This is an optimization exercise on Yosys and OpenROAD, whose aim is small area, a short achievable clock period and few clock cycles per item, not a production implementation.
At most, simulation tests tie the RTL to the original design; equivalence was not proved.
The series may have gaps, and a smaller design here may also do less where the tests do not look.
Function not checked in runs 5 to 8: the RTL went through the layout flow alone.

$ cat design/flow/run.sh
#!/bin/bash
# synth_recipe.tcl (not shown) runs the flow's synth.tcl, then flattens the netlist and writes it again
# the make line also repeats each setting of config.mk as NAME=value (left out here)
make -C /OpenROAD-flow-scripts/flow DESIGN_CONFIG=/design/flow/config.mk WORK_HOME=/design/flow/orfs CLKGATE_MAP_FILE= SYNTH_SCRIPT=/design/flow/synth_recipe.tcl finish
$ cat design/flow/config.mk
export PLATFORM = sky130hd
export DESIGN_NAME = mult_unit
export DESIGN_NICKNAME = mult_unit
export VERILOG_FILES = /design/flow/design.v
export SDC_FILE = /design/flow/constraint.sdc
export NUM_CORES = 4
export LEC_CHECK = 0
export CAP_MARGIN = 20
export CORE_MARGIN = 2
export CORE_UTILIZATION = 40
export SLEW_MARGIN = 20
$ cat design/flow/constraint.sdc
create_clock -name core_clock -period 15.0 [get_ports {clk_i}]
set_input_delay 3.0000 -clock core_clock [delete_from_list [all_inputs] [get_ports {clk_i}]]
set_output_delay 3.0000 -clock core_clock [all_outputs]
set_load 0.01 [all_outputs]
$ cat design/flow/design.v
`timescale 1ns/1ps
`default_nettype none
module mult_unit #(
    parameter integer LATENCY    = 3    
) (
    input  logic        clk_i,
    input  logic        rst_ni,
    input  logic        start_i,       
    input  logic [2:0]  op_type_i,     
    input  logic [31:0]       operand_a_i,   
    input  logic [31:0]       operand_b_i,   
    output logic [31:0]       result_o,      
    output logic        done_o,        
    output logic        exception_valid_o,  
    output logic [31:0] exception_cause_o   
);
    localparam integer DATA_WIDTH = 32;
    localparam logic [2:0] OP_TYPE_MUL    = 3'b000;  
    localparam logic [2:0] OP_TYPE_MULH   = 3'b001;  
    localparam logic [2:0] OP_TYPE_MULHSU = 3'b010;  
    localparam logic [2:0] OP_TYPE_MULHU  = 3'b011;  
    logic [31:0] operand_a_q, operand_b_q;
    logic [2:0] op_type_q;
    logic [63:0] product_ss;  
    logic [63:0] product_su;  
    logic [63:0] product_uu;  
    logic [LATENCY-1:0] busy_q;
    always_ff @(posedge clk_i or negedge rst_ni) begin
        if (!rst_ni) begin
            operand_a_q <= '0;
            operand_b_q <= '0;
            op_type_q   <= '0;
        end else if (start_i) begin
            operand_a_q <= operand_a_i;
            operand_b_q <= operand_b_i;
            op_type_q   <= op_type_i;
        end
    end
    assign product_ss = $signed(operand_a_q) * $signed(operand_b_q);  
    assign product_su = $signed({operand_a_q[DATA_WIDTH-1], operand_a_q}) * $signed({1'b0, operand_b_q});  
    assign product_uu = operand_a_q * operand_b_q;                    
    always_comb begin
        case (op_type_q)
            OP_TYPE_MUL:    result_o = product_ss[DATA_WIDTH-1:0];      
            OP_TYPE_MULH:   result_o = product_ss[2*DATA_WIDTH-1:DATA_WIDTH];  
            OP_TYPE_MULHSU: result_o = product_su[2*DATA_WIDTH-1:DATA_WIDTH];  
            OP_TYPE_MULHU:  result_o = product_uu[2*DATA_WIDTH-1:DATA_WIDTH];  
            default:        result_o = '0;
        endcase
    end
    always_ff @(posedge clk_i or negedge rst_ni) begin
        if (!rst_ni) begin
            busy_q <= '0;
        end else begin
            if (start_i) begin
                busy_q <= {1'b1, {LATENCY-1{1'b0}}};  
            end else begin
                busy_q <= {1'b0, busy_q[LATENCY-1:1]};  
            end
        end
    end
    assign done_o = busy_q[0];  
    assign exception_valid_o = 1'b0;
    assign exception_cause_o = '0;
endmodule
==> qor.yml, run 1 <==
global_route:
  grt_pass1_wl_mm: 388.0
  grt_pass1_vias: 62588
  grt_max_degree: 46
  antenna_found_initial: 10
min_path:
  hp-class: "register to register"
  min_path_cells: 1
sta:
  rsz0062_at_grt: "no"
  setup_viol: 0
  finClkSkew_ps: 0.1027
  setup_ws_ps: 677.1
  period_minus_slack_ps: 14320
  worst_slew_pin_slew_ps: 1171
  maxSlewViolCount: 0
  fmax_mhz: 69.82
  min_period_over_period_pct: 95.49
  finalHoldViolations: 0
  slew_headroom_pct: 21.92
critical_path:
  crit_arrival_ps: 11320
  required_ps: 12000
  cpPeakStageDelay_ps: 1130
  endpoint_kind: "primary output"
  crit_cells: 26
  rr_worst_depth: 4
  cpMaxStageDelayCell: "dfrtp_1"
  path_max_fanout: 19
  critPathBufInv: 7
  crit_top_cell: "fa_1"
  crit_family: "adder cells"
floorplanning:
  initial_core_util_pct: 40.35
  die_h_um: 450.7
  dieWidth_um: 450.7
  io_pins: 136
  rows: 163
  coreArea_um2: 197800
logic_synthesis:
  yosysTopAreaCellShare_pct: 57.05
  synth_area_leaders: "fa_1, inv_1, ha_1"
  post_synth_fa_ha_maj_area_fraction_pct: 67.35
  synth_top_family_by_area: "adder cells"
  synthCells: 8259
  synthSimpleGateAreaFrac_pct: 8.821
  post-synth-top-count-cell: "inv_1"
  synth_area_per_cell_um2: 9.665
  synth_compound_area_share_pct: 4.788
  yosys-top-cells-count: "inv_1, fa_1, nand2_1, ha_1, and2_1"
  synth_area_um2: 79830
  ys.flop_type: "dfrtp_1"
  yosysTopAreaCell: "fa_1"
  synth_edf_count: 0
  synthXorXnorAreaFrac_pct: 1.613
  yosysSeqAreaShare_pct: 2.194
  ys_ff_latch: 70
  synthArstFlopShare_pct: 100.0
drt:
  drt_first_pass_iters: 6
  drcViolationCount: 0
  vias_per_cell: 5.046
  drt_iter0_drc: 3690
clock_tree:
  cts-buffers-inserted: 9
  ctsRootBufferMaster: "clkbuf_16"
  clock_latency_ps: 480
  clkSinkCount: 70
  cts_setup_buffers: 0
  cts_tree: "built"
  htree_num_levels: 3
  ctsHoldBuffers: 0
  clockBufferDepth: 2
place:
  hpwl_mm: 228.4
  place_ws_ps: 1416
  placed_cell_area_um2: 83820
  port_buffers: 102
run:
  cap_violations: 0
layout:
  fin_area_um2: 84190
  drive_above_1_share_pct: 2.568
  syn_to_final_growth_pct: 5.473
  layout_common_cells: "inv_1, fa_1, nand2_1, ha_1, and2_1"
  final_common_cell: "inv_1"
  fin_nets: 11214
status:
  status: "no timing/DRC/antenna violations"
Testbench counts for the RTL of run 1, summed over its fixed seeds: cycles 4,808, ops 1,600.
run 1: per-layer routing:
layer / vias to the layer above / routed length [um] / global-route usage, %
met5: - / 13 / 0
met4: 2 / 20030 / 16.48
met3: 542 / 11960 / 2.595
met2: 1736 / 129300 / 45.37
met1: 28938 / 92340 / 30.33
li1: 23610 / - / -
run 1: kinds of logic after synthesis:
kind of cell	after synthesis
XOR/XNOR	147
adder cells (fa/ha/maj)	2932
multiplexers	73
AO/OA/AOI/OAI	586
other	1
AND/OR/NAND/NOR	1463
buffers and inverters	2987
flip-flops	70
run 1: stage by stage:
step	util, %	instances
after floorplan	-	8291
after global placement	42.37	10840
after detailed placement	42.37	10840
after CTS	42.53	10856
after global routing	42.56	10864
final	42.56	10866
run 1: path summary, 6_finish.rpt:
check / start / end / slack, ps
min in group asynchronous: rst_ni / operand_b_q[10]$_DFFE_PN0P_ / 2520
max in group asynchronous: rst_ni / operand_b_q[31]$_DFFE_PN0P_ / 11240
worst min-delay path: busy_q[2]$_DFF_PN0_ / busy_q[1]$_DFF_PN0_ / 470
worst min register to register: busy_q[2]$_DFF_PN0_ / busy_q[1]$_DFF_PN0_ / 470
worst max-delay path: operand_b_q[19]$_DFFE_PN0P_ / result_o[28] / 680
worst max register to register: operand_b_q[31]$_DFFE_PN0P_ / operand_b_q[31]$_DFFE_PN0P_ / 12280
run 1: layout make-up:
cell class,count,area [um2]
sequential,70,1754
clock buffer,9,225.2
fill,19439,113600
timing repair buffer,201,1804
inverter,2696,10120
tap,2640,3303
multi-input combinational,5234,66860
antenna,9,22.52
clock inverter,7,103.9
run 1: worst reg2reg max path: cells and delay by family (launching register included):
| kind | cells | cell delay, ps |
|---|---|---|
| AOI/OAI and AO/OA | 1 | 890 |
| buffers and inverters | 3 | 930 |
| DFF | 1 | 700 |
run 1: flip-flops by register name (all words and copies together) (netlist names):
signal / count
operand_b_q: 32
busy_q: 3
op_type_q: 3
operand_a_q: 32
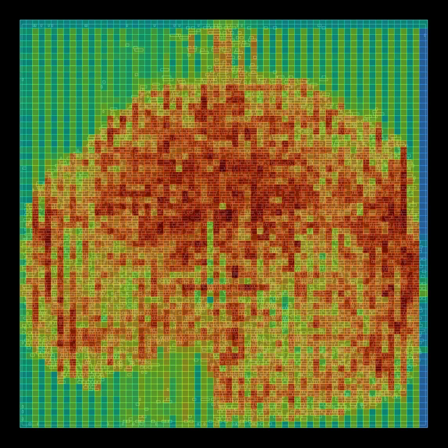
(run_1/final_congestion.png)
grt met1 use: 30.33%
GR Util met3: 2.595%
GRT busiest layer: met2

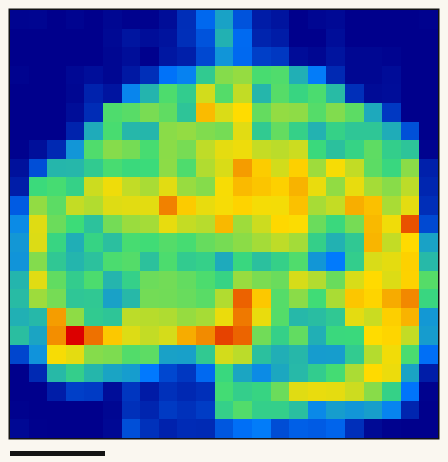
(run_1/wire_density.png)
Scale bar: 100 um. 23 x 23 tiles, from dark blue (low) to red (high), scaled to the fullest tile. Values are wire area over tile area, all layers added.
emptiest ninth of the die: top left
mean over tiles: 0.21
tiles over half the peak: 43%
fullest tile: 0.52
vias: 54828
GRT Total Usage: 25.88%
drt total wl: 253.7 mm
wire per inst: 23.35 um

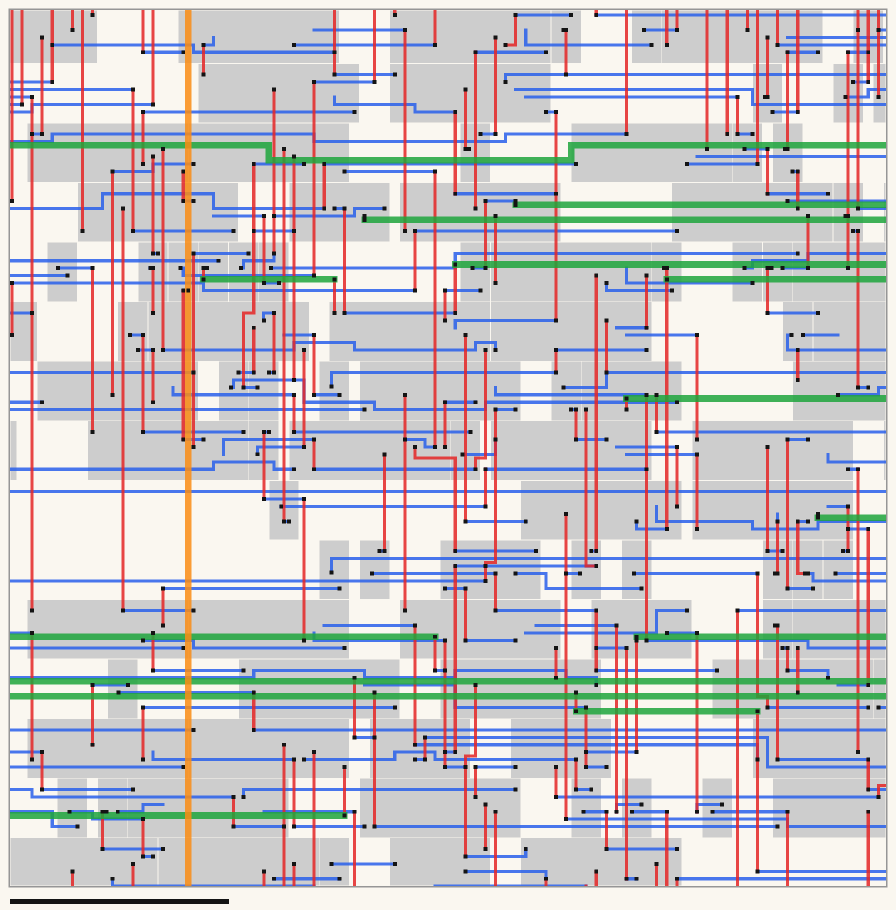
(run_1/zoom.png)
Scale bar: 10 um. Window x 318 to 358, y 93 to 133 um. Cells in gray, sequential cells in the stronger gray; small squares are vias.
[met4] orange
[met2] red
[met3] green
[met1] blue
most frequent: inv_1 (42), fa_1 (41), ha_1 (8)
cells with their middle in the window: 92
sequential cells in the window: 0

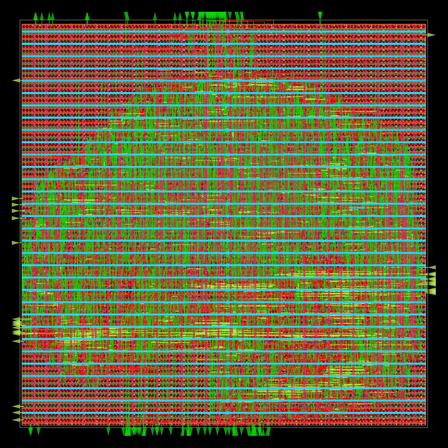
(run_1/final_all.png)
fin util: 42.56%
Cell Count, Final, Fillers Out: 10866
Die ar.: 203200 um2

## Run 2: large edit since run 1, in outline
design/flow/design.v: 65 -> 963 lines; modules unchanged: 0
  mult_unit: edited, 63 -> 953 lines
  mu_fa: new, 4 lines
  mu_ha: new, 4 lines
==> module mu_ha as of run 2 <==
module mu_ha (input logic a, input logic b, output logic s, output logic co);
    assign s  = a ^ b;
    assign co = a & b;
endmodule
==> module mu_fa as of run 2 <==
module mu_fa (input logic a, input logic b, input logic c, output logic s, output logic co);
    assign s  = a ^ b ^ c;
    assign co = (a & b) | (a & c) | (b & c);
endmodule
--- a/design/flow/config.mk
+++ b/design/flow/config.mk
@@ -6,6 +6,9 @@
 export NUM_CORES = 4
 export LEC_CHECK = 0
+export ABC_AREA = 1
 export CAP_MARGIN = 20
 export CORE_MARGIN = 2
-export CORE_UTILIZATION = 40
-export SLEW_MARGIN = 20
+export CORE_UTILIZATION = 60
+export SLEW_MARGIN = 70
+export SYNTH_HIERARCHICAL = 1
+export SYNTH_MINIMUM_KEEP_SIZE = 0
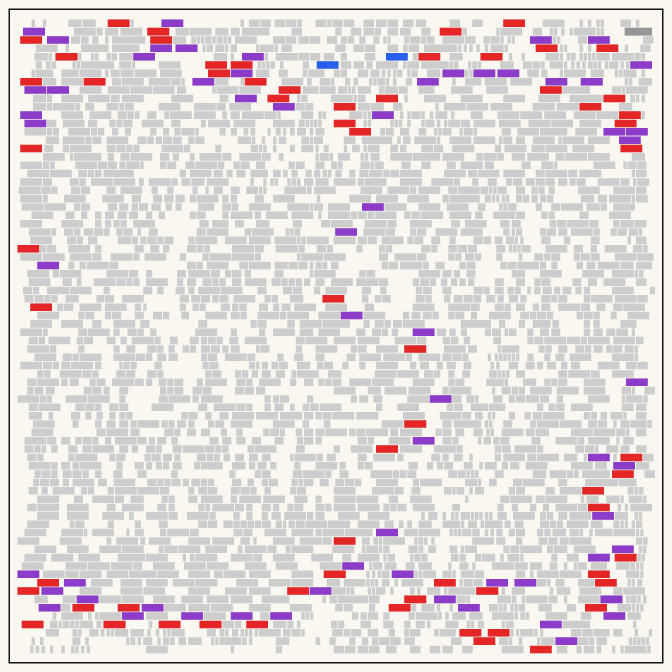
(run_2/registers.png)
Other sequential cells in the stronger gray, the rest of the logic in the fainter gray.
[ra_q] red | flops: 64 | where: spread over the die
[rb_q] purple | flops: 63 | where: spread over the die
[sel_q] blue | flops: 2
FF+latch area: 2608 um2
fin util: 66.26%
Seq area share: 9.156%

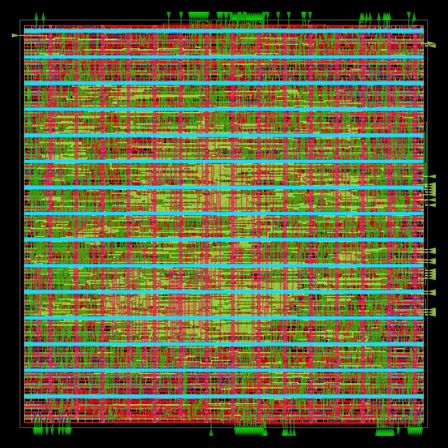
(run_2/final_all.png)
Std-Cell Rows: 76
cell area after layout: 28480 um2
drt total wl: 91.15 mm
Die ar.: 45120 um2
I/O pins: 136

==> qor.yml, run 2 <==
sta:
  setup_ws_ps: 7516
  min_period_over_period_pct: 49.89
  fmax_mhz: 133.6
  setup_viol: 0
  maxSlewViolCount: 0
  finalSetupTns_ps: 0
  rsz0062_at_grt: "no"
  period_minus_slack_ps: 7484
  finalHoldViolations: 0
  worst_slew_pin_slew_ps: 513.2
  slew_headroom_pct: 65.67
logic_synthesis:
  yosysWarnings: 7
  synthArstFlopShare_pct: 0.7692
  ys.flop_type: "dfxtp_1"
  yosysSeqAreaShare_pct: 10.01
  synthCells: 2671
  post-synth-top-count-cell: "xor2_1"
  yosysTopAreaCellShare_pct: 39.33
  synth_area_leaders: "fa_1, xor2_1, o22ai_1"
  yosys-top-cells-count: "xor2_1, fa_1, o22ai_1, inv_1"
  synth_area_per_cell_um2: 9.757
  synth_cell_types: 37
  synth_area_um2: 26060
  ys_ff_latch: 130
  yosysTopAreaCell: "fa_1"
  synth_edf_count: 0
clock_tree:
  htree_num_levels: 4
  clockBufferDepth: 2
  ctsHoldBuffers: 0
  path_clk_slew_ps: 60
  cts_resized: 0
  clkSinkCount: 130
  cts-buffers-inserted: 17
  cts_tree: "built"
  ctsRootBufferMaster: "clkbuf_16"
  cts_setup_buffers: 0
place:
  dpl.cell_count: 3192
  port_buffers: 102
  place_ws_ps: 7099
  placed_cell_area_um2: 27630
  gp_congestion: 0.9442
  hpwl_mm: 62.99
critical_path:
  path_max_fanout: 38
  crit_top_cell: "fa_1"
  required_ps: 15350
  critPathBufInv: 4
  crit_cells: 14
  cpMaxStageDelayCell: "fa_1"
  critPathLaunchType: "input port"
  endpoint_kind: "register"
  cpPeakStageDelay_ps: 530
  path_class: "input port to register"
  crit_family: "adder cells"
  crit_chain: "buf_2, buf_8, nor2_1, nor2_1, clkinv_1, buf_4, o22ai_1, xor2_1, fa_1, fa_1, fa_1, fa_1, fa_1, fa_1"
  crit_arrival_ps: 7840
layout:
  drive_above_1_share_pct: 7.899
  syn_to_final_growth_pct: 9.281
  largest_reg_flops: 64
  max_flop_register: "ra_q"
  fin_nets: 3323
  layout_common_cells: "xor2_1, fa_1, o22ai_1, nand2_1, inv_1"
  stdcell_count: 3231
  num_antenna_cells: 0
  final_common_cell: "xor2_1"
  top_regs: "ra_q: 64 flops, rb_q: 63 flops, sel_q: 2 flops"
floorplanning:
  die_h_um: 212.4
  dieWidth_um: 212.4
  coreArea_um2: 42980
  initial_core_util_pct: 60.63
drt:
  num_vias: 21873
  ant_nets: 0
  drt_iter0_drc: 2717
  drt_first_pass_iters: 6
  vias_per_cell: 6.770
  drcViolationCount: 0
  wire_per_inst_um: 28.21
min_path:
  hp-class: "input port to async pin"
global_route:
  grt_max_degree: 39
  grt_overflow: 0
  grt_pass1_vias: 22525
  antenna_found_initial: 0
  track_usage_pct: 41.79
  grt_pass1_wl_mm: 137.9
run:
  cap_violations: 0
status:
  status: "no timing/DRC/antenna violations"
Testbench counts for the RTL of run 2, summed over its fixed seeds: cycles 1,608, ops 1,600.
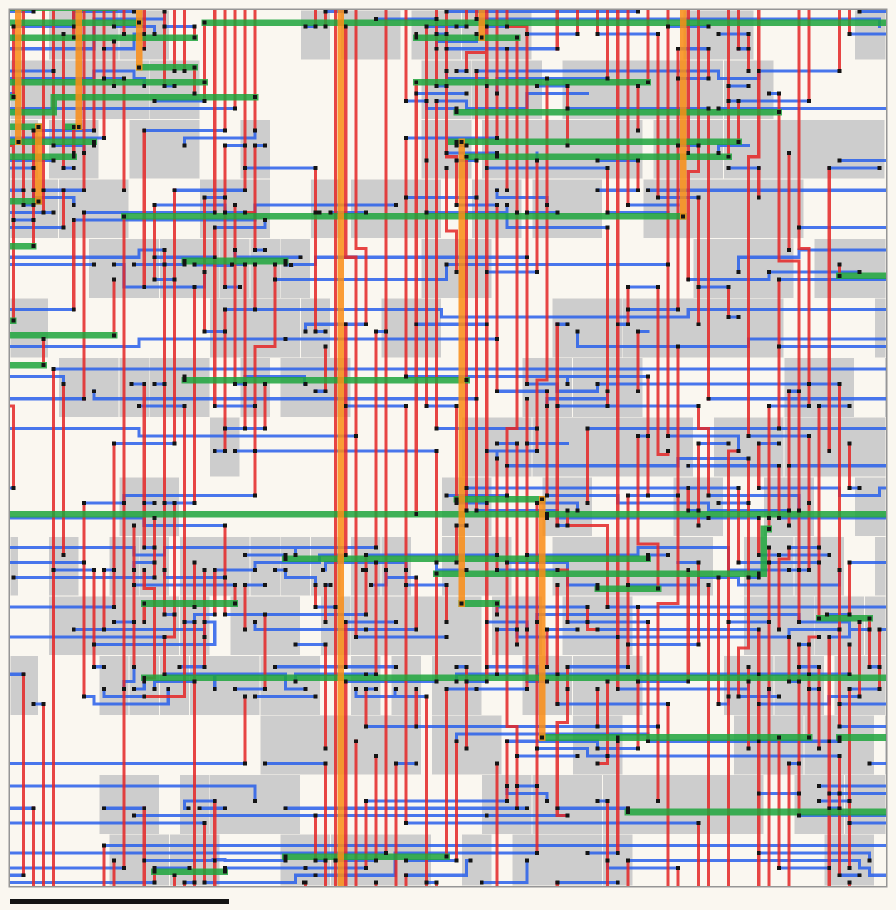
(run_2/zoom.png)
Scale bar: 10 um. Window x 139 to 179, y 33 to 73 um. Cells in gray, sequential cells in the stronger gray; small squares are vias.
[met3] green
[met2] red
[met1] blue
[met4] orange
sequential cells in the window: 0
most frequent: o22ai_1 (28), xor2_1 (24), nand2_1 (11)
cells with their middle in the window: 114

-- run 2: metal layers --
metal	global-route usage (%)	routed length [um]
met5	0	0
met4	24.33	5415
met3	11.23	10510
met2	62.94	41230
met1	54.53	34000
-- run 2: worst paths after layout --
kind,startpoint,end,slack [ps]
worst min-delay path,rst_ni,done_q$_DFF_PN0_,2650
max in group asynchronous,rst_ni,done_q$_DFF_PN0_,12250
worst max-delay path,operand_b_i[9],rb_q[37]$_DFF_P_,7520
min in group core_clock,operand_b_i[1],ra_q[0]$_DFF_P_,2790
-- run 2: cell type report --
cell class | count | area [um2]
Inverter | 171 | 656.9
Sequential cell | 130 | 2608
Clock inverter | 12 | 207.7
Multi-Input combinational cell | 2113 | 21770
Tap cell | 585 | 732.0
Fill cell | 3545 | 14500
Timing Repair Buffer | 200 | 2064
Clock buffer | 20 | 436.7
-- run 2: Yosys stat by module (local to each module, per instance) --
module / cells inside / flip-flops and latches
mu_fa: 1 / 0
mu_ha: 1 / 0
mult_unit: 2144 / 130
-- run 2: metrics by stage --
stage	util [%]	hold slack (ps)
after floorplan	-	2704
after global placement	63.28	3149
after detailed placement	64.28	3153
after CTS	65.78	2623
after global routing	66.26	2634
final	66.26	2655
-- run 2: kinds of logic after synthesis --
group,synth area share (%)
XOR/XNOR,17.68
other,0.02882
buffers and inverters,7.831
flip-flops,10.01
AO/OA/AOI/OAI,16.10
AND/OR/NAND/NOR,3.836
adder cells (fa/ha/maj),44.52
==> inputs of run 3 (changes only) <==
--- a/design/flow/config.mk
+++ b/design/flow/config.mk
@@ -11,3 +11,3 @@
 export CORE_UTILIZATION = 60
-export SLEW_MARGIN = 70
+export SLEW_MARGIN = 20
 export SYNTH_HIERARCHICAL = 1
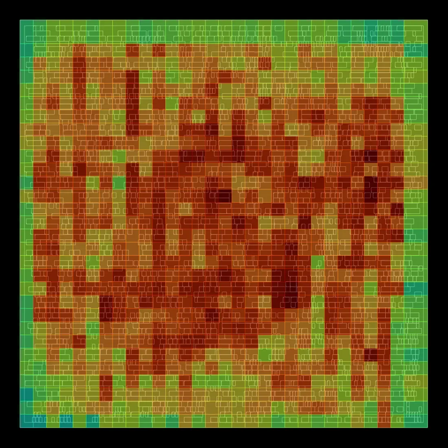
(run_3/final_congestion.png)
wire per inst: 28.12 um
GR Util met3: 12.19%
grt met1 use: 53.90%
GRT Total Usage: 41.75%
met2 Usage GRT: 63.27%

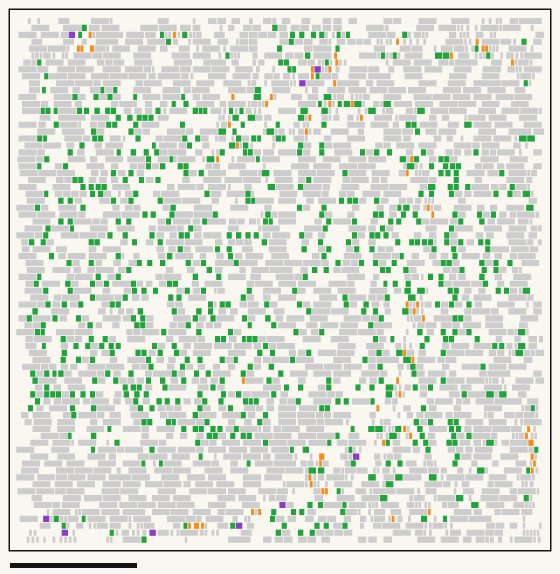
(run_3/gate_families.png)
Scale bar: 50 um.
[NOR gates] orange | cells: 64
[inverting AOI/OAI gates] green | cells: 665 | where: spread over the die
[AND-OR and OR-AND gates] purple | cells: 9
most common cell after layout, fill and taps aside: xor2_1
multi-input logic portion of the cell area: 77.80%
Cell Count, Final, Fillers Out: 3215

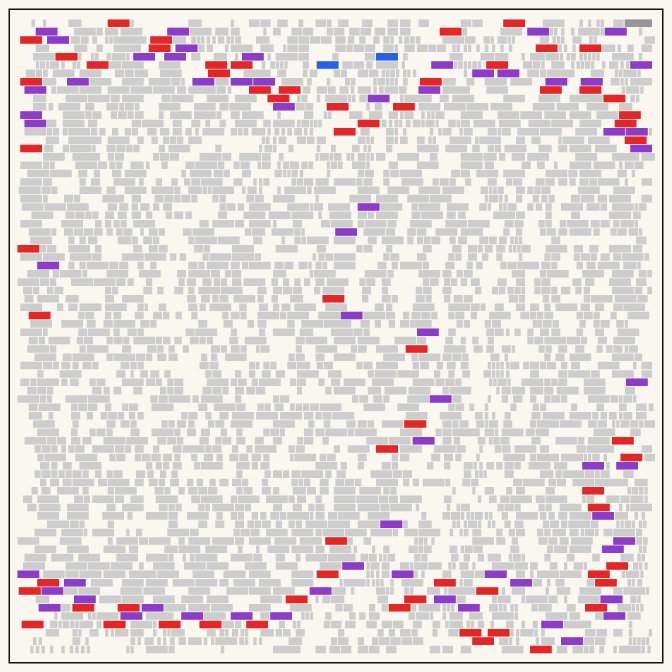
(run_3/registers.png)
Other sequential cells in the stronger gray, the rest of the logic in the fainter gray.
[sel_q] blue | flops: 2
[ra_q] red | flops: 64 | where: spread over the die
[rb_q] purple | flops: 63 | where: spread over the die
not colored: 1
fin util: 64.73%
Seq area share: 9.372%

==> qor.yml, run 3 <==
status:
  status: "no timing/DRC/antenna violations"
critical_path:
  endpoint_kind: "register"
  critPathBufInv: 3
  path_max_fanout: 38
  cpMaxStageDelayCell: "o21ai_2"
  critPathLaunchType: "input port"
  critPathLaunch: "operand_b_i[7]"
  crit_top_cell: "fa_1"
  path_class: "input port to register"
  crit_cells: 12
  crit_chain: "buf_2, buf_4, inv_1, o21ai_2, o22ai_1, xor2_1, fa_1, fa_1, fa_1, fa_1, fa_1, fa_1"
  crit_family: "adder cells"
  crit_arrival_ps: 8070
  crit_path_end: "rb_q[34]$_DFF_P_"
  cpPeakStageDelay_ps: 840
  required_ps: 15370
logic_synthesis:
  yosysWarnings: 7
  yosysSeqAreaShare_pct: 10.01
  post-synth-top-count-cell: "xor2_1"
  ys.flop_type: "dfxtp_1"
  yosysTopAreaCellShare_pct: 39.33
  ys_ff_latch: 130
  synth_edf_count: 0
  yosysTopAreaCell: "fa_1"
  synth_area_um2: 26060
  yosys-top-cells-count: "xor2_1, fa_1, o22ai_1, inv_1"
  synth_area_leaders: "fa_1, xor2_1, o22ai_1"
  synthCells: 2671
  synth_area_per_cell_um2: 9.757
  synth_cell_types: 37
  synthArstFlopShare_pct: 0.7692
sta:
  fmax_mhz: 129.8
  slew_headroom_pct: 29.17
  rsz0062_at_grt: "no"
  setup_viol: 0
  period_minus_slack_ps: 7705
  setup_ws_ps: 7295
  min_period_over_period_pct: 51.37
  whs_ps: 2650
  maxSlewViolCount: 0
  finalSetupTns_ps: 0
  finalHoldViolations: 0
  worst_slew_pin_slew_ps: 1061
clock_tree:
  htree_num_levels: 4
  path_clk_slew_ps: 60
  cts_setup_buffers: 0
  ctsRootBufferMaster: "clkbuf_16"
  clkSinkCount: 130
  clockBufferDepth: 2
  cts_resized: 0
  ctsHoldBuffers: 0
  cts-buffers-inserted: 17
  cts_tree: "built"
floorplanning:
  die_h_um: 212.4
  coreArea_um2: 42980
  rows: 76
  io_pins: 136
  dieWidth_um: 212.4
  die_area_um2: 45120
  initial_core_util_pct: 60.63
drt:
  drt_iter0_drc: 2651
  num_vias: 21681
  drt_first_pass_iters: 6
  drt_wl_total_mm: 90.42
  ant_nets: 0
  drcViolationCount: 0
  vias_per_cell: 6.744
place:
  place_ws_ps: 6924
  port_buffers: 102
  gp_congestion: 0.9442
  hpwl_mm: 62.20
layout:
  layout_common_cells: "xor2_1, fa_1, o22ai_1, inv_1, nand2_1"
  max_flop_register: "ra_q"
  fin_nets: 3308
  syn_to_final_growth_pct: 6.765
  top_regs: "ra_q: 64 flops, rb_q: 63 flops, sel_q: 2 flops"
  largest_reg_flops: 64
  n_fill_cell: 3592
  drive_above_1_share_pct: 6.236
  num_antenna_cells: 0
global_route:
  grt_pass1_vias: 22720
  antenna_found_initial: 2
  grt_max_degree: 39
  grt_overflow: 0
  grt_pass1_wl_mm: 138.0
min_path:
  hp-class: "input port to async pin"
run:
  cap_violations: 0
==> run 3: cell count changes in the layout (fill, tap and decap cells not counted), sizes merged <==
cell and delta:
buf -17, inv +4, clkinv -3, clkdlybuf4s50 +2
bufinv -1, clkbuf -1
==> run 3: modules after synthesis, one instance, submodules excluded <==
module,cell area [um2],flops+latches
mu_fa,20.02,0
mu_ha,12.51,0
mult_unit,15860,130
==> run 3: logic make-up (layout without fill, tap and decap cells) <==
kind of cell	count (synthesis)	in the layout	share of synthesized area, %
AOI/OAI and AO/OA	674	674	16.10
adders and majority gates	620	620	44.52
xor gates and xnor gates	526	526	17.68
buffers and inverters	475	387	7.831
and+or+nand+nor	244	244	3.836
DFF	130	130	10.01
other	2	49	0.02882
==> run 3: layout make-up <==
class	instances	area, um2	area share, %
multi-input combinational	2113	21650	77.80
clock inverter	12	182.7	0.6566
clock buffer	19	442.9	1.592
tap	585	732.0	2.631
timing repair buffer	185	1569	5.639
inverter	171	641.9	2.307
sequential	130	2608	9.372
==> run 3: worst min-delay path by stage <==
stage / startpoint / end / slack [ps] / cells past startpoint
after detailed placement: rst_ni / done_q$_DFF_PN0_ / 3160 / 1
after CTS: rst_ni / done_q$_DFF_PN0_ / 2620 / 1
final: rst_ni / done_q$_DFF_PN0_ / 2650 / 1
after global placement: rst_ni / done_q$_DFF_PN0_ / 3150 / 1
after global routing: rst_ni / done_q$_DFF_PN0_ / 2640 / 1
after floorplan: rst_ni / done_q$_DFF_PN0_ / 2700 / 0
==> run 3: stage by stage <==
| stage | cell area [um2] | utilization, % | instances |
|---|---|---|---|
| after floorplan | 26240 | - | 2718 |
| after global placement | 27200 | 63.28 | 3184 |
| after detailed placement | 27200 | 63.28 | 3184 |
| after CTS | 27820 | 64.73 | 3215 |
| after global routing | 27820 | 64.73 | 3215 |
| final | 27820 | 64.73 | 3215 |
==> run 3: routing by layer <==
metal | GRT usage, % | wire [um] | share of wire [%]
met3 | 12.19 | 10350 | 11
met2 | 63.27 | 40730 | 45
met1 | 53.90 | 33680 | 37
met4 | 23.29 | 5626 | 6.2
met5 | 0 | 27 | 0.030
==> inputs of run 4 (changes only) <==
--- a/design/flow/config.mk
+++ b/design/flow/config.mk
@@ -8,6 +8,6 @@
 export ABC_AREA = 1
-export CAP_MARGIN = 20
+export CAP_MARGIN = 50
 export CORE_MARGIN = 2
 export CORE_UTILIZATION = 60
-export SLEW_MARGIN = 20
+export SLEW_MARGIN = 85
 export SYNTH_HIERARCHICAL = 1
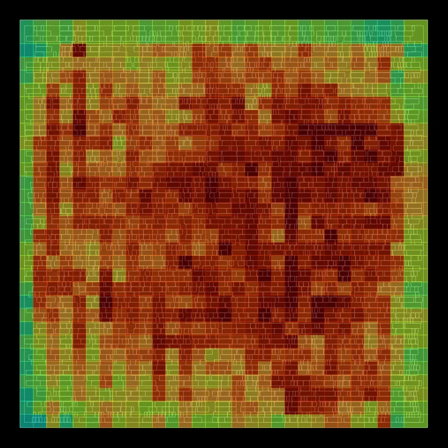
(run_4/final_congestion.png)
met2 Usage GRT: 68.36%
wire per inst: 30.31 um

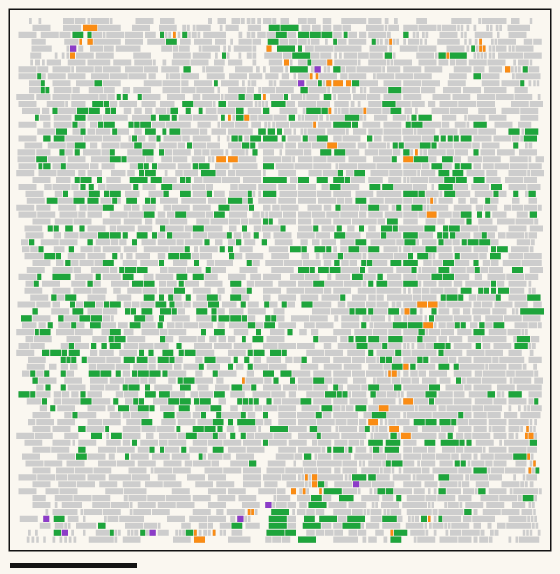
(run_4/gate_families.png)
Scale bar: 50 um.
[inverting AOI/OAI gates] green | cells: 665 | where: spread over the die
[NOR gates] orange | cells: 64
[AND-OR and OR-AND gates] purple | cells: 9
multi-input logic portion of the cell area: 73.14%
most common cell after layout, fill and taps aside: fa_1
Cell Count, Final, Fillers Out: 3403

==> qor.yml, run 4 <==
global_route:
  grt_pass1_vias: 24567
  grt_overflow: 0
  grt_util_met3_pct: 12.57
  top_usage_layer: "met2"
  grt_pass1_wl_mm: 147.6
  track_usage_pct: 44.66
  grt_max_degree: 29
  grt.met1_usage_pct: 55.90
  antenna_found_initial: 3
sta:
  finalHoldViolations: 0
  setup_viol: 0
  min_period_over_period_pct: 51.58
  whs_ps: 2652
  fmax_mhz: 129.2
  setup_ws_ps: 7263
  rsz0062_at_grt: "no"
clock_tree:
  clockBufferDepth: 2
  cts-buffers-inserted: 17
  htree_num_levels: 4
  ctsRootBufferMaster: "clkbuf_16"
  ctsHoldBuffers: 0
  cts_setup_buffers: 0
  cts_resized: 0
  clkSinkCount: 130
  path_clk_slew_ps: 60
critical_path:
  critPathLaunchType: "input port"
  required_ps: 15360
  crit_chain: "clkdlybuf4s50_1, buf_8, buf_8, a21oi_2, buf_8, buf_16, buf_8, o211ai_1, clkdlybuf4s50_1, o21ai_4, clkbuf_2, fa_1, fa_1, fa_1, fa_1, fa_1, fa_1"
  endpoint_kind: "register"
  crit_family: "adder cells"
  cpPeakStageDelay_ps: 560
  critPathBufInv: 8
  cpMaxStageDelayCell: "clkdlybuf4s50_1"
  path_max_fanout: 15
  crit_arrival_ps: 8100
floorplanning:
  initial_core_util_pct: 60.63
  rows: 76
  io_pins: 136
  dieWidth_um: 212.4
  die_h_um: 212.4
  die_area_um2: 45120
  coreArea_um2: 42980
logic_synthesis:
  synth_area_um2: 26060
  synth_area_leaders: "fa_1, xor2_1, o22ai_1"
  synth_edf_count: 0
  post-synth-top-count-cell: "xor2_1"
  synth_area_per_cell_um2: 9.757
  yosysSeqAreaShare_pct: 10.01
  yosysTopAreaCellShare_pct: 39.33
  yosysWarnings: 7
  yosys-top-cells-count: "xor2_1, fa_1, o22ai_1, inv_1"
  synthArstFlopShare_pct: 0.7692
place:
  place_ws_ps: 6923
  port_buffers: 102
  hpwl_mm: 76.26
layout:
  largest_reg_flops: 64
  layout_common_cells: "fa_1, xor2_1, o22ai_1, o22ai_2, xor2_2"
  max_flop_register: "ra_q"
  fin_nets: 3495
  drive_above_1_share_pct: 34.28
  n_fill_cell: 2394
  syn_to_final_growth_pct: 36.06
min_path:
  hp-class: "input port to async pin"
drt:
  drt_iter0_drc: 3190
  drcViolationCount: 0
  drt_wl_total_mm: 103.1
  vias_per_cell: 6.937
  met3_length_mm: 13.11
  topRoutingLayerUsed: "met5"
run:
  cap_violations: 0
status:
  status: "no timing/DRC/antenna violations"
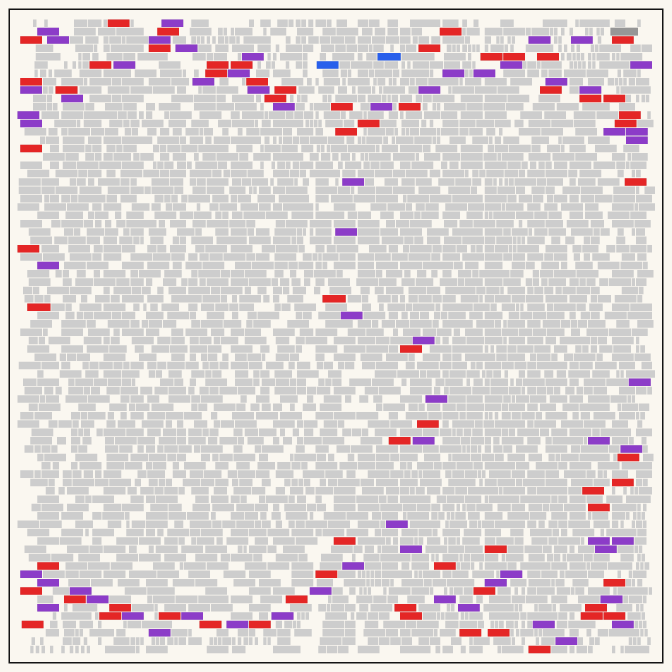
(run_4/registers.png)
Other sequential cells in the stronger gray, the rest of the logic in the fainter gray.
[sel_q] blue | flops: 2
[rb_q] purple | flops: 63 | where: spread over the die
[ra_q] red | flops: 64 | where: spread over the die
fin util: 82.50%

run 4: cell count changes in the layout (fill, tap and decap cells not counted), moves of 25 or more:
| cell | previous run | this run |
|---|---|---|
| xor2_1 | 522 | 292 |
| buf_2 | 15 | 58 |
| buf_16 | 0 | 40 |
| o22ai_2 | 0 | 218 |
| o22ai_1 | 510 | 271 |
| o21ai_0 | 27 | 2 |
| xor2_2 | 0 | 214 |
| nor2_1 | 60 | 32 |
| buf_8 | 0 | 154 |
| buf_4 | 83 | 4 |
run 4: cell families after synthesis:
kind of cell    synth area share, %
compound gates                16.10
buf+inv                       7.831
xor+xnor                      17.68
fa+ha+maj                     44.52
simple gates                  3.836
flops                         10.01
other cells                 0.02882
run 4: final timing paths:
path | cells past startpoint | to | from | slack [ps]
max in group asynchronous | 1 | done_q$_DFF_PN0_ | rst_ni | 12250
min in group core_clock | 1 | ra_q[0]$_DFF_P_ | operand_b_i[1] | 2750
worst min-delay path | 1 | done_q$_DFF_PN0_ | rst_ni | 2650
worst max-delay path | 17 | rb_q[41]$_DFF_P_ | op_type_i[1] | 7260
run 4: layout make-up:
| type | instances | area [um2] | share of cell area (%) |
|---|---|---|---|
| well taps | 585 | 732.0 | 2.064 |
| clock inverters | 12 | 157.7 | 0.4446 |
| inverters | 171 | 729.5 | 2.057 |
| repair buffers | 372 | 4857 | 13.70 |
| flip-flops and latches | 130 | 2611 | 7.364 |
| clock buffers | 20 | 436.7 | 1.232 |
| multi-input cells | 2113 | 25930 | 73.14 |
run 4: modules after synthesis (local to each module, per instance):
module	area [um2]	flops+latches	copies in the design	cells inside
mult_unit	15860	130	1	2144
mu_fa	20.02	0	481	1
mu_ha	12.51	0	46	1
run 4: per-stage QoR:
step	instance area, um2
2_1_floorplan	26240
3_3_place_gp	27200
3_5_place_dp	32070
4_1_cts	32660
5_1_grt	35460
6_report	35460
--- run 5: outline of the changes from run 4 ---
design/flow/design.v: 963 -> 969 lines; modules unchanged: 2
  mult_unit: edited, 953 -> 959 lines
==> design/flow/flow/run.sh (new file) <==
#!/bin/bash
# The standard layout, with repair_timing asked for extra setup slack and plain port buffers
bash standard.sh SETUP_SLACK_MARGIN=8.5 "BUFFER_PORTS_ARGS=-buffer_cell sky130_fd_sc_hd__buf_2" finish > standard.log 2>&1
==> design/flow/standard.sh (new file) <==
#!/bin/bash
# synth_recipe.tcl (not shown) runs the flow's synth.tcl, then flattens the netlist and writes it again
# the make line also repeats each setting of config.mk as NAME=value (left out here)
make -C /OpenROAD-flow-scripts/flow DESIGN_CONFIG=/design/flow/config.mk WORK_HOME=/design/flow/orfs CLKGATE_MAP_FILE= SYNTH_SCRIPT=/design/flow/synth_recipe.tcl "${@:-finish}"
--- a/design/flow/config.mk
+++ b/design/flow/config.mk
@@ -7,8 +7,8 @@
 export LEC_CHECK = 0
 export ABC_AREA = 1
-export CAP_MARGIN = 50
+export CAP_MARGIN = 20
 export CORE_MARGIN = 2
 export CORE_UTILIZATION = 60
-export SLEW_MARGIN = 85
+export SLEW_MARGIN = 20
 export SYNTH_HIERARCHICAL = 1
 export SYNTH_MINIMUM_KEEP_SIZE = 0
removed: design/flow/run.sh
==> qor.yml, run 5 <==
logic_synthesis:
  ys.flop_type: "dfxtp_1"
  synth_area_per_cell_um2: 9.786
  synth_cell_types: 34
  synth_edf_count: 0
  ys_ff_latch: 130
  synth_area_um2: 26050
  synthCells: 2662
  yosys-top-cells-count: "xor2_1, o22ai_1, fa_1, inv_1, dfxtp_1"
  post-synth-top-count-cell: "xor2_1"
  yosysTopAreaCellShare_pct: 39.27
  synth_area_leaders: "fa_1, xor2_1, o22ai_1"
  yosysWarnings: 7
  yosysTopAreaCell: "fa_1"
  synthArstFlopShare_pct: 0.7692
  yosysSeqAreaShare_pct: 10.01
drt:
  ant_nets: 0
  vias_per_cell: 7.259
  drt_wl_total_mm: 117.9
  wire_per_inst_um: 35.09
  drcViolationCount: 0
  num_vias: 24397
  drt_first_pass_iters: 14
  drt_iter0_drc: 3946
clock_tree:
  clkSinkCount: 130
  cts-buffers-inserted: 17
  clockBufferDepth: 2
  path_clk_slew_ps: 60
  htree_num_levels: 4
  ctsHoldBuffers: 0
  cts_tree: "built"
  ctsRootBufferMaster: "clkbuf_16"
place:
  port_buffers: 102
  place_ws_ps: 6971
  hpwl_mm: 63.99
  gp_congestion: 0.9208
layout:
  syn_to_final_growth_pct: 24.08
  fin_nets: 3450
  final_common_cell: "xor2_1"
  max_flop_register: "st_q"
  n_fill_cell: 2995
  layout_common_cells: "xor2_1, o22ai_1, fa_1, inv_1, dfxtp_1"
  multi_input_area_um2: 23690
  regArea_um2: 2611
  top_regs: "st_q: 127 flops, sel_q: 2 flops, done_q: 1 flops"
  drive_above_1_share_pct: 27.11
  largest_reg_flops: 127
floorplanning:
  coreArea_um2: 42980
  initial_core_util_pct: 60.61
  rows: 76
  io_pins: 136
critical_path:
  critPathLaunchType: "input port"
  path_max_fanout: 8
  cpPeakStageDelay_ps: 580
  required_ps: 15360
  crit_chain: "buf_4, buf_12, nand2_4, inv_1, nor2_4, bufinv_16, o22ai_1, xor2_1, fa_1, fa_2, fa_1, fa_2, fa_1, fa_2"
  path_class: "input port to register"
  endpoint_kind: "register"
  cpMaxStageDelayCell: "fa_2"
  crit_arrival_ps: 7040
global_route:
  antenna_found_initial: 4
  grt_pass1_wl_mm: 163.9
  grt_pass1_vias: 24586
  grt_overflow: 0
  grt_max_degree: 38
sta:
  min_period_over_period_pct: 44.57
  finalSetupTns_ps: 0
  setup_ws_ps: 8315
  rsz0062_at_grt: "yes"
  setup_viol: 0
  period_minus_slack_ps: 6685
  slew_headroom_pct: 26.36
  worst_slew_pin_slew_ps: 1103
  whs_ps: 2289
  finalHoldViolations: 0
  fmax_mhz: 149.6
  maxSlewViolCount: 0
run:
  cap_violations: 0
min_path:
  hp-class: "input port to async pin"
status:
  status: "no timing/DRC/antenna violations"
run 5: final timing paths:
check | from | end | slack [ps] | depth (start not counted)
worst max-delay path | operand_b_i[13] | st_q[72]$_DFF_P_ | 8310 | 14
max in group asynchronous | rst_ni | done_q$_DFF_PN0_ | 12630 | 1
min in group core_clock | op_type_i[2] | sel_q[1]$_DFF_P_ | 2630 | 1
worst min-delay path | rst_ni | done_q$_DFF_PN0_ | 2290 | 1
run 5: critical path, delay by kind of cell:
| family | cells | cell delay (ps) |
|---|---|---|
| buffers and inverters | 4 | 570 |
| AO/OA/AOI/OAI | 1 | 210 |
| adder cells (fa/ha/maj) | 6 | 2770 |
| AND/OR/NAND/NOR | 2 | 210 |
| XOR/XNOR | 1 | 250 |
run 5: what timing repair did:
action,4_1_cts,5_1_grt
pin swaps,59,102
buffers inserted,84,28
gates resized for setup,292,255
gates cloned,41,6
setup endpoints to repair,101,89
run 5: metal layers:
| metal | global-route usage (%) | share of wire [%] | vias up |
|---|---|---|---|
| met3 | 26.43 | 18 | 816 |
| met1 | 61.88 | 33 | 11994 |
| met4 | 37.81 | 9.5 | 8 |
| met5 | 2.113 | 0.15 | - |
| li1 | - | - | 9066 |
| met2 | 70.53 | 40 | 2513 |
run 5: kinds of logic (layout without fill, tap and decap cells):
kind of cell	count (synthesis)	in the layout	share of synthesized area (%)
DFF	130	130	10.01
xor gates and xnor gates	558	558	18.76
other	2	51	0.02883
AOI/OAI and AO/OA	635	635	15.09
and+or+nand+nor	246	246	3.866
adders and majority gates	619	619	44.46
buffers and inverters	472	537	7.790
run 5: final cells by class:
| cell class | instances | area share, % |
|---|---|---|
| diodes | 2 | 0.01548 |
| clock buffers | 19 | 1.370 |
| clock inverters | 13 | 0.3406 |
| inverters | 171 | 2.531 |
| multi-input cells | 2107 | 73.29 |
| flip-flops and latches | 130 | 8.078 |
| well taps | 585 | 2.264 |
| repair buffers | 327 | 11.92 |
| repair inverters | 7 | 0.1897 |
run 5: per-stage QoR:
step,area [um2],std cells
floorplan,26950,2709
global placement,27100,3168
detailed placement,27100,3168
CTS,30780,3325
global route,32320,3360
finish,32320,3361
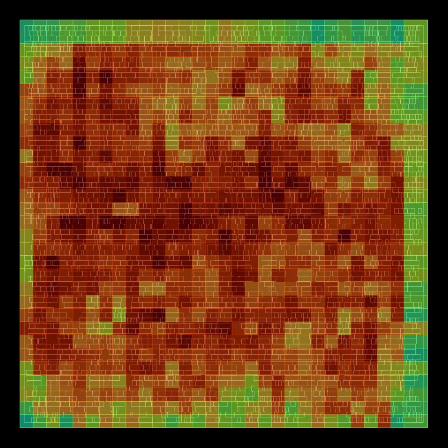
(run_5/final_congestion.png)
GRT Total Usage: 51.61%
fin util: 75.21%
met2 Usage GRT: 70.53%

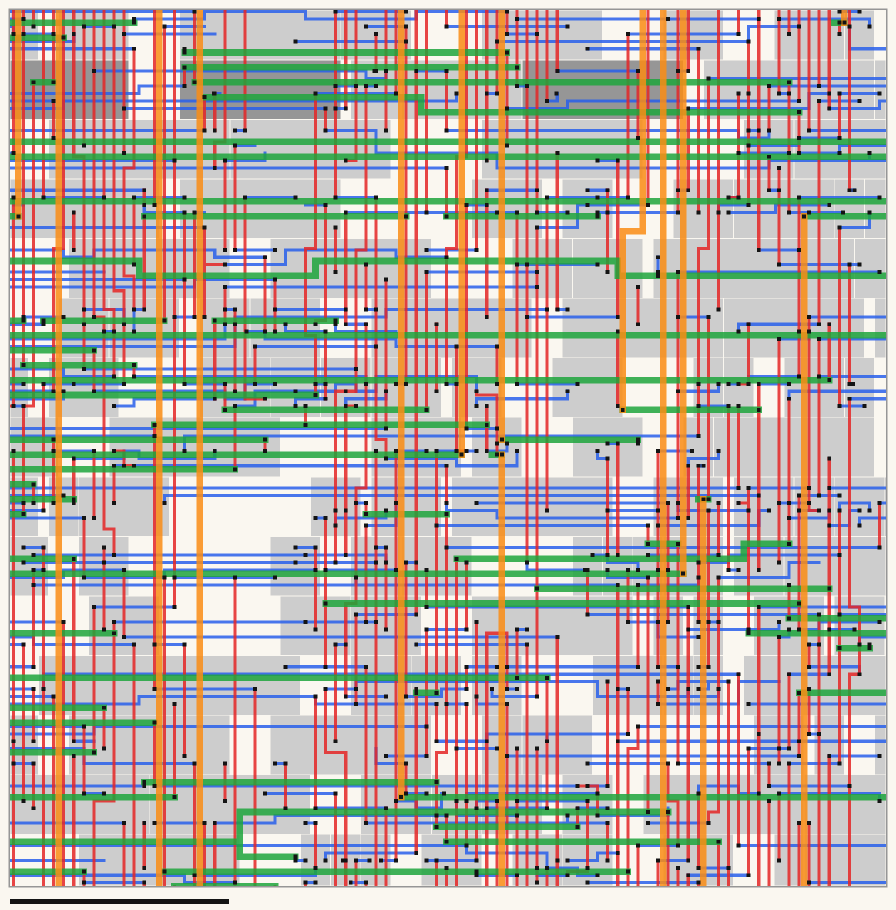
(run_5/zoom.png)
Scale bar: 10 um. Window x 139 to 179, y 33 to 73 um. Cells in gray, sequential cells in the stronger gray; small squares are vias.
[met4] orange
[met3] green
[met2] red
[met1] blue
cells with their middle in the window: 119
most frequent: xor2_1 (22), o22ai_1 (22), fa_1 (17)
netlist names of flops here include: st_q (3)
sequential cells in the window: 3

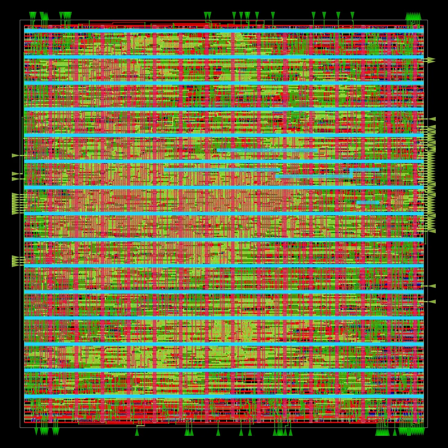
(run_5/final_all.png)
Cell Count, Final, Fillers Out: 3361
cell area after layout: 32320 um2
Die ar.: 45100 um2
Die Ht: 212.4 um
die extent in x: 212.4 um

==> inputs of run 6 (changes only) <==
==> design/flow/flow/run.sh (replaced) <==
#!/bin/bash
# The standard layout, with repair_timing asked for extra setup slack and plain port buffers
bash standard.sh SETUP_SLACK_MARGIN=7.8 "BUFFER_PORTS_ARGS=-buffer_cell sky130_fd_sc_hd__buf_2" finish > standard.log 2>&1
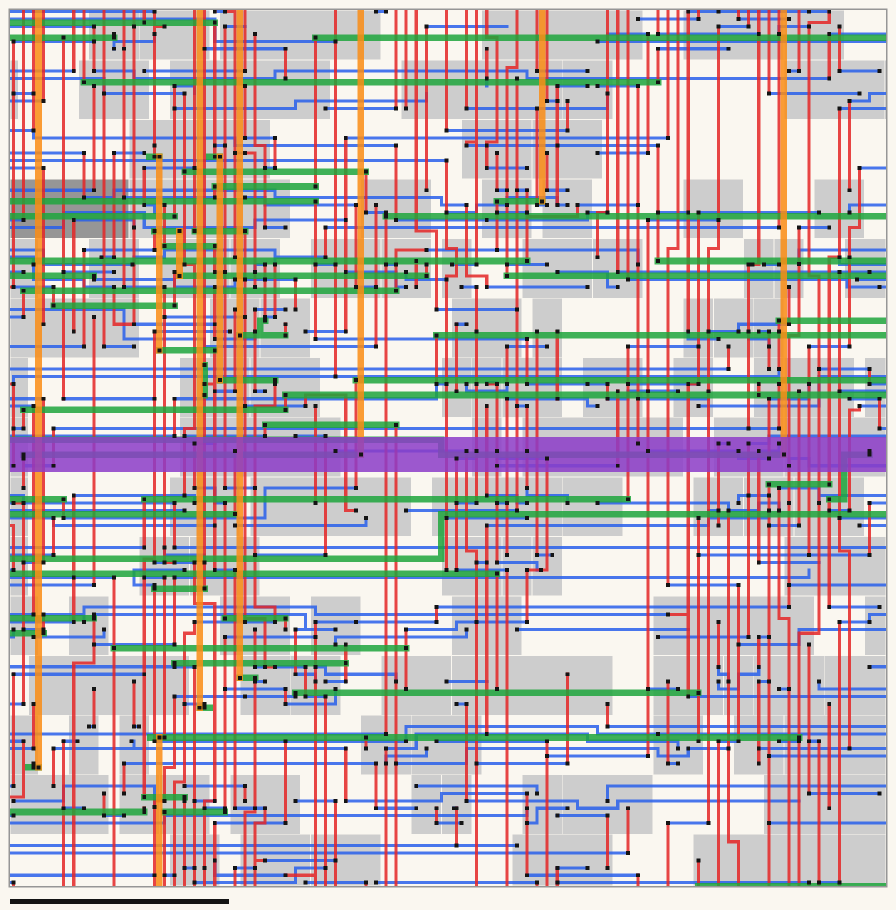
(run_6/zoom.png)
Scale bar: 10 um. Window x 139 to 179, y 33 to 73 um. Cells in gray, sequential cells in the stronger gray; small squares are vias.
[met3] green
[met2] red
[met5] purple
[met4] orange
[met1] blue
cells with their middle in the window: 105
most frequent: xor2_1 (27), o22ai_1 (23), fa_1 (14)
sequential cells in the window: 1
netlist names of flops here include: st_q (1)

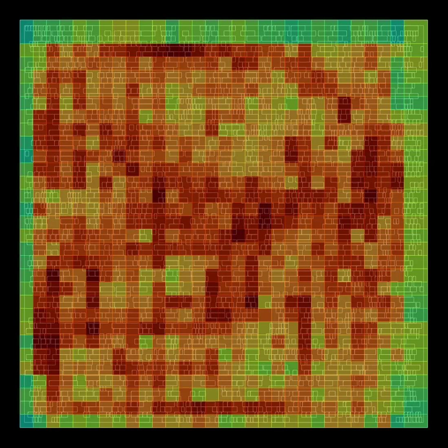
(run_6/final_congestion.png)
GRT Total Usage: 44.87%
fin util: 64.74%
wire per inst: 30.92 um
GR Util met3: 17.13%

==> qor.yml, run 6 <==
drt:
  vias_per_cell: 6.901
  ant_nets: 0
  drcViolationCount: 0
  num_vias: 22250
  drt_iter0_drc: 3037
  drt_wl_total_mm: 99.70
  drt_first_pass_iters: 6
critical_path:
  cpMaxStageDelayCell: "clkinv_1"
  crit_chain: "buf_2, buf_4, clkinv_1, buf_4, o22ai_1, xor2_1, fa_1, fa_1, fa_1, fa_1, fa_1"
  path_max_fanout: 17
  crit_top_cell: "fa_1"
  path_class: "input port to register"
  endpoint_kind: "register"
  cpPeakStageDelay_ps: 620
  critPathLaunchType: "input port"
  required_ps: 15330
  critPathBufInv: 4
  crit_arrival_ps: 7500
  crit_family: "adder cells"
layout:
  fin_area_um2: 27830
  top_regs: "st_q: 127 flops, sel_q: 2 flops, done_q: 1 flops"
  final_common_cell: "xor2_1"
  largest_reg_flops: 127
  drive_above_1_share_pct: 10.43
  max_flop_register: "st_q"
  fin_nets: 3312
  stdcell_count: 3224
  n_fill_cell: 3596
  layout_common_cells: "xor2_1, o22ai_1, fa_1, inv_1, dfxtp_1"
  syn_to_final_growth_pct: 6.810
place:
  gp_congestion: 0.9403
  dpl.cell_count: 3176
  placed_cell_area_um2: 26760
  hpwl_mm: 65.07
  port_buffers: 102
logic_synthesis:
  ys.flop_type: "dfxtp_1"
  yosysTopAreaCell: "fa_1"
  synth_edf_count: 0
  synth_area_per_cell_um2: 9.786
  yosys-top-cells-count: "xor2_1, o22ai_1, fa_1, inv_1, dfxtp_1"
  ys_ff_latch: 130
  synthCells: 2662
  synth_compound_area_share_pct: 15.09
  synth_area_leaders: "fa_1, xor2_1, o22ai_1"
  synthXorXnorAreaFrac_pct: 18.76
  post_synth_fa_ha_maj_area_fraction_pct: 44.46
  yosysWarnings: 7
  post-synth-top-count-cell: "xor2_1"
  synth_top_family_by_area: "adder cells"
  synthSimpleGateAreaFrac_pct: 3.866
  synthArstFlopShare_pct: 0.7692
  synth_area_um2: 26050
  synth_cell_types: 34
  yosysTopAreaCellShare_pct: 39.27
  yosysSeqAreaShare_pct: 10.01
  synthMuxAreaShare_pct: 0
sta:
  period_minus_slack_ps: 7176
  maxSlewViolCount: 0
  fmax_mhz: 139.4
  finalSetupTns_ps: 0
  slew_headroom_pct: 18.53
  min_period_over_period_pct: 47.84
  setup_viol: 0
  finalHoldViolations: 0
  rsz0062_at_grt: "no"
  worst_slew_pin_slew_ps: 1209
clock_tree:
  path_clk_slew_ps: 60
  ctsHoldBuffers: 0
  cts-buffers-inserted: 17
  cts_tree: "built"
  htree_num_levels: 4
  clkSinkCount: 130
  ctsRootBufferMaster: "clkbuf_16"
  clockBufferDepth: 2
min_path:
  hp-class: "input port to async pin"
floorplanning:
  coreArea_um2: 42980
  io_pins: 136
  dieWidth_um: 212.4
  rows: 76
  die_h_um: 212.4
  initial_core_util_pct: 60.61
  die_area_um2: 45100
status:
  status: "no timing/DRC/antenna violations"
run:
  cap_violations: 0
global_route:
  grt_max_degree: 41
  grt_pass1_wl_mm: 145.6
  grt_pass1_vias: 22535
  grt_overflow: 0
  antenna_found_initial: 2
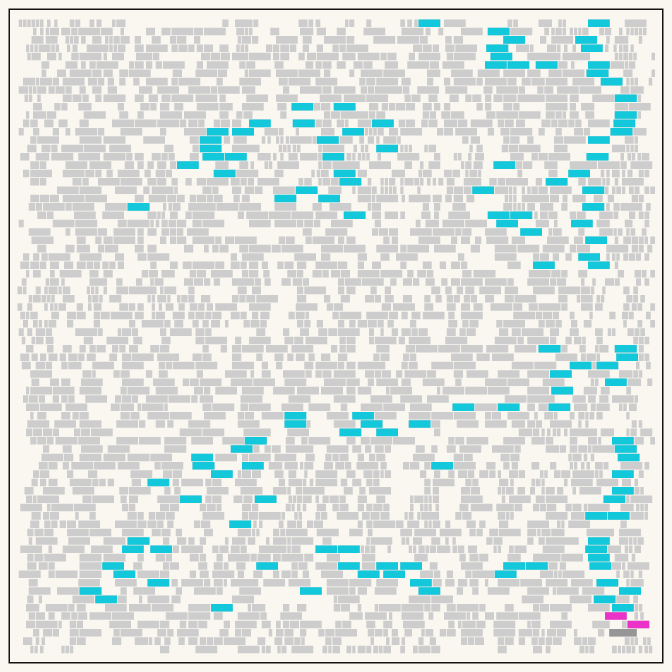
(run_6/registers.png)
Other sequential cells in the stronger gray, the rest of the logic in the fainter gray.
[sel_q] magenta | flops: 2
[st_q] cyan | flops: 127 | where: spread over the die
not colored: 1
Seq area share: 9.371%

## run 6: cell counts after synthesis
No cell type changed its count.
## run 6: layout make-up
| cell class | instances | area (um2) | share of cell area [%] |
|---|---|---|---|
| inverter | 171 | 659.4 | 2.370 |
| timing repair buffer | 196 | 1525 | 5.481 |
| sequential | 130 | 2608 | 9.371 |
| antenna | 3 | 7.507 | 0.02698 |
| clock buffer | 20 | 436.7 | 1.569 |
| tap | 585 | 732.0 | 2.631 |
| clock inverter | 12 | 135.1 | 0.4856 |
| multi-input combinational | 2107 | 21720 | 78.07 |
## run 6: logic make-up (layout without fill, tap and decap cells)
| group | Yosys count | in the layout |
|---|---|---|
| AO/OA/AOI/OAI | 635 | 635 |
| adder cells (fa/ha/maj) | 619 | 619 |
| XOR/XNOR | 558 | 558 |
| buffers and inverters | 472 | 399 |
| AND/OR/NAND/NOR | 246 | 246 |
| flip-flops | 130 | 130 |
| other | 2 | 52 |
## run 6: routing by layer
metal	global-route usage, %	vias up	wire (um)
met4	22.98	2	6002
met5	0	-	88
met1	60.23	10981	36680
li1	-	8790	-
met3	17.13	424	15870
met2	63.20	2053	41060
## run 6: through the flow
step,util (%),hold WS (ps),setup slack [ps]
2_1_floorplan,-,2704,8155
3_5_place_dp,62.26,2776,6739
6_report,64.74,2300,7824
3_3_place_gp,62.26,2774,6813
4_1_cts,64.02,2277,7771
5_1_grt,64.72,2288,7792
## run 6: worst paths after layout
check | depth (start not counted) | startpoint | slack, ps | to
worst max-delay path | 11 | operand_a_i[0] | 7820 | st_q[56]$_DFF_P_
worst min-delay path | 1 | rst_ni | 2300 | done_q$_DFF_PN0_
max in group asynchronous | 1 | rst_ni | 12620 | done_q$_DFF_PN0_
min in group core_clock | 1 | op_type_i[2] | 2640 | sel_q[1]$_DFF_P_
## run 6: modules after synthesis, one instance, submodules excluded
module | times used | cells inside
mult_unit | 1 | 2136
mu_fa | 480 | 1
mu_ha | 46 | 1
## run 6: repair_timing
| item | in CTS | in global routing |
|---|---|---|
| buffers inserted | 4 | 7 |
| endpoints found under the setup margin | 62 | 50 |
| cloned | 0 | 2 |
| pin swaps | 1 | 2 |
| gates resized for setup | 32 | 61 |
==> inputs of run 7 (changes only) <==
==> design/flow/flow/run.sh (replaced) <==
#!/bin/bash
# The standard layout, with repair_timing asked for extra setup slack and plain port buffers
bash standard.sh SETUP_SLACK_MARGIN=8.0 "BUFFER_PORTS_ARGS=-buffer_cell sky130_fd_sc_hd__buf_2" finish > standard.log 2>&1
==> qor.yml, run 7 <==
min_path:
  hp-class: "input port to async pin"
drt:
  ant_nets: 0
  topRoutingLayerUsed: "met5"
  wl_met1_mm: 37.87
  drt_wl_total_mm: 103.2
  drt_first_pass_iters: 6
  met3_length_mm: 16.85
  wire_per_inst_um: 31.74
  drcViolationCount: 0
  num_vias: 22602
  drt_iter0_drc: 3435
  vias_per_cell: 6.950
  wl_met2_mm: 42.34
place:
  dpl.cell_count: 3176
  hpwl_mm: 65.07
  gp_congestion: 0.9403
  port_buffers: 102
  place_ws_ps: 6739
layout:
  sequential_cell_total: 130
  inverters_excl_clock: 171
  num_antenna_cells: 4
  max_flop_register: "st_q"
  clock_area_share_pct: 2.014
  syn_to_final_growth_pct: 8.972
  final_common_cell: "xor2_1"
  largest_reg_flops: 127
  n_fill_cell: 3520
  top_regs: "st_q: 127 flops, sel_q: 2 flops, done_q: 1 flops"
  layout_common_cells: "xor2_1, o22ai_1, fa_1, inv_1, dfxtp_1"
  fin_nets: 3339
  multi_input_area_share_pct: 76.64
  regArea_um2: 2608
  buf_share_pct: 7.215
  drive_above_1_share_pct: 11.64
  nNonClkBuffers: 223
  multi_input_area_um2: 21760
  nMultiInputCombCells: 2107
logic_synthesis:
  synthArstFlopShare_pct: 0.7692
  yosys-top-cells-count: "xor2_1, o22ai_1, fa_1, inv_1, dfxtp_1"
  ys.flop_type: "dfxtp_1"
  post-synth-top-count-cell: "xor2_1"
  synth_area_um2: 26050
  yosysSeqAreaShare_pct: 10.01
  synthCells: 2662
  synth_area_per_cell_um2: 9.786
  yosysTopAreaCellShare_pct: 39.27
  synth_cell_types: 34
  yosysTopAreaCell: "fa_1"
  synth_edf_count: 0
  ys_ff_latch: 130
  synth_area_leaders: "fa_1, xor2_1, o22ai_1"
  yosysWarnings: 7
global_route:
  grt_max_degree: 41
  grt_overflow: 0
  grt_pass1_wl_mm: 146.3
  antenna_found_initial: 5
  grt_pass1_vias: 22617
  grt.met1_usage_pct: 59.80
  top_usage_layer: "met2"
  track_usage_pct: 45.12
run:
  cap_violations: 0
sta:
  min_period_over_period_pct: 46.74
  maxSlewViolCount: 0
  finalSetupTns_ps: 0
  period_minus_slack_ps: 7011
  slew_headroom_pct: 25.41
  finalHoldViolations: 0
  worst_slew_pin_slew_ps: 1107
  setup_ws_ps: 7989
  rsz0062_at_grt: "yes"
  setup_viol: 0
  fmax_mhz: 142.6
clock_tree:
  clkSinkCount: 130
  clockBufferDepth: 2
  cts-buffers-inserted: 17
  cts_tree: "built"
  path_clk_slew_ps: 60
  htree_num_levels: 4
  ctsRootBufferMaster: "clkbuf_16"
floorplanning:
  rows: 76
  io_pins: 136
  dieWidth_um: 212.4
  tap_cells: 585
  coreArea_um2: 42980
  initial_core_util_pct: 60.61
  die_area_um2: 45100
critical_path:
  required_ps: 15330
  crit_arrival_ps: 7340
  endpoint_kind: "register"
  path_class: "input port to register"
  path_max_fanout: 17
  critPathLaunchType: "input port"
status:
  status: "no timing/DRC/antenna violations"
## run 7: changes by cell type in the layout (fill, tap and decap cells not counted), moves of 6 or more
| cell | before | now |
|---|---|---|
| clkbuf_16 | 19 | 28 |
| buf_6 | 17 | 11 |
| buf_4 | 57 | 66 |
| buf_12 | 15 | 26 |
## run 7: timing repair
item,in CTS,in global routing
pin swaps,1,14
setup endpoints to repair,68,56
gates cloned,1,11
gates resized for setup,73,49
setup buffers,7,21
## run 7: cells by family (layout without fill, tap and decap cells)
logic type / count (synthesis) / in the layout / synth area share [%]
fa+ha+maj: 619 / 619 / 44.46
compound gates: 635 / 635 / 15.09
other cells: 2 / 53 / 0.02883
simple gates: 246 / 246 / 3.866
buf+inv: 472 / 426 / 7.790
flops: 130 / 130 / 10.01
xor+xnor: 558 / 558 / 18.76
## run 7: modules after synthesis, one instance, submodules excluded
module,flops+latches,area (um2),cells inside,times used
mu_fa,0,20.02,1,480
mu_ha,0,12.51,1,46
mult_unit,130,15870,2136,1
## run 7: critical path, stage by stage
cell and delay, ps:
buf_2 80, buf_4 370, clkinvlp_4 490, buf_4 360, o22ai_1 320, xor2_1 280
fa_1 470, fa_1 480, fa_1 450, fa_1 570, fa_1 450
## run 7: worst max-delay path by stage
| stage | start | end | slack [ps] | cells past startpoint |
|---|---|---|---|---|
| 2_1_floorplan | operand_b_i[7] | st_q[66]$_DFF_P_ | 8150 | 12 |
| 3_3_place_gp | operand_b_i[19] | st_q[68]$_DFF_P_ | 6810 | 13 |
| 3_5_place_dp | operand_b_i[19] | st_q[70]$_DFF_P_ | 6740 | 13 |
| 4_1_cts | operand_b_i[17] | st_q[72]$_DFF_P_ | 7950 | 14 |
| 5_1_grt | operand_b_i[11] | st_q[66]$_DFF_P_ | 7970 | 15 |
| 6_report | operand_a_i[0] | st_q[56]$_DFF_P_ | 7990 | 11 |
## run 7: through the flow
stage                     hold WS [ps]  utilization [%]  area [um2]
after floorplan                   2704                -       26230
after global placement            2774            62.26       26760
after detailed placement          2776            62.26       26760
after CTS                         2277            64.53       27740
after global routing              2286            66.03       28380
final                             2299            66.05       28390
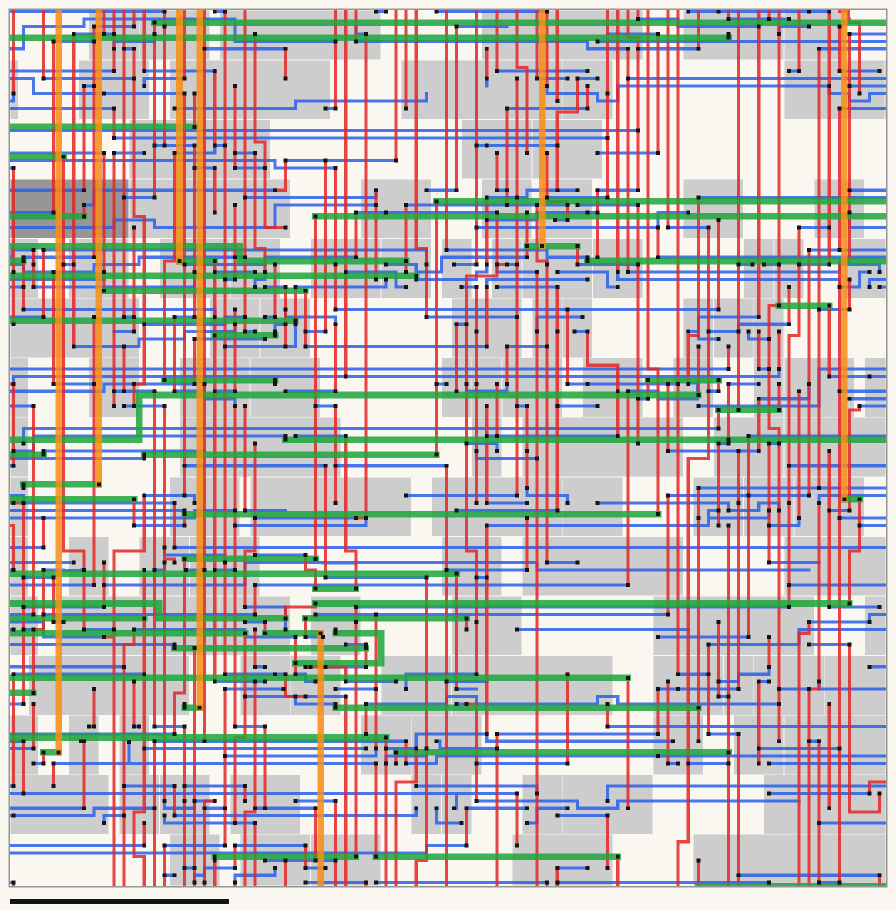
(run_7/zoom.png)
Scale bar: 10 um. Window x 139 to 179, y 33 to 73 um. Cells in gray, sequential cells in the stronger gray; small squares are vias.
[met2] red
[met4] orange
[met3] green
[met1] blue
netlist names of flops here include: st_q (1)
most frequent: xor2_1 (27), o22ai_1 (23), fa_1 (14)
sequential cells in the window: 1
cells with their middle in the window: 108

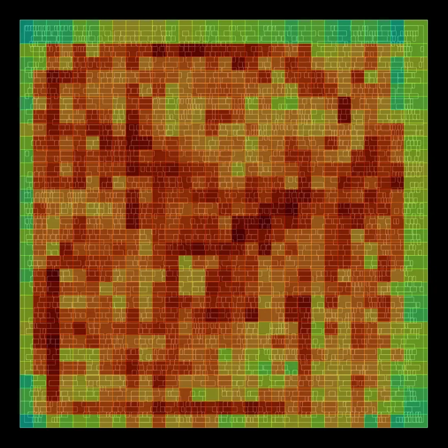
(run_7/final_congestion.png)
GR Util met3: 18.40%
fin util: 66.05%
met2 Usage GRT: 63.58%

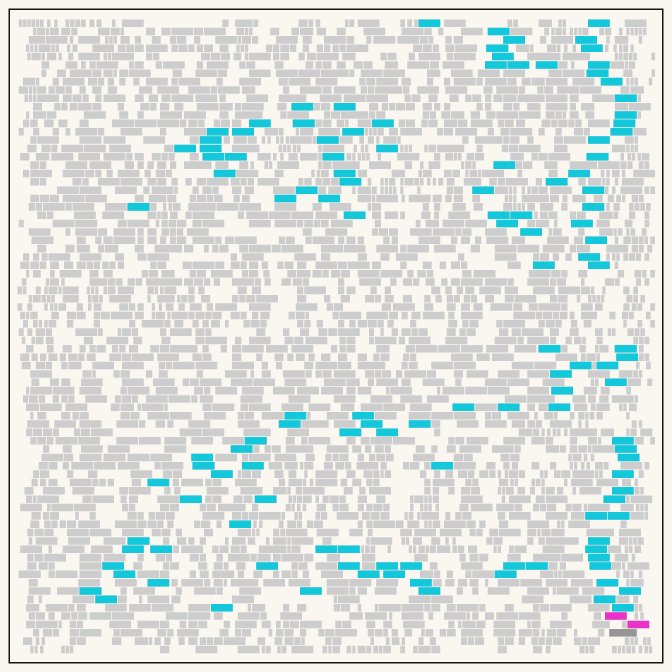
(run_7/registers.png)
Other sequential cells in the stronger gray, the rest of the logic in the fainter gray.
[st_q] cyan | flops: 127 | where: spread over the die
[sel_q] magenta | flops: 2
Seq area share: 9.185%

==> run_7/final_all.png <==
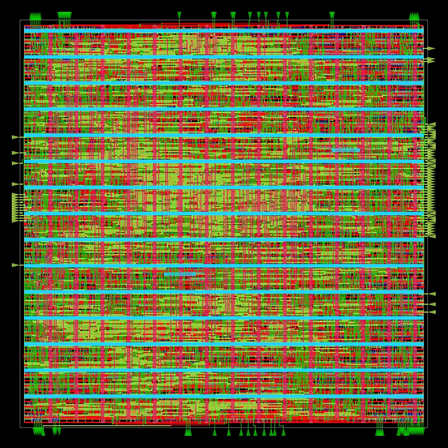

==> inputs of run 8 (changes only) <==
==> design/flow/flow/run.sh (replaced) <==
#!/bin/bash
# The standard layout, with repair_timing asked for extra setup slack and plain port buffers
bash standard.sh SETUP_SLACK_MARGIN=8.2 "BUFFER_PORTS_ARGS=-buffer_cell sky130_fd_sc_hd__buf_2" finish > standard.log 2>&1
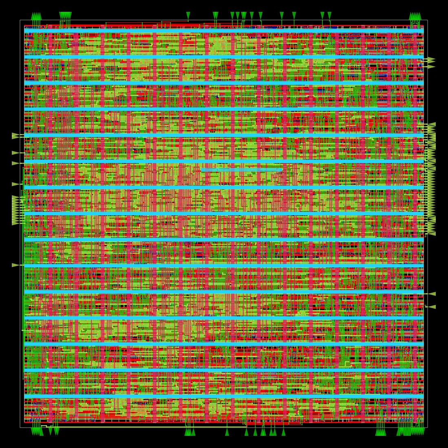
(run_8/final_all.png)
cell area after layout: 29520 um2
drt total wl: 108.4 mm

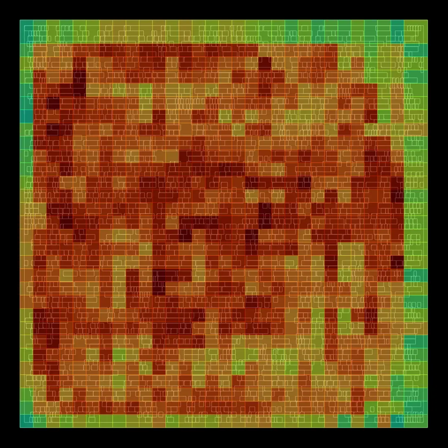
(run_8/final_congestion.png)
wire per inst: 32.91 um
grt met1 use: 60.23%
GRT Total Usage: 46.28%
met2 Usage GRT: 63.87%

==> qor.yml, run 8 <==
logic_synthesis:
  post-synth-top-count-cell: "xor2_1"
  synth_top_family_by_area: "adder cells"
  yosysTopAreaCellShare_pct: 39.27
  ys.flop_type: "dfxtp_1"
  post_synth_fa_ha_maj_area_fraction_pct: 44.46
  synth_edf_count: 0
  synth_cell_types: 34
  synthArstFlopShare_pct: 0.7692
  synth_compound_area_share_pct: 15.09
  synthMuxAreaShare_pct: 0
  synth_area_per_cell_um2: 9.786
  ys_ff_latch: 130
  synthXorXnorAreaFrac_pct: 18.76
  yosysTopAreaCell: "fa_1"
  synthCells: 2662
  yosysWarnings: 7
  synth_area_um2: 26050
  synth_area_leaders: "fa_1, xor2_1, o22ai_1"
  yosysSeqAreaShare_pct: 10.01
  synthSimpleGateAreaFrac_pct: 3.866
  yosys-top-cells-count: "xor2_1, o22ai_1, fa_1, inv_1, dfxtp_1"
critical_path:
  crit_chain: "buf_2, inv_2, buf_12, a21oi_4, buf_4, bufbuf_16, o21ai_0, fa_1, fa_1, fa_1, fa_1, fa_1"
  path_max_fanout: 34
  endpoint_kind: "register"
  required_ps: 15340
  cpPeakStageDelay_ps: 690
  cpMaxStageDelayCell: "o21ai_0"
  crit_arrival_ps: 7180
  crit_top_cell: "fa_1"
  critPathLaunchType: "input port"
  path_class: "input port to register"
layout:
  largest_reg_flops: 127
  final_common_cell: "xor2_1"
  max_flop_register: "st_q"
  top_regs: "st_q: 127 flops, sel_q: 2 flops, done_q: 1 flops"
  layout_common_cells: "xor2_1, o22ai_1, fa_1, inv_1, dfxtp_1"
  fin_nets: 3380
  drive_above_1_share_pct: 15.13
  syn_to_final_growth_pct: 13.31
  stdcell_count: 3292
global_route:
  grt_pass1_vias: 22978
  grt_max_degree: 39
  antenna_found_initial: 2
  grt_overflow: 0
  grt_pass1_wl_mm: 148.9
sta:
  rsz0062_at_grt: "yes"
  worst_slew_pin_slew_ps: 1322
  setup_viol: 0
  finalHoldViolations: 0
  slew_headroom_pct: 10.91
  min_period_over_period_pct: 45.61
  whs_ps: 2296
  maxSlewViolCount: 0
  fmax_mhz: 146.2
  period_minus_slack_ps: 6842
  finalSetupTns_ps: 0
clock_tree:
  ctsRootBufferMaster: "clkbuf_16"
  cts-buffers-inserted: 17
  cts_tree: "built"
  htree_num_levels: 4
  clkSinkCount: 130
  path_clk_slew_ps: 60
  ctsHoldBuffers: 0
  clockBufferDepth: 2
place:
  port_buffers: 102
  hpwl_mm: 63.67
  gp_congestion: 0.9377
  dpl.cell_count: 3176
drt:
  ant_nets: 0
  num_vias: 23073
  vias_per_cell: 7.009
  drt_iter0_drc: 3569
  drt_first_pass_iters: 6
  drcViolationCount: 0
run:
  cap_violations: 0
floorplanning:
  io_pins: 136
  dieWidth_um: 212.4
  coreArea_um2: 42980
  initial_core_util_pct: 60.61
  die_area_um2: 45100
  die_h_um: 212.4
  rows: 76
min_path:
  hp-class: "input port to async pin"
status:
  status: "no timing/DRC/antenna violations"
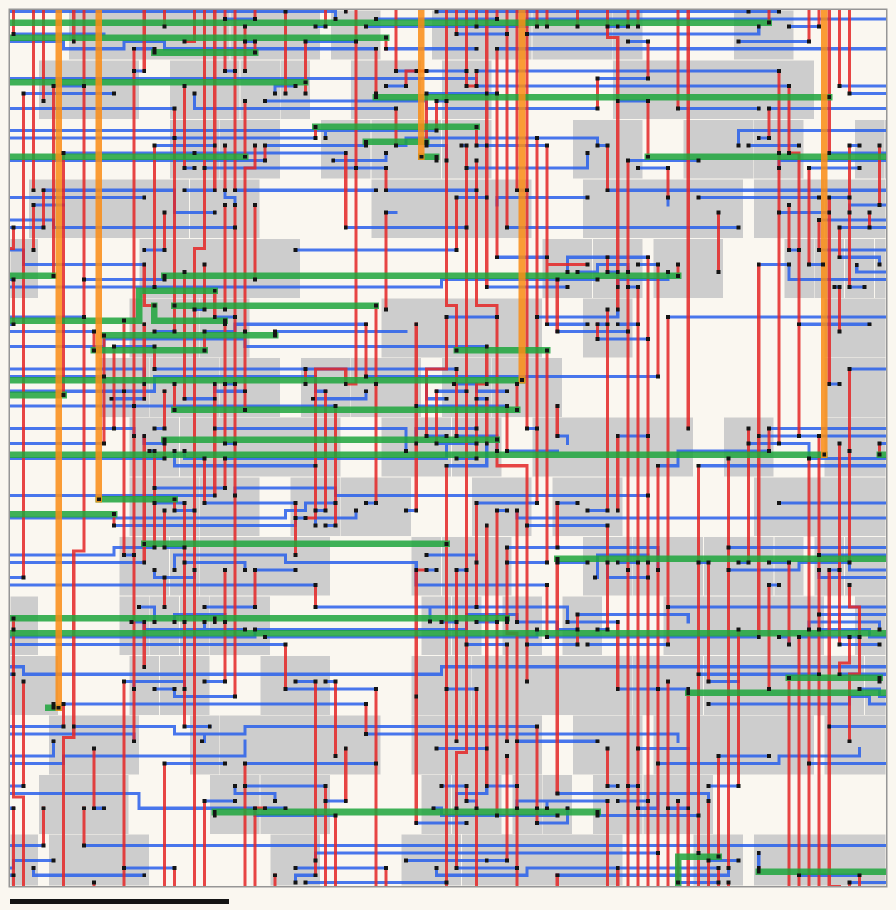
(run_8/zoom.png)
Scale bar: 10 um. Window x 139 to 179, y 33 to 73 um. Cells in gray, sequential cells in the stronger gray; small squares are vias.
[met4] orange
[met3] green
[met1] blue
[met2] red
most frequent: xor2_1 (24), o22ai_1 (22), fa_1 (11)
cells with their middle in the window: 112
sequential cells in the window: 0

-- run 8: cell counts after synthesis --
Identical to the previous run, type by type.
-- run 8: cell families after synthesis --
| logic type | Yosys count |
|---|---|
| adder cells (fa/ha/maj) | 619 |
| AND/OR/NAND/NOR | 246 |
| other | 2 |
| flip-flops | 130 |
| buffers and inverters | 472 |
| XOR/XNOR | 558 |
| AO/OA/AOI/OAI | 635 |
-- run 8: what timing repair did --
action,4_1_cts,5_1_grt
pin swaps,4,29
endpoints found under the hold margin,0,0
setup buffers,13,40
resized for setup,107,107
gates cloned,9,19
endpoints found under the setup margin,81,64
-- run 8: path summary, 6_finish.rpt --
check / slack (ps) / to / startpoint
setup / recovery: 8160 / st_q[88]$_DFF_P_ / operand_a_i[31]
max in group asynchronous: 12620 / done_q$_DFF_PN0_ / rst_ni
min in group core_clock: 2630 / sel_q[1]$_DFF_P_ / op_type_i[2]
hold / removal: 2300 / done_q$_DFF_PN0_ / rst_ni
-- run 8: area by class of cell --
cell class,instances,area (um2)
multi-input cells,2107,22010
fillers,3367,13460
repair buffers,264,2831
flip-flops and latches,130,2608
well taps,585,732.0
inverters,171,663.1
clock buffers,19,432.9
clock inverters,13,231.5
diodes,3,7.507
-- run 8: modules after synthesis, one instance, submodules excluded --
module	area [um2]	cells inside
mu_fa	20.02	1
mult_unit	15870	2136
mu_ha	12.51	1
-- run 8: metal layers --
layer,wire [um],share of wire [%],track usage [%],vias up
li1,-,-,-,8924
met1,37710,35,60.23,11260
met2,43440,40,63.87,2336
met3,18770,17,19.94,551
met4,8392,7.7,27.01,2
met5,40,0.037,2.336,-
-- run 8: critical path, delay by kind of cell --
kind / cells / cell delay (ps)
fa+ha+maj: 5 / 2530
compound gates: 2 / 750
buf+inv: 5 / 890
-- run 8: per-stage QoR --
step                util [%]  setup WS, ps  area, um2
floorplan                  -          8177      26260
CTS                    65.88          8164      28310
global placement       62.27          6992      26760
detailed placement     62.27          6908      26760
finish                 68.68          8158      29520
global route           68.67          8165      29510
==> inputs of run 9 (changes only) <==
--- a/design/flow/design.v
+++ b/design/flow/design.v
@@ -69,3 +69,4 @@
     mu_fa u_fa15 (.a(pp[320]), .b(pp[352]), .c(pp[384]), .s(fs[15]), .co(fc[15]));
-    mu_fa u_fa16 (.a(1'b1), .b(pp[33]), .c(pp[65]), .s(fs[16]), .co(fc[16]));
+    assign fs[16] = ~(pp[33] ^ pp[65]);
+    assign fc[16] = pp[33] | pp[65];
     mu_fa u_fa17 (.a(pp[97]), .b(pp[129]), .c(pp[161]), .s(fs[17]), .co(fc[17]));
@@ -74,3 +75,4 @@
     mu_ha u_ha8 (.a(pp[385]), .b(pp[417]), .s(hs[8]), .co(hc[8]));
-    mu_fa u_fa20 (.a(1'b1), .b(pp[66]), .c(pp[98]), .s(fs[20]), .co(fc[20]));
+    assign fs[20] = ~(pp[66] ^ pp[98]);
+    assign fc[20] = pp[66] | pp[98];
     mu_fa u_fa21 (.a(pp[130]), .b(pp[162]), .c(pp[194]), .s(fs[21]), .co(fc[21]));
@@ -83,3 +85,4 @@
     mu_fa u_fa27 (.a(pp[355]), .b(pp[387]), .c(pp[419]), .s(fs[27]), .co(fc[27]));
-    mu_fa u_fa28 (.a(1'b1), .b(pp[100]), .c(pp[132]), .s(fs[28]), .co(fc[28]));
+    assign fs[28] = ~(pp[100] ^ pp[132]);
+    assign fc[28] = pp[100] | pp[132];
     mu_fa u_fa29 (.a(pp[164]), .b(pp[196]), .c(pp[228]), .s(fs[29]), .co(fc[29]));
@@ -90,3 +93,4 @@
     mu_fa u_fa33 (.a(pp[293]), .b(pp[325]), .c(pp[357]), .s(fs[33]), .co(fc[33]));
-    mu_fa u_fa34 (.a(1'b1), .b(pp[134]), .c(pp[166]), .s(fs[34]), .co(fc[34]));
+    assign fs[34] = ~(pp[134] ^ pp[166]);
+    assign fc[34] = pp[134] | pp[166];
     mu_fa u_fa35 (.a(pp[198]), .b(pp[230]), .c(pp[262]), .s(fs[35]), .co(fc[35]));
@@ -95,6 +99,8 @@
     mu_fa u_fa37 (.a(pp[231]), .b(pp[263]), .c(pp[295]), .s(fs[37]), .co(fc[37]));
-    mu_fa u_fa38 (.a(1'b1), .b(pp[168]), .c(pp[200]), .s(fs[38]), .co(fc[38]));
+    assign fs[38] = ~(pp[168] ^ pp[200]);
+    assign fc[38] = pp[168] | pp[200];
     mu_ha u_ha12 (.a(pp[232]), .b(pp[264]), .s(hs[12]), .co(hc[12]));
     mu_fa u_fa39 (.a(pp[169]), .b(pp[201]), .c(pp[233]), .s(fs[39]), .co(fc[39]));
-    mu_ha u_ha13 (.a(1'b1), .b(pp[202]), .s(hs[13]), .co(hc[13]));
+    assign hs[13] = ~pp[202];
+    assign hc[13] = pp[202];
     mu_ha u_ha14 (.a(neg[8]), .b(pp[16]), .s(hs[14]), .co(hc[14]));
@@ -199,3 +205,4 @@
     mu_fa u_fa131 (.a(pp[491]), .b(pp[523]), .c(pp[555]), .s(fs[131]), .co(fc[131]));
-    mu_fa u_fa132 (.a(1'b1), .b(pp[236]), .c(pp[268]), .s(fs[132]), .co(fc[132]));
+    assign fs[132] = ~(pp[236] ^ pp[268]);
+    assign fc[132] = pp[236] | pp[268];
     mu_fa u_fa133 (.a(pp[300]), .b(pp[332]), .c(pp[364]), .s(fs[133]), .co(fc[133]));
@@ -206,3 +213,4 @@
     mu_fa u_fa137 (.a(pp[429]), .b(pp[461]), .c(pp[493]), .s(fs[137]), .co(fc[137]));
-    mu_fa u_fa138 (.a(1'b1), .b(pp[270]), .c(pp[302]), .s(fs[138]), .co(fc[138]));
+    assign fs[138] = ~(pp[270] ^ pp[302]);
+    assign fc[138] = pp[270] | pp[302];
     mu_fa u_fa139 (.a(pp[334]), .b(pp[366]), .c(pp[398]), .s(fs[139]), .co(fc[139]));
@@ -211,6 +219,8 @@
     mu_fa u_fa141 (.a(pp[367]), .b(pp[399]), .c(pp[431]), .s(fs[141]), .co(fc[141]));
-    mu_fa u_fa142 (.a(1'b1), .b(pp[304]), .c(pp[336]), .s(fs[142]), .co(fc[142]));
+    assign fs[142] = ~(pp[304] ^ pp[336]);
+    assign fc[142] = pp[304] | pp[336];
     mu_ha u_ha24 (.a(pp[368]), .b(pp[400]), .s(hs[24]), .co(hc[24]));
     mu_fa u_fa143 (.a(pp[305]), .b(pp[337]), .c(pp[369]), .s(fs[143]), .co(fc[143]));
-    mu_ha u_ha25 (.a(1'b1), .b(pp[338]), .s(hs[25]), .co(hc[25]));
+    assign hs[25] = ~pp[338];
+    assign hc[25] = pp[338];
     mu_ha u_ha26 (.a(neg[5]), .b(pp[10]), .s(hs[26]), .co(hc[26]));
@@ -335,3 +345,4 @@
     mu_fa u_fa257 (.a(pp[531]), .b(pp[563]), .c(hc[25]), .s(fs[257]), .co(fc[257]));
-    mu_fa u_fa258 (.a(1'b1), .b(pp[372]), .c(pp[404]), .s(fs[258]), .co(fc[258]));
+    assign fs[258] = ~(pp[372] ^ pp[404]);
+    assign fc[258] = pp[372] | pp[404];
     mu_fa u_fa259 (.a(pp[436]), .b(pp[468]), .c(pp[500]), .s(fs[259]), .co(fc[259]));
@@ -340,6 +351,8 @@
     mu_fa u_fa261 (.a(pp[469]), .b(pp[501]), .c(pp[533]), .s(fs[261]), .co(fc[261]));
-    mu_fa u_fa262 (.a(1'b1), .b(pp[406]), .c(pp[438]), .s(fs[262]), .co(fc[262]));
+    assign fs[262] = ~(pp[406] ^ pp[438]);
+    assign fc[262] = pp[406] | pp[438];
     mu_ha u_ha33 (.a(pp[470]), .b(pp[502]), .s(hs[33]), .co(hc[33]));
     mu_fa u_fa263 (.a(pp[407]), .b(pp[439]), .c(pp[471]), .s(fs[263]), .co(fc[263]));
-    mu_ha u_ha34 (.a(1'b1), .b(pp[440]), .s(hs[34]), .co(hc[34]));
+    assign hs[34] = ~pp[440];
+    assign hc[34] = pp[440];
     mu_ha u_ha35 (.a(neg[3]), .b(pp[6]), .s(hs[35]), .co(hc[35]));
@@ -446,6 +459,8 @@
     mu_fa u_fa361 (.a(pp[537]), .b(pp[569]), .c(hc[34]), .s(fs[361]), .co(fc[361]));
-    mu_fa u_fa362 (.a(1'b1), .b(pp[474]), .c(pp[506]), .s(fs[362]), .co(fc[362]));
+    assign fs[362] = ~(pp[474] ^ pp[506]);
+    assign fc[362] = pp[474] | pp[506];
     mu_ha u_ha39 (.a(pp[538]), .b(pp[570]), .s(hs[39]), .co(hc[39]));
     mu_fa u_fa363 (.a(pp[475]), .b(pp[507]), .c(pp[539]), .s(fs[363]), .co(fc[363]));
-    mu_ha u_ha40 (.a(1'b1), .b(pp[508]), .s(hs[40]), .co(hc[40]));
+    assign hs[40] = ~pp[508];
+    assign hc[40] = pp[508];
     mu_ha u_ha41 (.a(neg[2]), .b(pp[4]), .s(hs[41]), .co(hc[41]));
@@ -508,3 +523,4 @@
     mu_fa u_fa419 (.a(pp[509]), .b(pp[541]), .c(pp[573]), .s(fs[419]), .co(fc[419]));
-    mu_ha u_ha43 (.a(1'b1), .b(pp[542]), .s(hs[43]), .co(hc[43]));
+    assign hs[43] = ~pp[542];
+    assign hc[43] = pp[542];
     mu_ha u_ha44 (.a(neg[1]), .b(pp[2]), .s(hs[44]), .co(hc[44]));
@@ -965,2 +981,27 @@
 endmodule
+module mu_pp_lo (input logic [2:0] b, input logic [17:0] am, output logic [16:0] pp, output logic neg);
+    logic one, two;
+    assign one = b[1] ^ b[0];
+    assign two = (b[2] & ~b[1] & ~b[0]) | (~b[2] & b[1] & b[0]);
+    assign neg = b[2] & ~(b[1] & b[0]);
+    genvar i;
+    generate
+        for (i = 0; i < 17; i = i + 1) begin : g_bit
+            assign pp[i] = ((one & am[i+1]) | (two & am[i])) ^ neg;
+        end
+    endgenerate
+endmodule
+module mu_pp_hi (input logic [2:0] b, input logic [16:0] am, output logic [16:0] pp);
+    logic one, two, neg;
+    assign one = b[1] ^ b[0];
+    assign two = (b[2] & ~b[1] & ~b[0]) | (~b[2] & b[1] & b[0]);
+    assign neg = b[2] & ~(b[1] & b[0]);
+    genvar i;
+    generate
+        for (i = 0; i < 16; i = i + 1) begin : g_bit
+            assign pp[i] = ((one & am[i+1]) | (two & am[i])) ^ neg;
+        end
+    endgenerate
+    assign pp[16] = ~(((one | two) & am[16]) ^ neg);
+endmodule
 module mu_ha (input logic a, input logic b, output logic s, output logic co);
==> design/flow/flow/run.sh (replaced) <==
#!/bin/bash
# The standard layout, with repair_timing asked for extra setup slack and plain port buffers
bash standard.sh SETUP_SLACK_MARGIN=8.0 "BUFFER_PORTS_ARGS=-buffer_cell sky130_fd_sc_hd__buf_2" finish > standard.log 2>&1
--- a/design/flow/config.mk
+++ b/design/flow/config.mk
@@ -10,3 +10,3 @@
 export CORE_MARGIN = 2
-export CORE_UTILIZATION = 60
+export CORE_UTILIZATION = 70
 export SLEW_MARGIN = 20
==> qor.yml, run 9 <==
status:
  status: "no timing/DRC/antenna violations"
logic_synthesis:
  yosys-top-cells-count: "xor2_1, o22ai_1, fa_1, inv_1, dfxtp_1"
  ys.flop_type: "dfxtp_1"
  post-synth-top-count-cell: "xor2_1"
  synthArstFlopShare_pct: 0.7692
  yosysTopAreaCell: "fa_1"
  synthCells: 2677
  synth_edf_count: 0
  synth_area_per_cell_um2: 9.690
  synth_area_leaders: "fa_1, xor2_1, o22ai_1"
  yosysWarnings: 7
  ys_ff_latch: 130
  yosysSeqAreaShare_pct: 10.05
  synth_cell_types: 35
  synth_area_um2: 25940
  yosysTopAreaCellShare_pct: 38.59
critical_path:
  cpMaxStageDelayCell: "fa_1"
  crit_cells: 14
  crit_arrival_ps: 7330
  critPathBufInv: 4
  path_class: "input port to register"
  crit_chain: "buf_2, buf_12, nor2_1, nor2_4, clkinvlp_4, buf_4, o22ai_1, xor2_1, fa_1, fa_1, fa_1, fa_1, fa_1, fa_1"
  crit_top_cell: "fa_1"
  critPathLaunch: "operand_b_i[19]"
  path_max_fanout: 36
  endpoint_kind: "register"
  cpPeakStageDelay_ps: 540
  crit_family: "adder cells"
  required_ps: 15350
  critPathLaunchType: "input port"
drt:
  vias_per_cell: 7.101
  drt_wl_total_mm: 88.15
  drt_first_pass_iters: 7
  drt_iter0_drc: 2873
  ant_nets: 0
  drcViolationCount: 0
global_route:
  grt_max_degree: 41
  antenna_found_initial: 0
  grt_pass1_vias: 23415
  grt_pass1_wl_mm: 133.2
  grt_overflow: 0
sta:
  period_minus_slack_ps: 6981
  whs_ps: 2291
  maxSlewViolCount: 0
  fmax_mhz: 143.2
  setup_ws_ps: 8019
  finalSetupTns_ps: 0
  min_period_over_period_pct: 46.54
  rsz0062_at_grt: "yes"
  finalHoldViolations: 0
  slew_headroom_pct: 33.88
  worst_slew_pin_slew_ps: 981.4
  setup_viol: 0
clock_tree:
  path_clk_slew_ps: 70
  clkSinkCount: 130
  clockBufferDepth: 2
  ctsHoldBuffers: 0
  htree_num_levels: 4
  cts-buffers-inserted: 17
  cts_tree: "built"
  ctsRootBufferMaster: "clkbuf_16"
layout:
  layout_common_cells: "xor2_1, o22ai_1, fa_1, inv_1, dfxtp_1"
  drive_above_1_share_pct: 12.05
  top_regs: "st_q: 127 flops, sel_q: 2 flops, done_q: 1 flops"
  final_util_pct: 76.41
  max_flop_register: "st_q"
  n_fill_cell: 2596
  largest_reg_flops: 127
  fin_nets: 3335
  fin_area_um2: 27910
  syn_to_final_growth_pct: 7.577
min_path:
  hp-class: "input port to async pin"
floorplanning:
  coreArea_um2: 36520
  dieWidth_um: 196.5
  io_pins: 136
  rows: 70
  die_area_um2: 38610
  die_h_um: 196.5
  initial_core_util_pct: 71.03
run:
  cap_violations: 0
place:
  port_buffers: 102
  placed_cell_area_um2: 26460
  place_ws_ps: 6851
  gp_congestion: 0.9977
  hpwl_mm: 58.21
  dpl.cell_count: 3056
Testbench counts for the RTL of run 9, summed over its fixed seeds: cycles 1,608, ops 1,600.
==> run 9: cell count changes after synthesis, moves of 2 or more <==
cell      previous run  this run
buf_2              107        74
clkbuf_1            80       107
inv_1              167       192
fa_1               511       500
buf_1               81        87
ha_1               108       114
nand2_1            125       119
o21bai_1             2         0
==> run 9: cell families (layout without fill, tap and decap cells) <==
group	Yosys count	after routing	synth area share [%]
AO/OA/AOI/OAI	637	638	15.22
XOR/XNOR	557	557	18.81
adder cells (fa/ha/maj)	614	614	44.08
buffers and inverters	498	452	8.040
flip-flops	130	130	10.05
other	1	35	0.01446
AND/OR/NAND/NOR	240	240	3.781
==> run 9: repair_timing <==
action / CTS / global route
gates cloned: 2 / 5
pin swaps: 3 / 4
resized for setup: 65 / 61
endpoints found under the setup margin: 67 / 45
setup buffers: 25 / 12
==> run 9: final cells by class <==
class,count,area (um2),share of cell area (%)
diodes,2,5.005,0.01793
clock buffers,18,439.2,1.574
clock inverters,14,127.6,0.4573
inverters,197,783.3,2.807
multi-input cells,2082,21540,77.17
flip-flops and latches,130,2608,9.344
well taps,468,585.6,2.098
repair buffers,220,1803,6.461
repair inverters,3,20.02,0.07174
==> run 9: worst paths after layout <==
kind / endpoint / slack [ps]
setup / recovery: st_q[78]$_DFF_P_ / 8020
hold / removal: done_q$_DFF_PN0_ / 2290
max in group asynchronous: done_q$_DFF_PN0_ / 12630
min in group core_clock: sel_q[1]$_DFF_P_ / 2630
==> run 9: per-module statistics from Yosys (local to each module, per instance) <==
| module | cells inside | flip-flops and latches | copies in the design | area [um2] |
|---|---|---|---|---|
| mult_unit | 2167 | 130 | 1 | 16040 |
| mu_ha | 1 | 0 | 41 | 12.51 |
| mu_fa | 1 | 0 | 469 | 20.02 |
==> run 9: per-layer routing <==
| metal | share of wire [%] | vias to the layer above | global-route usage (%) |
|---|---|---|---|
| met5 | 0 | - | 0 |
| met4 | 7.0 | 0 | 29.21 |
| met3 | 13 | 508 | 14.19 |
| met2 | 45 | 1914 | 69.78 |
| met1 | 35 | 10961 | 58.67 |
| li1 | - | 8870 | - |
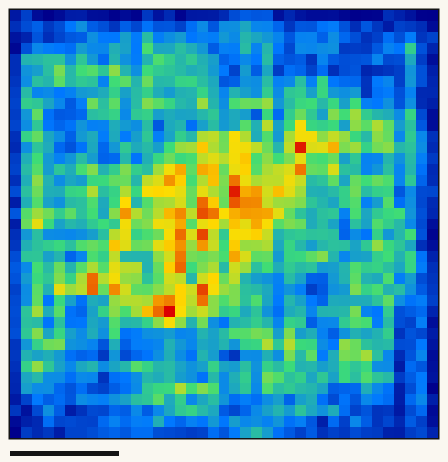
(run_9/wire_density.png)
Scale bar: 50 um. 39 x 39 tiles, from dark blue (low) to red (high), scaled to the fullest tile. Values are wire area over tile area, all layers added.
mean over tiles: 0.41
fullest tile: 1.1
densest ninth of the die: middle
vias: 22253
wire per inst: 28.13 um
GRT Total Usage: 46.31%

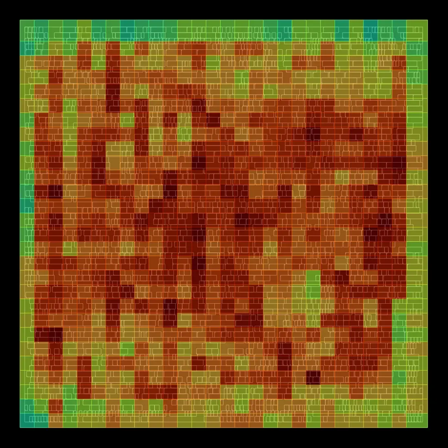
(run_9/final_congestion.png)
grt met1 use: 58.67%
met2 Usage GRT: 69.78%

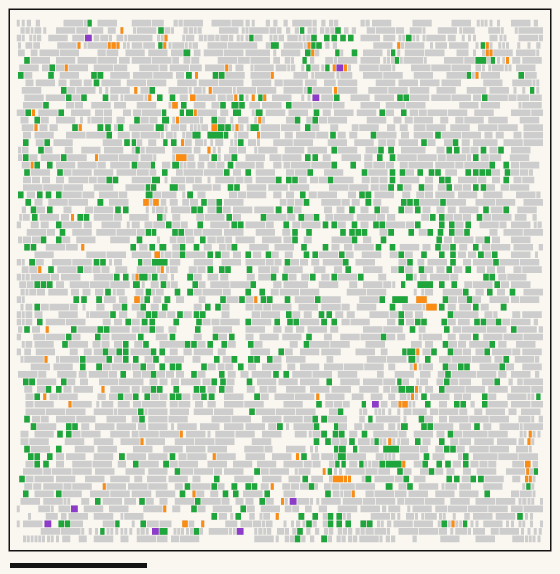
(run_9/gate_families.png)
Scale bar: 50 um.
[AND-OR and OR-AND gates] purple | cells: 9
[inverting AOI/OAI gates] green | cells: 629 | where: spread over the die
[NOR gates] orange | cells: 94 | where: spread over the die
most common cell after layout, fill and taps aside: xor2_1
Cell Count, Final, Fillers Out: 3134
multi-input logic portion of the cell area: 77.17%

==> inputs of run 10 (changes only) <==
--- a/design/flow/config.mk
+++ b/design/flow/config.mk
@@ -10,3 +10,5 @@
 export CORE_MARGIN = 2
-export CORE_UTILIZATION = 70
+export CORE_UTILIZATION = 60
+export CTS_BUF_LIST = sky130_fd_sc_hd__clkbuf_8
+export CTS_CLUSTER_SIZE = 40
 export SLEW_MARGIN = 20
==> qor.yml, run 10 <==
status:
  status: "no timing/DRC/antenna violations"
place:
  gp_congestion: 0.9537
  placed_cell_area_um2: 26630
  port_buffers: 102
  hpwl_mm: 61.28
  dpl.cell_count: 3177
  place_ws_ps: 6883
sta:
  maxSlewViolCount: 0
  finalHoldViolations: 0
  fmax_mhz: 144.1
  slew_headroom_pct: 26.78
  finalSetupTns_ps: 0
  setup_viol: 0
  worst_slew_pin_slew_ps: 1087
  rsz0062_at_grt: "yes"
  min_period_over_period_pct: 46.26
  whs_ps: 2193
  setup_ws_ps: 8061
  period_minus_slack_ps: 6939
min_path:
  hp-class: "input port to async pin"
global_route:
  grt_pass1_wl_mm: 137.3
  antenna_found_initial: 1
  grt_pass1_vias: 22602
  grt_max_degree: 41
  grt_overflow: 0
clock_tree:
  htree_num_levels: 4
  ctsHoldBuffers: 0
  path_clk_slew_ps: 80
  ctsRootBufferMaster: "clkbuf_8"
  cts-buffers-inserted: 17
  clockBufferDepth: 2
  clkSinkCount: 130
  cts_tree: "built"
layout:
  regArea_um2: 2608
  n_fill_cell: 3610
  multi_input_area_um2: 21520
  clock_area_share_pct: 1.439
  largest_reg_flops: 127
  dominant_cells: "multi-input combinational cells"
  drive_above_1_share_pct: 11.19
  buf_share_pct: 5.869
  fin_nets: 3320
  inverters_excl_clock: 197
  nMultiInputCombCells: 2081
  syn_to_final_growth_pct: 6.589
  multi_input_area_share_pct: 77.84
  top_regs: "st_q: 127 flops, sel_q: 2 flops, done_q: 1 flops"
  fin_area_um2: 27650
  num_antenna_cells: 0
  sequential_cell_total: 130
  max_flop_register: "st_q"
  nClkBuffers: 19
  final_common_cell: "xor2_1"
  nNonClkBuffers: 209
  stdcell_count: 3231
  layout_common_cells: "xor2_1, o22ai_1, fa_1, inv_1, dfxtp_1"
drt:
  drt_first_pass_iters: 6
  num_vias: 21608
  vias_per_cell: 6.688
  drt_iter0_drc: 2423
  wire_per_inst_um: 27.93
  ant_nets: 0
  drcViolationCount: 0
logic_synthesis:
  synth_edf_count: 0
  ys_ff_latch: 130
  synth_area_leaders: "fa_1, xor2_1, o22ai_1"
  yosys-top-cells-count: "xor2_1, o22ai_1, fa_1, inv_1, dfxtp_1"
  yosysWarnings: 7
  synth_area_um2: 25940
  synth_cell_types: 35
  synthCells: 2677
  post-synth-top-count-cell: "xor2_1"
  synth_area_per_cell_um2: 9.690
  ys.flop_type: "dfxtp_1"
  yosysSeqAreaShare_pct: 10.05
  yosysTopAreaCell: "fa_1"
  yosysTopAreaCellShare_pct: 38.59
  synthArstFlopShare_pct: 0.7692
floorplanning:
  coreArea_um2: 42890
  initial_core_util_pct: 60.49
  rows: 76
  io_pins: 136
  tap_cells: 585
critical_path:
  critPathLaunchType: "input port"
  path_max_fanout: 36
  path_class: "input port to register"
  required_ps: 15450
  crit_arrival_ps: 7390
  endpoint_kind: "register"
run:
  cap_violations: 0
run 10: changes by cell type in the layout (fill, tap and decap cells not counted), moves of 3 or more:
cell	before	now
buf_12	22	19
buf_4	77	71
buf_6	11	14
buf_8	5	0
clkbuf_16	20	0
clkbuf_8	1	22
clkinv_1	2	5
clkinvlp_4	15	8
inv_6	5	1
nor2_1	79	84
nor2_4	4	0
run 10: cell families (layout without fill, tap and decap cells):
group | Yosys count | after routing | share of synthesized area [%]
compound gates | 637 | 637 | 15.22
xor+xnor | 557 | 557 | 18.81
fa+ha+maj | 614 | 614 | 44.08
buf+inv | 498 | 435 | 8.040
flops | 130 | 130 | 10.05
other cells | 1 | 33 | 0.01446
simple gates | 240 | 240 | 3.781
run 10: Yosys stat by module, one instance, submodules excluded:
| module | area, um2 | flops+latches | times used | cells |
|---|---|---|---|---|
| mult_unit | 16040 | 130 | 1 | 2167 |
| mu_fa | 20.02 | 0 | 469 | 1 |
| mu_ha | 12.51 | 0 | 41 | 1 |
run 10: metal layers:
metal | share of wire [%] | vias up | GRT usage, %
li1 | - | 8831 | -
met1 | 37 | 10912 | 53.97
met2 | 45 | 1511 | 62.71
met3 | 12 | 352 | 12.12
met4 | 6.0 | 2 | 24.99
met5 | 0.020 | - | 0
run 10: worst paths after layout:
| kind | from | to | slack, ps | cells past startpoint |
|---|---|---|---|---|
| worst max-delay path | operand_b_i[15] | st_q[70]$_DFF_P_ | 8060 | 13 |
| max in group asynchronous | rst_ni | done_q$_DFF_PN0_ | 12720 | 1 |
| min in group core_clock | start_i | done_q$_DFF_PN0_ | 2540 | 1 |
| worst min-delay path | rst_ni | done_q$_DFF_PN0_ | 2190 | 1 |
run 10: what timing repair did:
action	in CTS	in global routing
buffers inserted	17	8
pin swaps	5	3
resized for setup	45	52
endpoints found under the setup margin	65	58
run 10: worst max-delay path, cell delays in order:
cell	delay (ps)
buf_2	100
buf_12	260
inv_1	210
o21ai_2	170
buf_4	430
o22ai_1	140
xor2_1	240
fa_1	490
fa_1	510
fa_1	440
fa_1	400
fa_1	520
fa_1	410
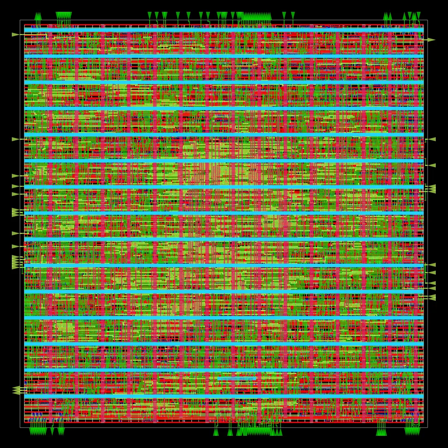
(run_10/final_all.png)
fin util: 64.47%
Die Ht: 211.9 um
drt total wl: 90.26 mm
Die ar.: 44910 um2
die extent in x: 211.9 um

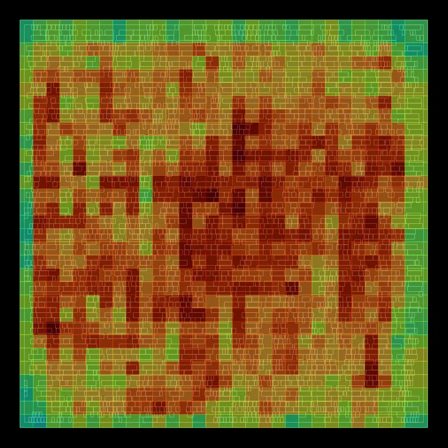
(run_10/final_congestion.png)
grt met1 use: 53.97%
GRT Total Usage: 41.85%

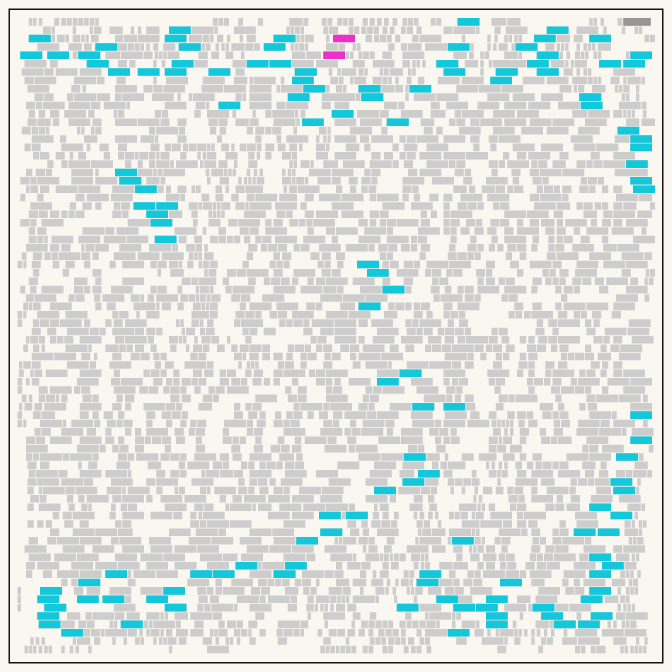
(run_10/registers.png)
Other sequential cells in the stronger gray, the rest of the logic in the fainter gray.
[st_q] cyan | flops: 127 | where: spread over the die
[sel_q] magenta | flops: 2
Seq area share: 9.430%

==> inputs of run 11 (changes only) <==
--- a/design/flow/design.v
+++ b/design/flow/design.v
@@ -21,3 +21,3 @@
     assign bm = {operand_b_i, 1'b0};
-    logic [15:0] one, two, neg;
+    logic [15:0] one, two, neg, negz;
     logic [577:0] pp;
@@ -26,9 +26,13 @@
         for (gj = 0; gj < 16; gj = gj + 1) begin : g_booth
-            assign one[gj] = bm[2*gj+1] ^ bm[2*gj];
-            assign two[gj] = (bm[2*gj+2] & ~bm[2*gj+1] & ~bm[2*gj]) | (~bm[2*gj+2] & bm[2*gj+1] & bm[2*gj]);
-            assign neg[gj] = bm[2*gj+2];
-            for (gi = 0; gi < 33; gi = gi + 1) begin : g_bit
-                assign pp[gj*34+gi] = ((one[gj] & am[gi+1]) | (two[gj] & am[gi])) ^ neg[gj];
+            logic [33:0] x;    
+            assign one[gj]  = bm[2*gj+1] ^ bm[2*gj];
+            assign two[gj]  = (bm[2*gj+2] & ~bm[2*gj+1] & ~bm[2*gj]) | (~bm[2*gj+2] & bm[2*gj+1] & bm[2*gj]);
+            assign neg[gj]  = bm[2*gj+2];
+            assign negz[gj] = bm[2*gj+2] & ~(bm[2*gj+1] & bm[2*gj]);
+            assign x = {am[33], am[33:1]} ^ {34{neg[gj]}};
+            assign pp[gj*34] = (one[gj] & x[0]) | (two[gj] & neg[gj]);
+            for (gi = 1; gi < 33; gi = gi + 1) begin : g_bit
+                assign pp[gj*34+gi] = (one[gj] & x[gi]) | (two[gj] & x[gi-1]);
             end
-            assign pp[gj*34+33] = ~(((one[gj] | two[gj]) & am[33]) ^ neg[gj]);
+            assign pp[gj*34+33] = ~((one[gj] | two[gj]) & x[33]);
         end
@@ -45,5 +49,5 @@
     logic [45:0] hs, hc;
-    mu_ha u_ha0 (.a(neg[12]), .b(pp[24]), .s(hs[0]), .co(hc[0]));
+    mu_ha u_ha0 (.a(negz[12]), .b(pp[24]), .s(hs[0]), .co(hc[0]));
     mu_ha u_ha1 (.a(pp[25]), .b(pp[57]), .s(hs[1]), .co(hc[1]));
-    mu_fa u_fa0 (.a(neg[13]), .b(pp[26]), .c(pp[58]), .s(fs[0]), .co(fc[0]));
+    mu_fa u_fa0 (.a(negz[13]), .b(pp[26]), .c(pp[58]), .s(fs[0]), .co(fc[0]));
     mu_ha u_ha2 (.a(pp[90]), .b(pp[122]), .s(hs[2]), .co(hc[2]));
@@ -51,3 +55,3 @@
     mu_ha u_ha3 (.a(pp[123]), .b(pp[155]), .s(hs[3]), .co(hc[3]));
-    mu_fa u_fa2 (.a(neg[14]), .b(pp[28]), .c(pp[60]), .s(fs[2]), .co(fc[2]));
+    mu_fa u_fa2 (.a(negz[14]), .b(pp[28]), .c(pp[60]), .s(fs[2]), .co(fc[2]));
     mu_fa u_fa3 (.a(pp[92]), .b(pp[124]), .c(pp[156]), .s(fs[3]), .co(fc[3]));
@@ -57,3 +61,3 @@
     mu_ha u_ha5 (.a(pp[221]), .b(pp[253]), .s(hs[5]), .co(hc[5]));
-    mu_fa u_fa6 (.a(neg[15]), .b(pp[30]), .c(pp[62]), .s(fs[6]), .co(fc[6]));
+    mu_fa u_fa6 (.a(negz[15]), .b(pp[30]), .c(pp[62]), .s(fs[6]), .co(fc[6]));
     mu_fa u_fa7 (.a(pp[94]), .b(pp[126]), .c(pp[158]), .s(fs[7]), .co(fc[7]));
@@ -105,5 +109,5 @@
     assign hc[13] = pp[202];
-    mu_ha u_ha14 (.a(neg[8]), .b(pp[16]), .s(hs[14]), .co(hc[14]));
+    mu_ha u_ha14 (.a(negz[8]), .b(pp[16]), .s(hs[14]), .co(hc[14]));
     mu_ha u_ha15 (.a(pp[17]), .b(pp[49]), .s(hs[15]), .co(hc[15]));
-    mu_fa u_fa40 (.a(neg[9]), .b(pp[18]), .c(pp[50]), .s(fs[40]), .co(fc[40]));
+    mu_fa u_fa40 (.a(negz[9]), .b(pp[18]), .c(pp[50]), .s(fs[40]), .co(fc[40]));
     mu_ha u_ha16 (.a(pp[82]), .b(pp[114]), .s(hs[16]), .co(hc[16]));
@@ -111,3 +115,3 @@
     mu_ha u_ha17 (.a(pp[115]), .b(pp[147]), .s(hs[17]), .co(hc[17]));
-    mu_fa u_fa42 (.a(neg[10]), .b(pp[20]), .c(pp[52]), .s(fs[42]), .co(fc[42]));
+    mu_fa u_fa42 (.a(negz[10]), .b(pp[20]), .c(pp[52]), .s(fs[42]), .co(fc[42]));
     mu_fa u_fa43 (.a(pp[84]), .b(pp[116]), .c(pp[148]), .s(fs[43]), .co(fc[43]));
@@ -117,3 +121,3 @@
     mu_ha u_ha19 (.a(pp[213]), .b(pp[245]), .s(hs[19]), .co(hc[19]));
-    mu_fa u_fa46 (.a(neg[11]), .b(pp[22]), .c(pp[54]), .s(fs[46]), .co(fc[46]));
+    mu_fa u_fa46 (.a(negz[11]), .b(pp[22]), .c(pp[54]), .s(fs[46]), .co(fc[46]));
     mu_fa u_fa47 (.a(pp[86]), .b(pp[118]), .c(pp[150]), .s(fs[47]), .co(fc[47]));
@@ -225,5 +229,5 @@
     assign hc[25] = pp[338];
-    mu_ha u_ha26 (.a(neg[5]), .b(pp[10]), .s(hs[26]), .co(hc[26]));
+    mu_ha u_ha26 (.a(negz[5]), .b(pp[10]), .s(hs[26]), .co(hc[26]));
     mu_ha u_ha27 (.a(pp[11]), .b(pp[43]), .s(hs[27]), .co(hc[27]));
-    mu_fa u_fa144 (.a(neg[6]), .b(pp[12]), .c(pp[44]), .s(fs[144]), .co(fc[144]));
+    mu_fa u_fa144 (.a(negz[6]), .b(pp[12]), .c(pp[44]), .s(fs[144]), .co(fc[144]));
     mu_ha u_ha28 (.a(pp[76]), .b(pp[108]), .s(hs[28]), .co(hc[28]));
@@ -231,3 +235,3 @@
     mu_ha u_ha29 (.a(pp[109]), .b(pp[141]), .s(hs[29]), .co(hc[29]));
-    mu_fa u_fa146 (.a(neg[7]), .b(pp[14]), .c(pp[46]), .s(fs[146]), .co(fc[146]));
+    mu_fa u_fa146 (.a(negz[7]), .b(pp[14]), .c(pp[46]), .s(fs[146]), .co(fc[146]));
     mu_fa u_fa147 (.a(pp[78]), .b(pp[110]), .c(pp[142]), .s(fs[147]), .co(fc[147]));
@@ -357,5 +361,5 @@
     assign hc[34] = pp[440];
-    mu_ha u_ha35 (.a(neg[3]), .b(pp[6]), .s(hs[35]), .co(hc[35]));
+    mu_ha u_ha35 (.a(negz[3]), .b(pp[6]), .s(hs[35]), .co(hc[35]));
     mu_ha u_ha36 (.a(pp[7]), .b(pp[39]), .s(hs[36]), .co(hc[36]));
-    mu_fa u_fa264 (.a(neg[4]), .b(pp[8]), .c(pp[40]), .s(fs[264]), .co(fc[264]));
+    mu_fa u_fa264 (.a(negz[4]), .b(pp[8]), .c(pp[40]), .s(fs[264]), .co(fc[264]));
     mu_ha u_ha37 (.a(pp[72]), .b(pp[104]), .s(hs[37]), .co(hc[37]));
@@ -465,3 +469,3 @@
     assign hc[40] = pp[508];
-    mu_ha u_ha41 (.a(neg[2]), .b(pp[4]), .s(hs[41]), .co(hc[41]));
+    mu_ha u_ha41 (.a(negz[2]), .b(pp[4]), .s(hs[41]), .co(hc[41]));
     mu_ha u_ha42 (.a(pp[5]), .b(pp[37]), .s(hs[42]), .co(hc[42]));
@@ -525,3 +529,3 @@
     assign hc[43] = pp[542];
-    mu_ha u_ha44 (.a(neg[1]), .b(pp[2]), .s(hs[44]), .co(hc[44]));
+    mu_ha u_ha44 (.a(negz[1]), .b(pp[2]), .s(hs[44]), .co(hc[44]));
     mu_ha u_ha45 (.a(pp[3]), .b(pp[35]), .s(hs[45]), .co(hc[45]));
@@ -588,3 +592,3 @@
     logic [126:0] st_d, st_q;
-    assign st_d = {fs[479], fc[478], fs[478], fc[477], fs[477], fc[476], fs[476], fc[475], fs[475], fc[474], fs[474], fc[473], fs[473], fc[472], fs[472], fc[471], fs[471], fc[470], fs[470], fc[469], fs[469], fc[468], fs[468], fc[467], fs[467], fc[466], fs[466], fc[465], fs[465], fc[464], fs[464], fc[463], fs[463], fc[462], fs[462], fc[461], fs[461], fc[460], fs[460], fc[459], fs[459], fc[458], fs[458], fc[457], fs[457], fc[456], fs[456], fc[455], fs[455], fc[454], fs[454], fc[453], fs[453], fc[452], fs[452], fc[451], fs[451], fc[450], fs[450], fc[449], fs[449], fc[448], fs[448], fc[447], fs[447], fc[446], fs[446], fc[445], fs[445], fc[444], fs[444], fc[443], fs[443], fc[442], fs[442], fc[441], fs[441], fc[440], fs[440], fc[439], fs[439], fc[438], fs[438], fc[437], fs[437], fc[436], fs[436], fc[435], fs[435], fc[434], fs[434], fc[433], fs[433], fc[432], fs[432], fc[431], fs[431], fc[430], fs[430], fc[429], fs[429], fc[428], fs[428], fc[427], fs[427], fc[426], fs[426], fc[425], fs[425], fc[424], fs[424], fc[423], fs[423], fc[422], fs[422], fc[421], fs[421], fc[420], fs[420], hc[45], hs[45], hc[44], pp[34], hs[44], pp[1], pp[0], neg[0]};
+    assign st_d = {fs[479], fc[478], fs[478], fc[477], fs[477], fc[476], fs[476], fc[475], fs[475], fc[474], fs[474], fc[473], fs[473], fc[472], fs[472], fc[471], fs[471], fc[470], fs[470], fc[469], fs[469], fc[468], fs[468], fc[467], fs[467], fc[466], fs[466], fc[465], fs[465], fc[464], fs[464], fc[463], fs[463], fc[462], fs[462], fc[461], fs[461], fc[460], fs[460], fc[459], fs[459], fc[458], fs[458], fc[457], fs[457], fc[456], fs[456], fc[455], fs[455], fc[454], fs[454], fc[453], fs[453], fc[452], fs[452], fc[451], fs[451], fc[450], fs[450], fc[449], fs[449], fc[448], fs[448], fc[447], fs[447], fc[446], fs[446], fc[445], fs[445], fc[444], fs[444], fc[443], fs[443], fc[442], fs[442], fc[441], fs[441], fc[440], fs[440], fc[439], fs[439], fc[438], fs[438], fc[437], fs[437], fc[436], fs[436], fc[435], fs[435], fc[434], fs[434], fc[433], fs[433], fc[432], fs[432], fc[431], fs[431], fc[430], fs[430], fc[429], fs[429], fc[428], fs[428], fc[427], fs[427], fc[426], fs[426], fc[425], fs[425], fc[424], fs[424], fc[423], fs[423], fc[422], fs[422], fc[421], fs[421], fc[420], fs[420], hc[45], hs[45], hc[44], pp[34], hs[44], pp[1], pp[0], negz[0]};
     logic [1:0] sel_q;    
--- a/design/flow/config.mk
+++ b/design/flow/config.mk
@@ -10,3 +10,3 @@
 export CORE_MARGIN = 2
-export CORE_UTILIZATION = 60
+export CORE_UTILIZATION = 70
 export CTS_BUF_LIST = sky130_fd_sc_hd__clkbuf_8
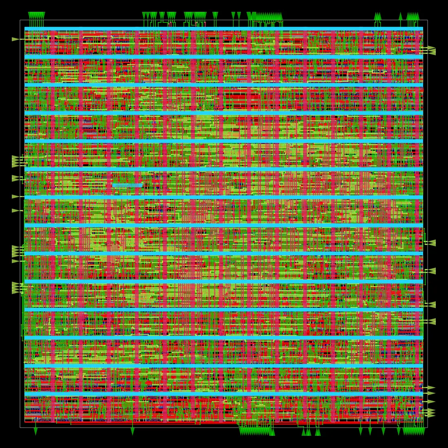
(run_11/final_all.png)
Die ar.: 38950 um2
die extent in x: 197.3 um

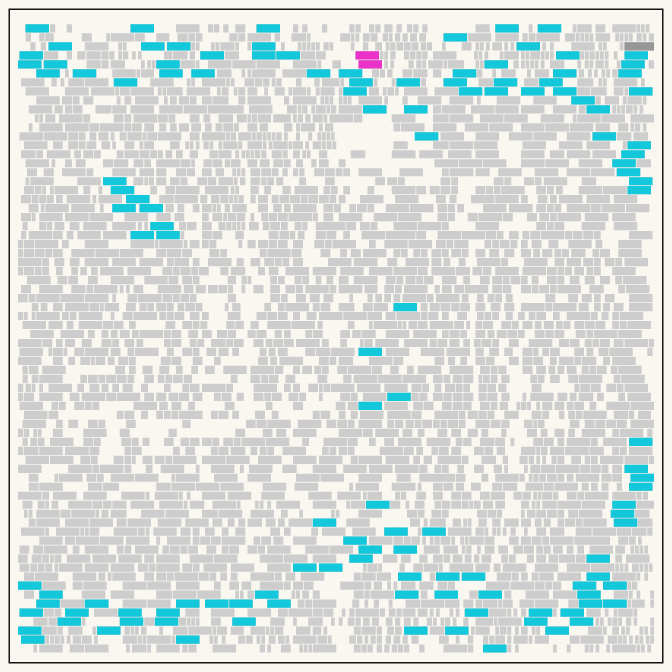
(run_11/registers.png)
Other sequential cells in the stronger gray, the rest of the logic in the fainter gray.
[sel_q] magenta | flops: 2
[st_q] cyan | flops: 127 | where: spread over the die
not colored: 1
Seq area share: 9.493%
fin util: 74.84%

==> qor.yml, run 11 <==
status:
  status: "no timing/DRC/antenna violations"
critical_path:
  path_max_fanout: 19
  crit_chain: "buf_4, o21ai_2, buf_4, xor2_1, o21bai_1, fa_1, fa_1, fa_1, fa_1, fa_1"
  endpoint_kind: "register"
  crit_cells: 10
  crit_arrival_ps: 7420
  path_class: "input port to register"
  critPathLaunchType: "input port"
  critPathBufInv: 2
  crit_top_cell: "fa_1"
  crit_family: "adder cells"
logic_synthesis:
  synth_area_um2: 26170
  synthCells: 2671
  synth_cell_types: 34
  yosysWarnings: 7
  post-synth-top-count-cell: "o22ai_1"
  yosysTopAreaCell: "fa_1"
  synthArstFlopShare_pct: 0.7692
  synth_edf_count: 0
  yosys-top-cells-count: "o22ai_1, xnor2_1, fa_1, inv_1, buf_2"
  ys.flop_type: "dfxtp_1"
  synth_area_per_cell_um2: 9.797
  ys_ff_latch: 130
sta:
  period_minus_slack_ps: 7015
  rsz0062_at_grt: "yes"
  maxSlewViolCount: 0
  worst_slew_pin_slew_ps: 1183
  fmax_mhz: 142.6
  slew_headroom_pct: 20.31
drt:
  drt_iter0_drc: 2428
  vias_per_cell: 6.853
  drt_first_pass_iters: 8
  drcViolationCount: 0
layout:
  drive_above_1_share_pct: 10.16
  fin_nets: 3345
  syn_to_final_growth_pct: 4.963
  largest_reg_flops: 127
  top_regs: "st_q: 127 flops, sel_q: 2 flops, done_q: 1 flops"
clock_tree:
  htree_num_levels: 4
  clockBufferDepth: 2
  path_clk_slew_ps: 90
  clkSinkCount: 130
  ctsHoldBuffers: 0
  cts_tree: "built"
  cts-buffers-inserted: 17
  ctsRootBufferMaster: "clkbuf_8"
floorplanning:
  rows: 70
  initial_core_util_pct: 71.31
  io_pins: 136
global_route:
  grt_max_degree: 39
  grt_overflow: 0
  antenna_found_initial: 6
  grt_pass1_vias: 22546
place:
  hpwl_mm: 64.44
  gp_congestion: 1.023
Testbench counts for the RTL of run 11, summed over its fixed seeds: cycles 1,608, ops 1,600.
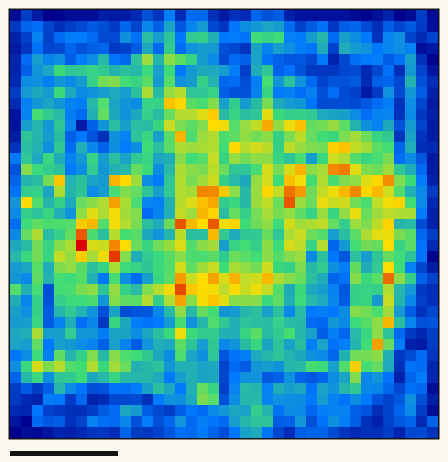
(run_11/wire_density.png)
Scale bar: 50 um. 39 x 39 tiles, from dark blue (low) to red (high), scaled to the fullest tile. Values are wire area over tile area, all layers added.
tiles over half the peak: 29%
mean over tiles: 0.40
densest ninth of the die: middle
nearly empty tiles: 0.70%
wire per inst: 27.54 um
GRT Total Usage: 45.61%
drt total wl: 86.26 mm
vias: 21464

run 11: cell count changes after synthesis, moves of 17 or more:
cell,before,now
inv_1,192,213
nand3_1,7,24
xor2_1,553,44
o22ai_1,536,518
xnor2_1,4,515
buf_1,87,3
buf_2,74,157
clkbuf_1,107,72
run 11: cell families after synthesis:
logic type / share of synthesized area [%]
adder cells (fa/ha/maj): 44.42
flip-flops: 9.965
buffers and inverters: 8.138
XOR/XNOR: 18.71
AND/OR/NAND/NOR: 4.083
other: 0.01433
AO/OA/AOI/OAI: 14.67
run 11: modules after synthesis (local to each module, per instance):
module / cell area (um2) / times used / cells
mult_unit: 16270 / 1 / 2161
mu_fa: 20.02 / 469 / 1
mu_ha: 12.51 / 41 / 1
run 11: area by class of cell:
type	count	area [um2]
antenna	6	15.01
clock buffer	18	247.7
clock inverter	13	162.7
fill	2689	9231
inverter	215	878.3
multi-input combinational	2092	21620
sequential	130	2608
tap	468	585.6
timing repair buffer	180	1290
timing repair inverter	10	62.56
run 11: through the flow:
stage	hold slack (ps)	cells	setup WS, ps
CTS	2206	3091	8014
global placement	2775	3046	7006
detailed placement	2777	3046	6878
global route	2204	3131	7982
floorplan	2704	2703	8185
finish	2223	3132	7985
run 11: per-layer routing:
layer | track usage, % | up-vias | wire (um)
li1 | - | 8889 | -
met5 | 0.3831 | - | 12
met2 | 70.10 | 1669 | 38330
met3 | 14.77 | 459 | 11380
met4 | 27.68 | 2 | 6441
met1 | 56.30 | 10445 | 30100
run 11: what timing repair did:
| action | in CTS | in global routing |
|---|---|---|
| cloned | 7 | 5 |
| setup buffers | 7 | 30 |
| pin swaps | 0 | 0 |
| gates resized for setup | 38 | 37 |
| setup endpoints to repair | 51 | 66 |
run 11: worst min-delay path by stage:
| stage | start | slack, ps | endpoint | cells past startpoint |
|---|---|---|---|---|
| after global placement | rst_ni | 2770 | done_q$_DFF_PN0_ | 1 |
| after CTS | rst_ni | 2210 | done_q$_DFF_PN0_ | 1 |
| after floorplan | rst_ni | 2700 | done_q$_DFF_PN0_ | 0 |
| after global routing | rst_ni | 2200 | done_q$_DFF_PN0_ | 1 |
| after detailed placement | rst_ni | 2780 | done_q$_DFF_PN0_ | 1 |
| final | rst_ni | 2220 | done_q$_DFF_PN0_ | 1 |

[afterwards: timing with drivers on the ports]
No port has a modelled driver above. Below, the same layouts with a new extraction and two added sets of constraints.
Step 1: set_driving_cell puts a clkbuf_16 on clk_i and a buf_2 on each other input, an assumption about the parent block.
Step 2 times the ports against the registers' clock, not the clock port: input delays grow and output delays shrink by t, the midpoint of the rising clock arrivals with the driver on.
Slacks: ideal ports / drivers / drivers and shift; pairs: ideal ports / drivers.
run	shift t [ns]	slack for setup (ns)	hold slack, ns	worst data-port slew with drivers (ns)	pins driven straight from the clock port
run 1	0.556	0.677 / 0.616 / 1.172	0.467 / 0.467 / 0.467	0.17	1
run 2	0.538	7.516 / 7.550 / 7.012	2.655 / 2.617 / 3.156	0.05	1
run 3	0.547	7.295 / 7.330 / 6.783	2.650 / 2.613 / 3.160	0.05	1
run 4	0.545	7.263 / 7.300 / 6.755	2.652 / 2.618 / 3.163	0.16	1
run 5	0.526	8.315 / 8.323 / 7.797	2.289 / 2.256 / 2.782	0.07	1
run 6	0.520	7.824 / 7.860 / 7.339	2.300 / 2.262 / 2.782	0.06	1
run 7	0.524	7.989 / 8.022 / 7.499	2.299 / 2.262 / 2.786	0.06	1
run 8	0.522	8.158 / 8.194 / 7.672	2.296 / 2.268 / 2.790	0.05	1
run 9	0.528	8.019 / 8.055 / 7.527	2.291 / 2.254 / 2.781	0.06	1
run 10	0.617	8.061 / 8.090 / 7.473	2.193 / 2.163 / 2.780	0.05	1
run 11	0.577	7.985 / 8.014 / 7.437	2.223 / 2.190 / 2.768	0.10	1
After both steps setup and hold are still met in every run listed. For run 10, which loses most, drivers alone change the setup slack by +0.029 ns; drivers and shift together by -0.588 ns.
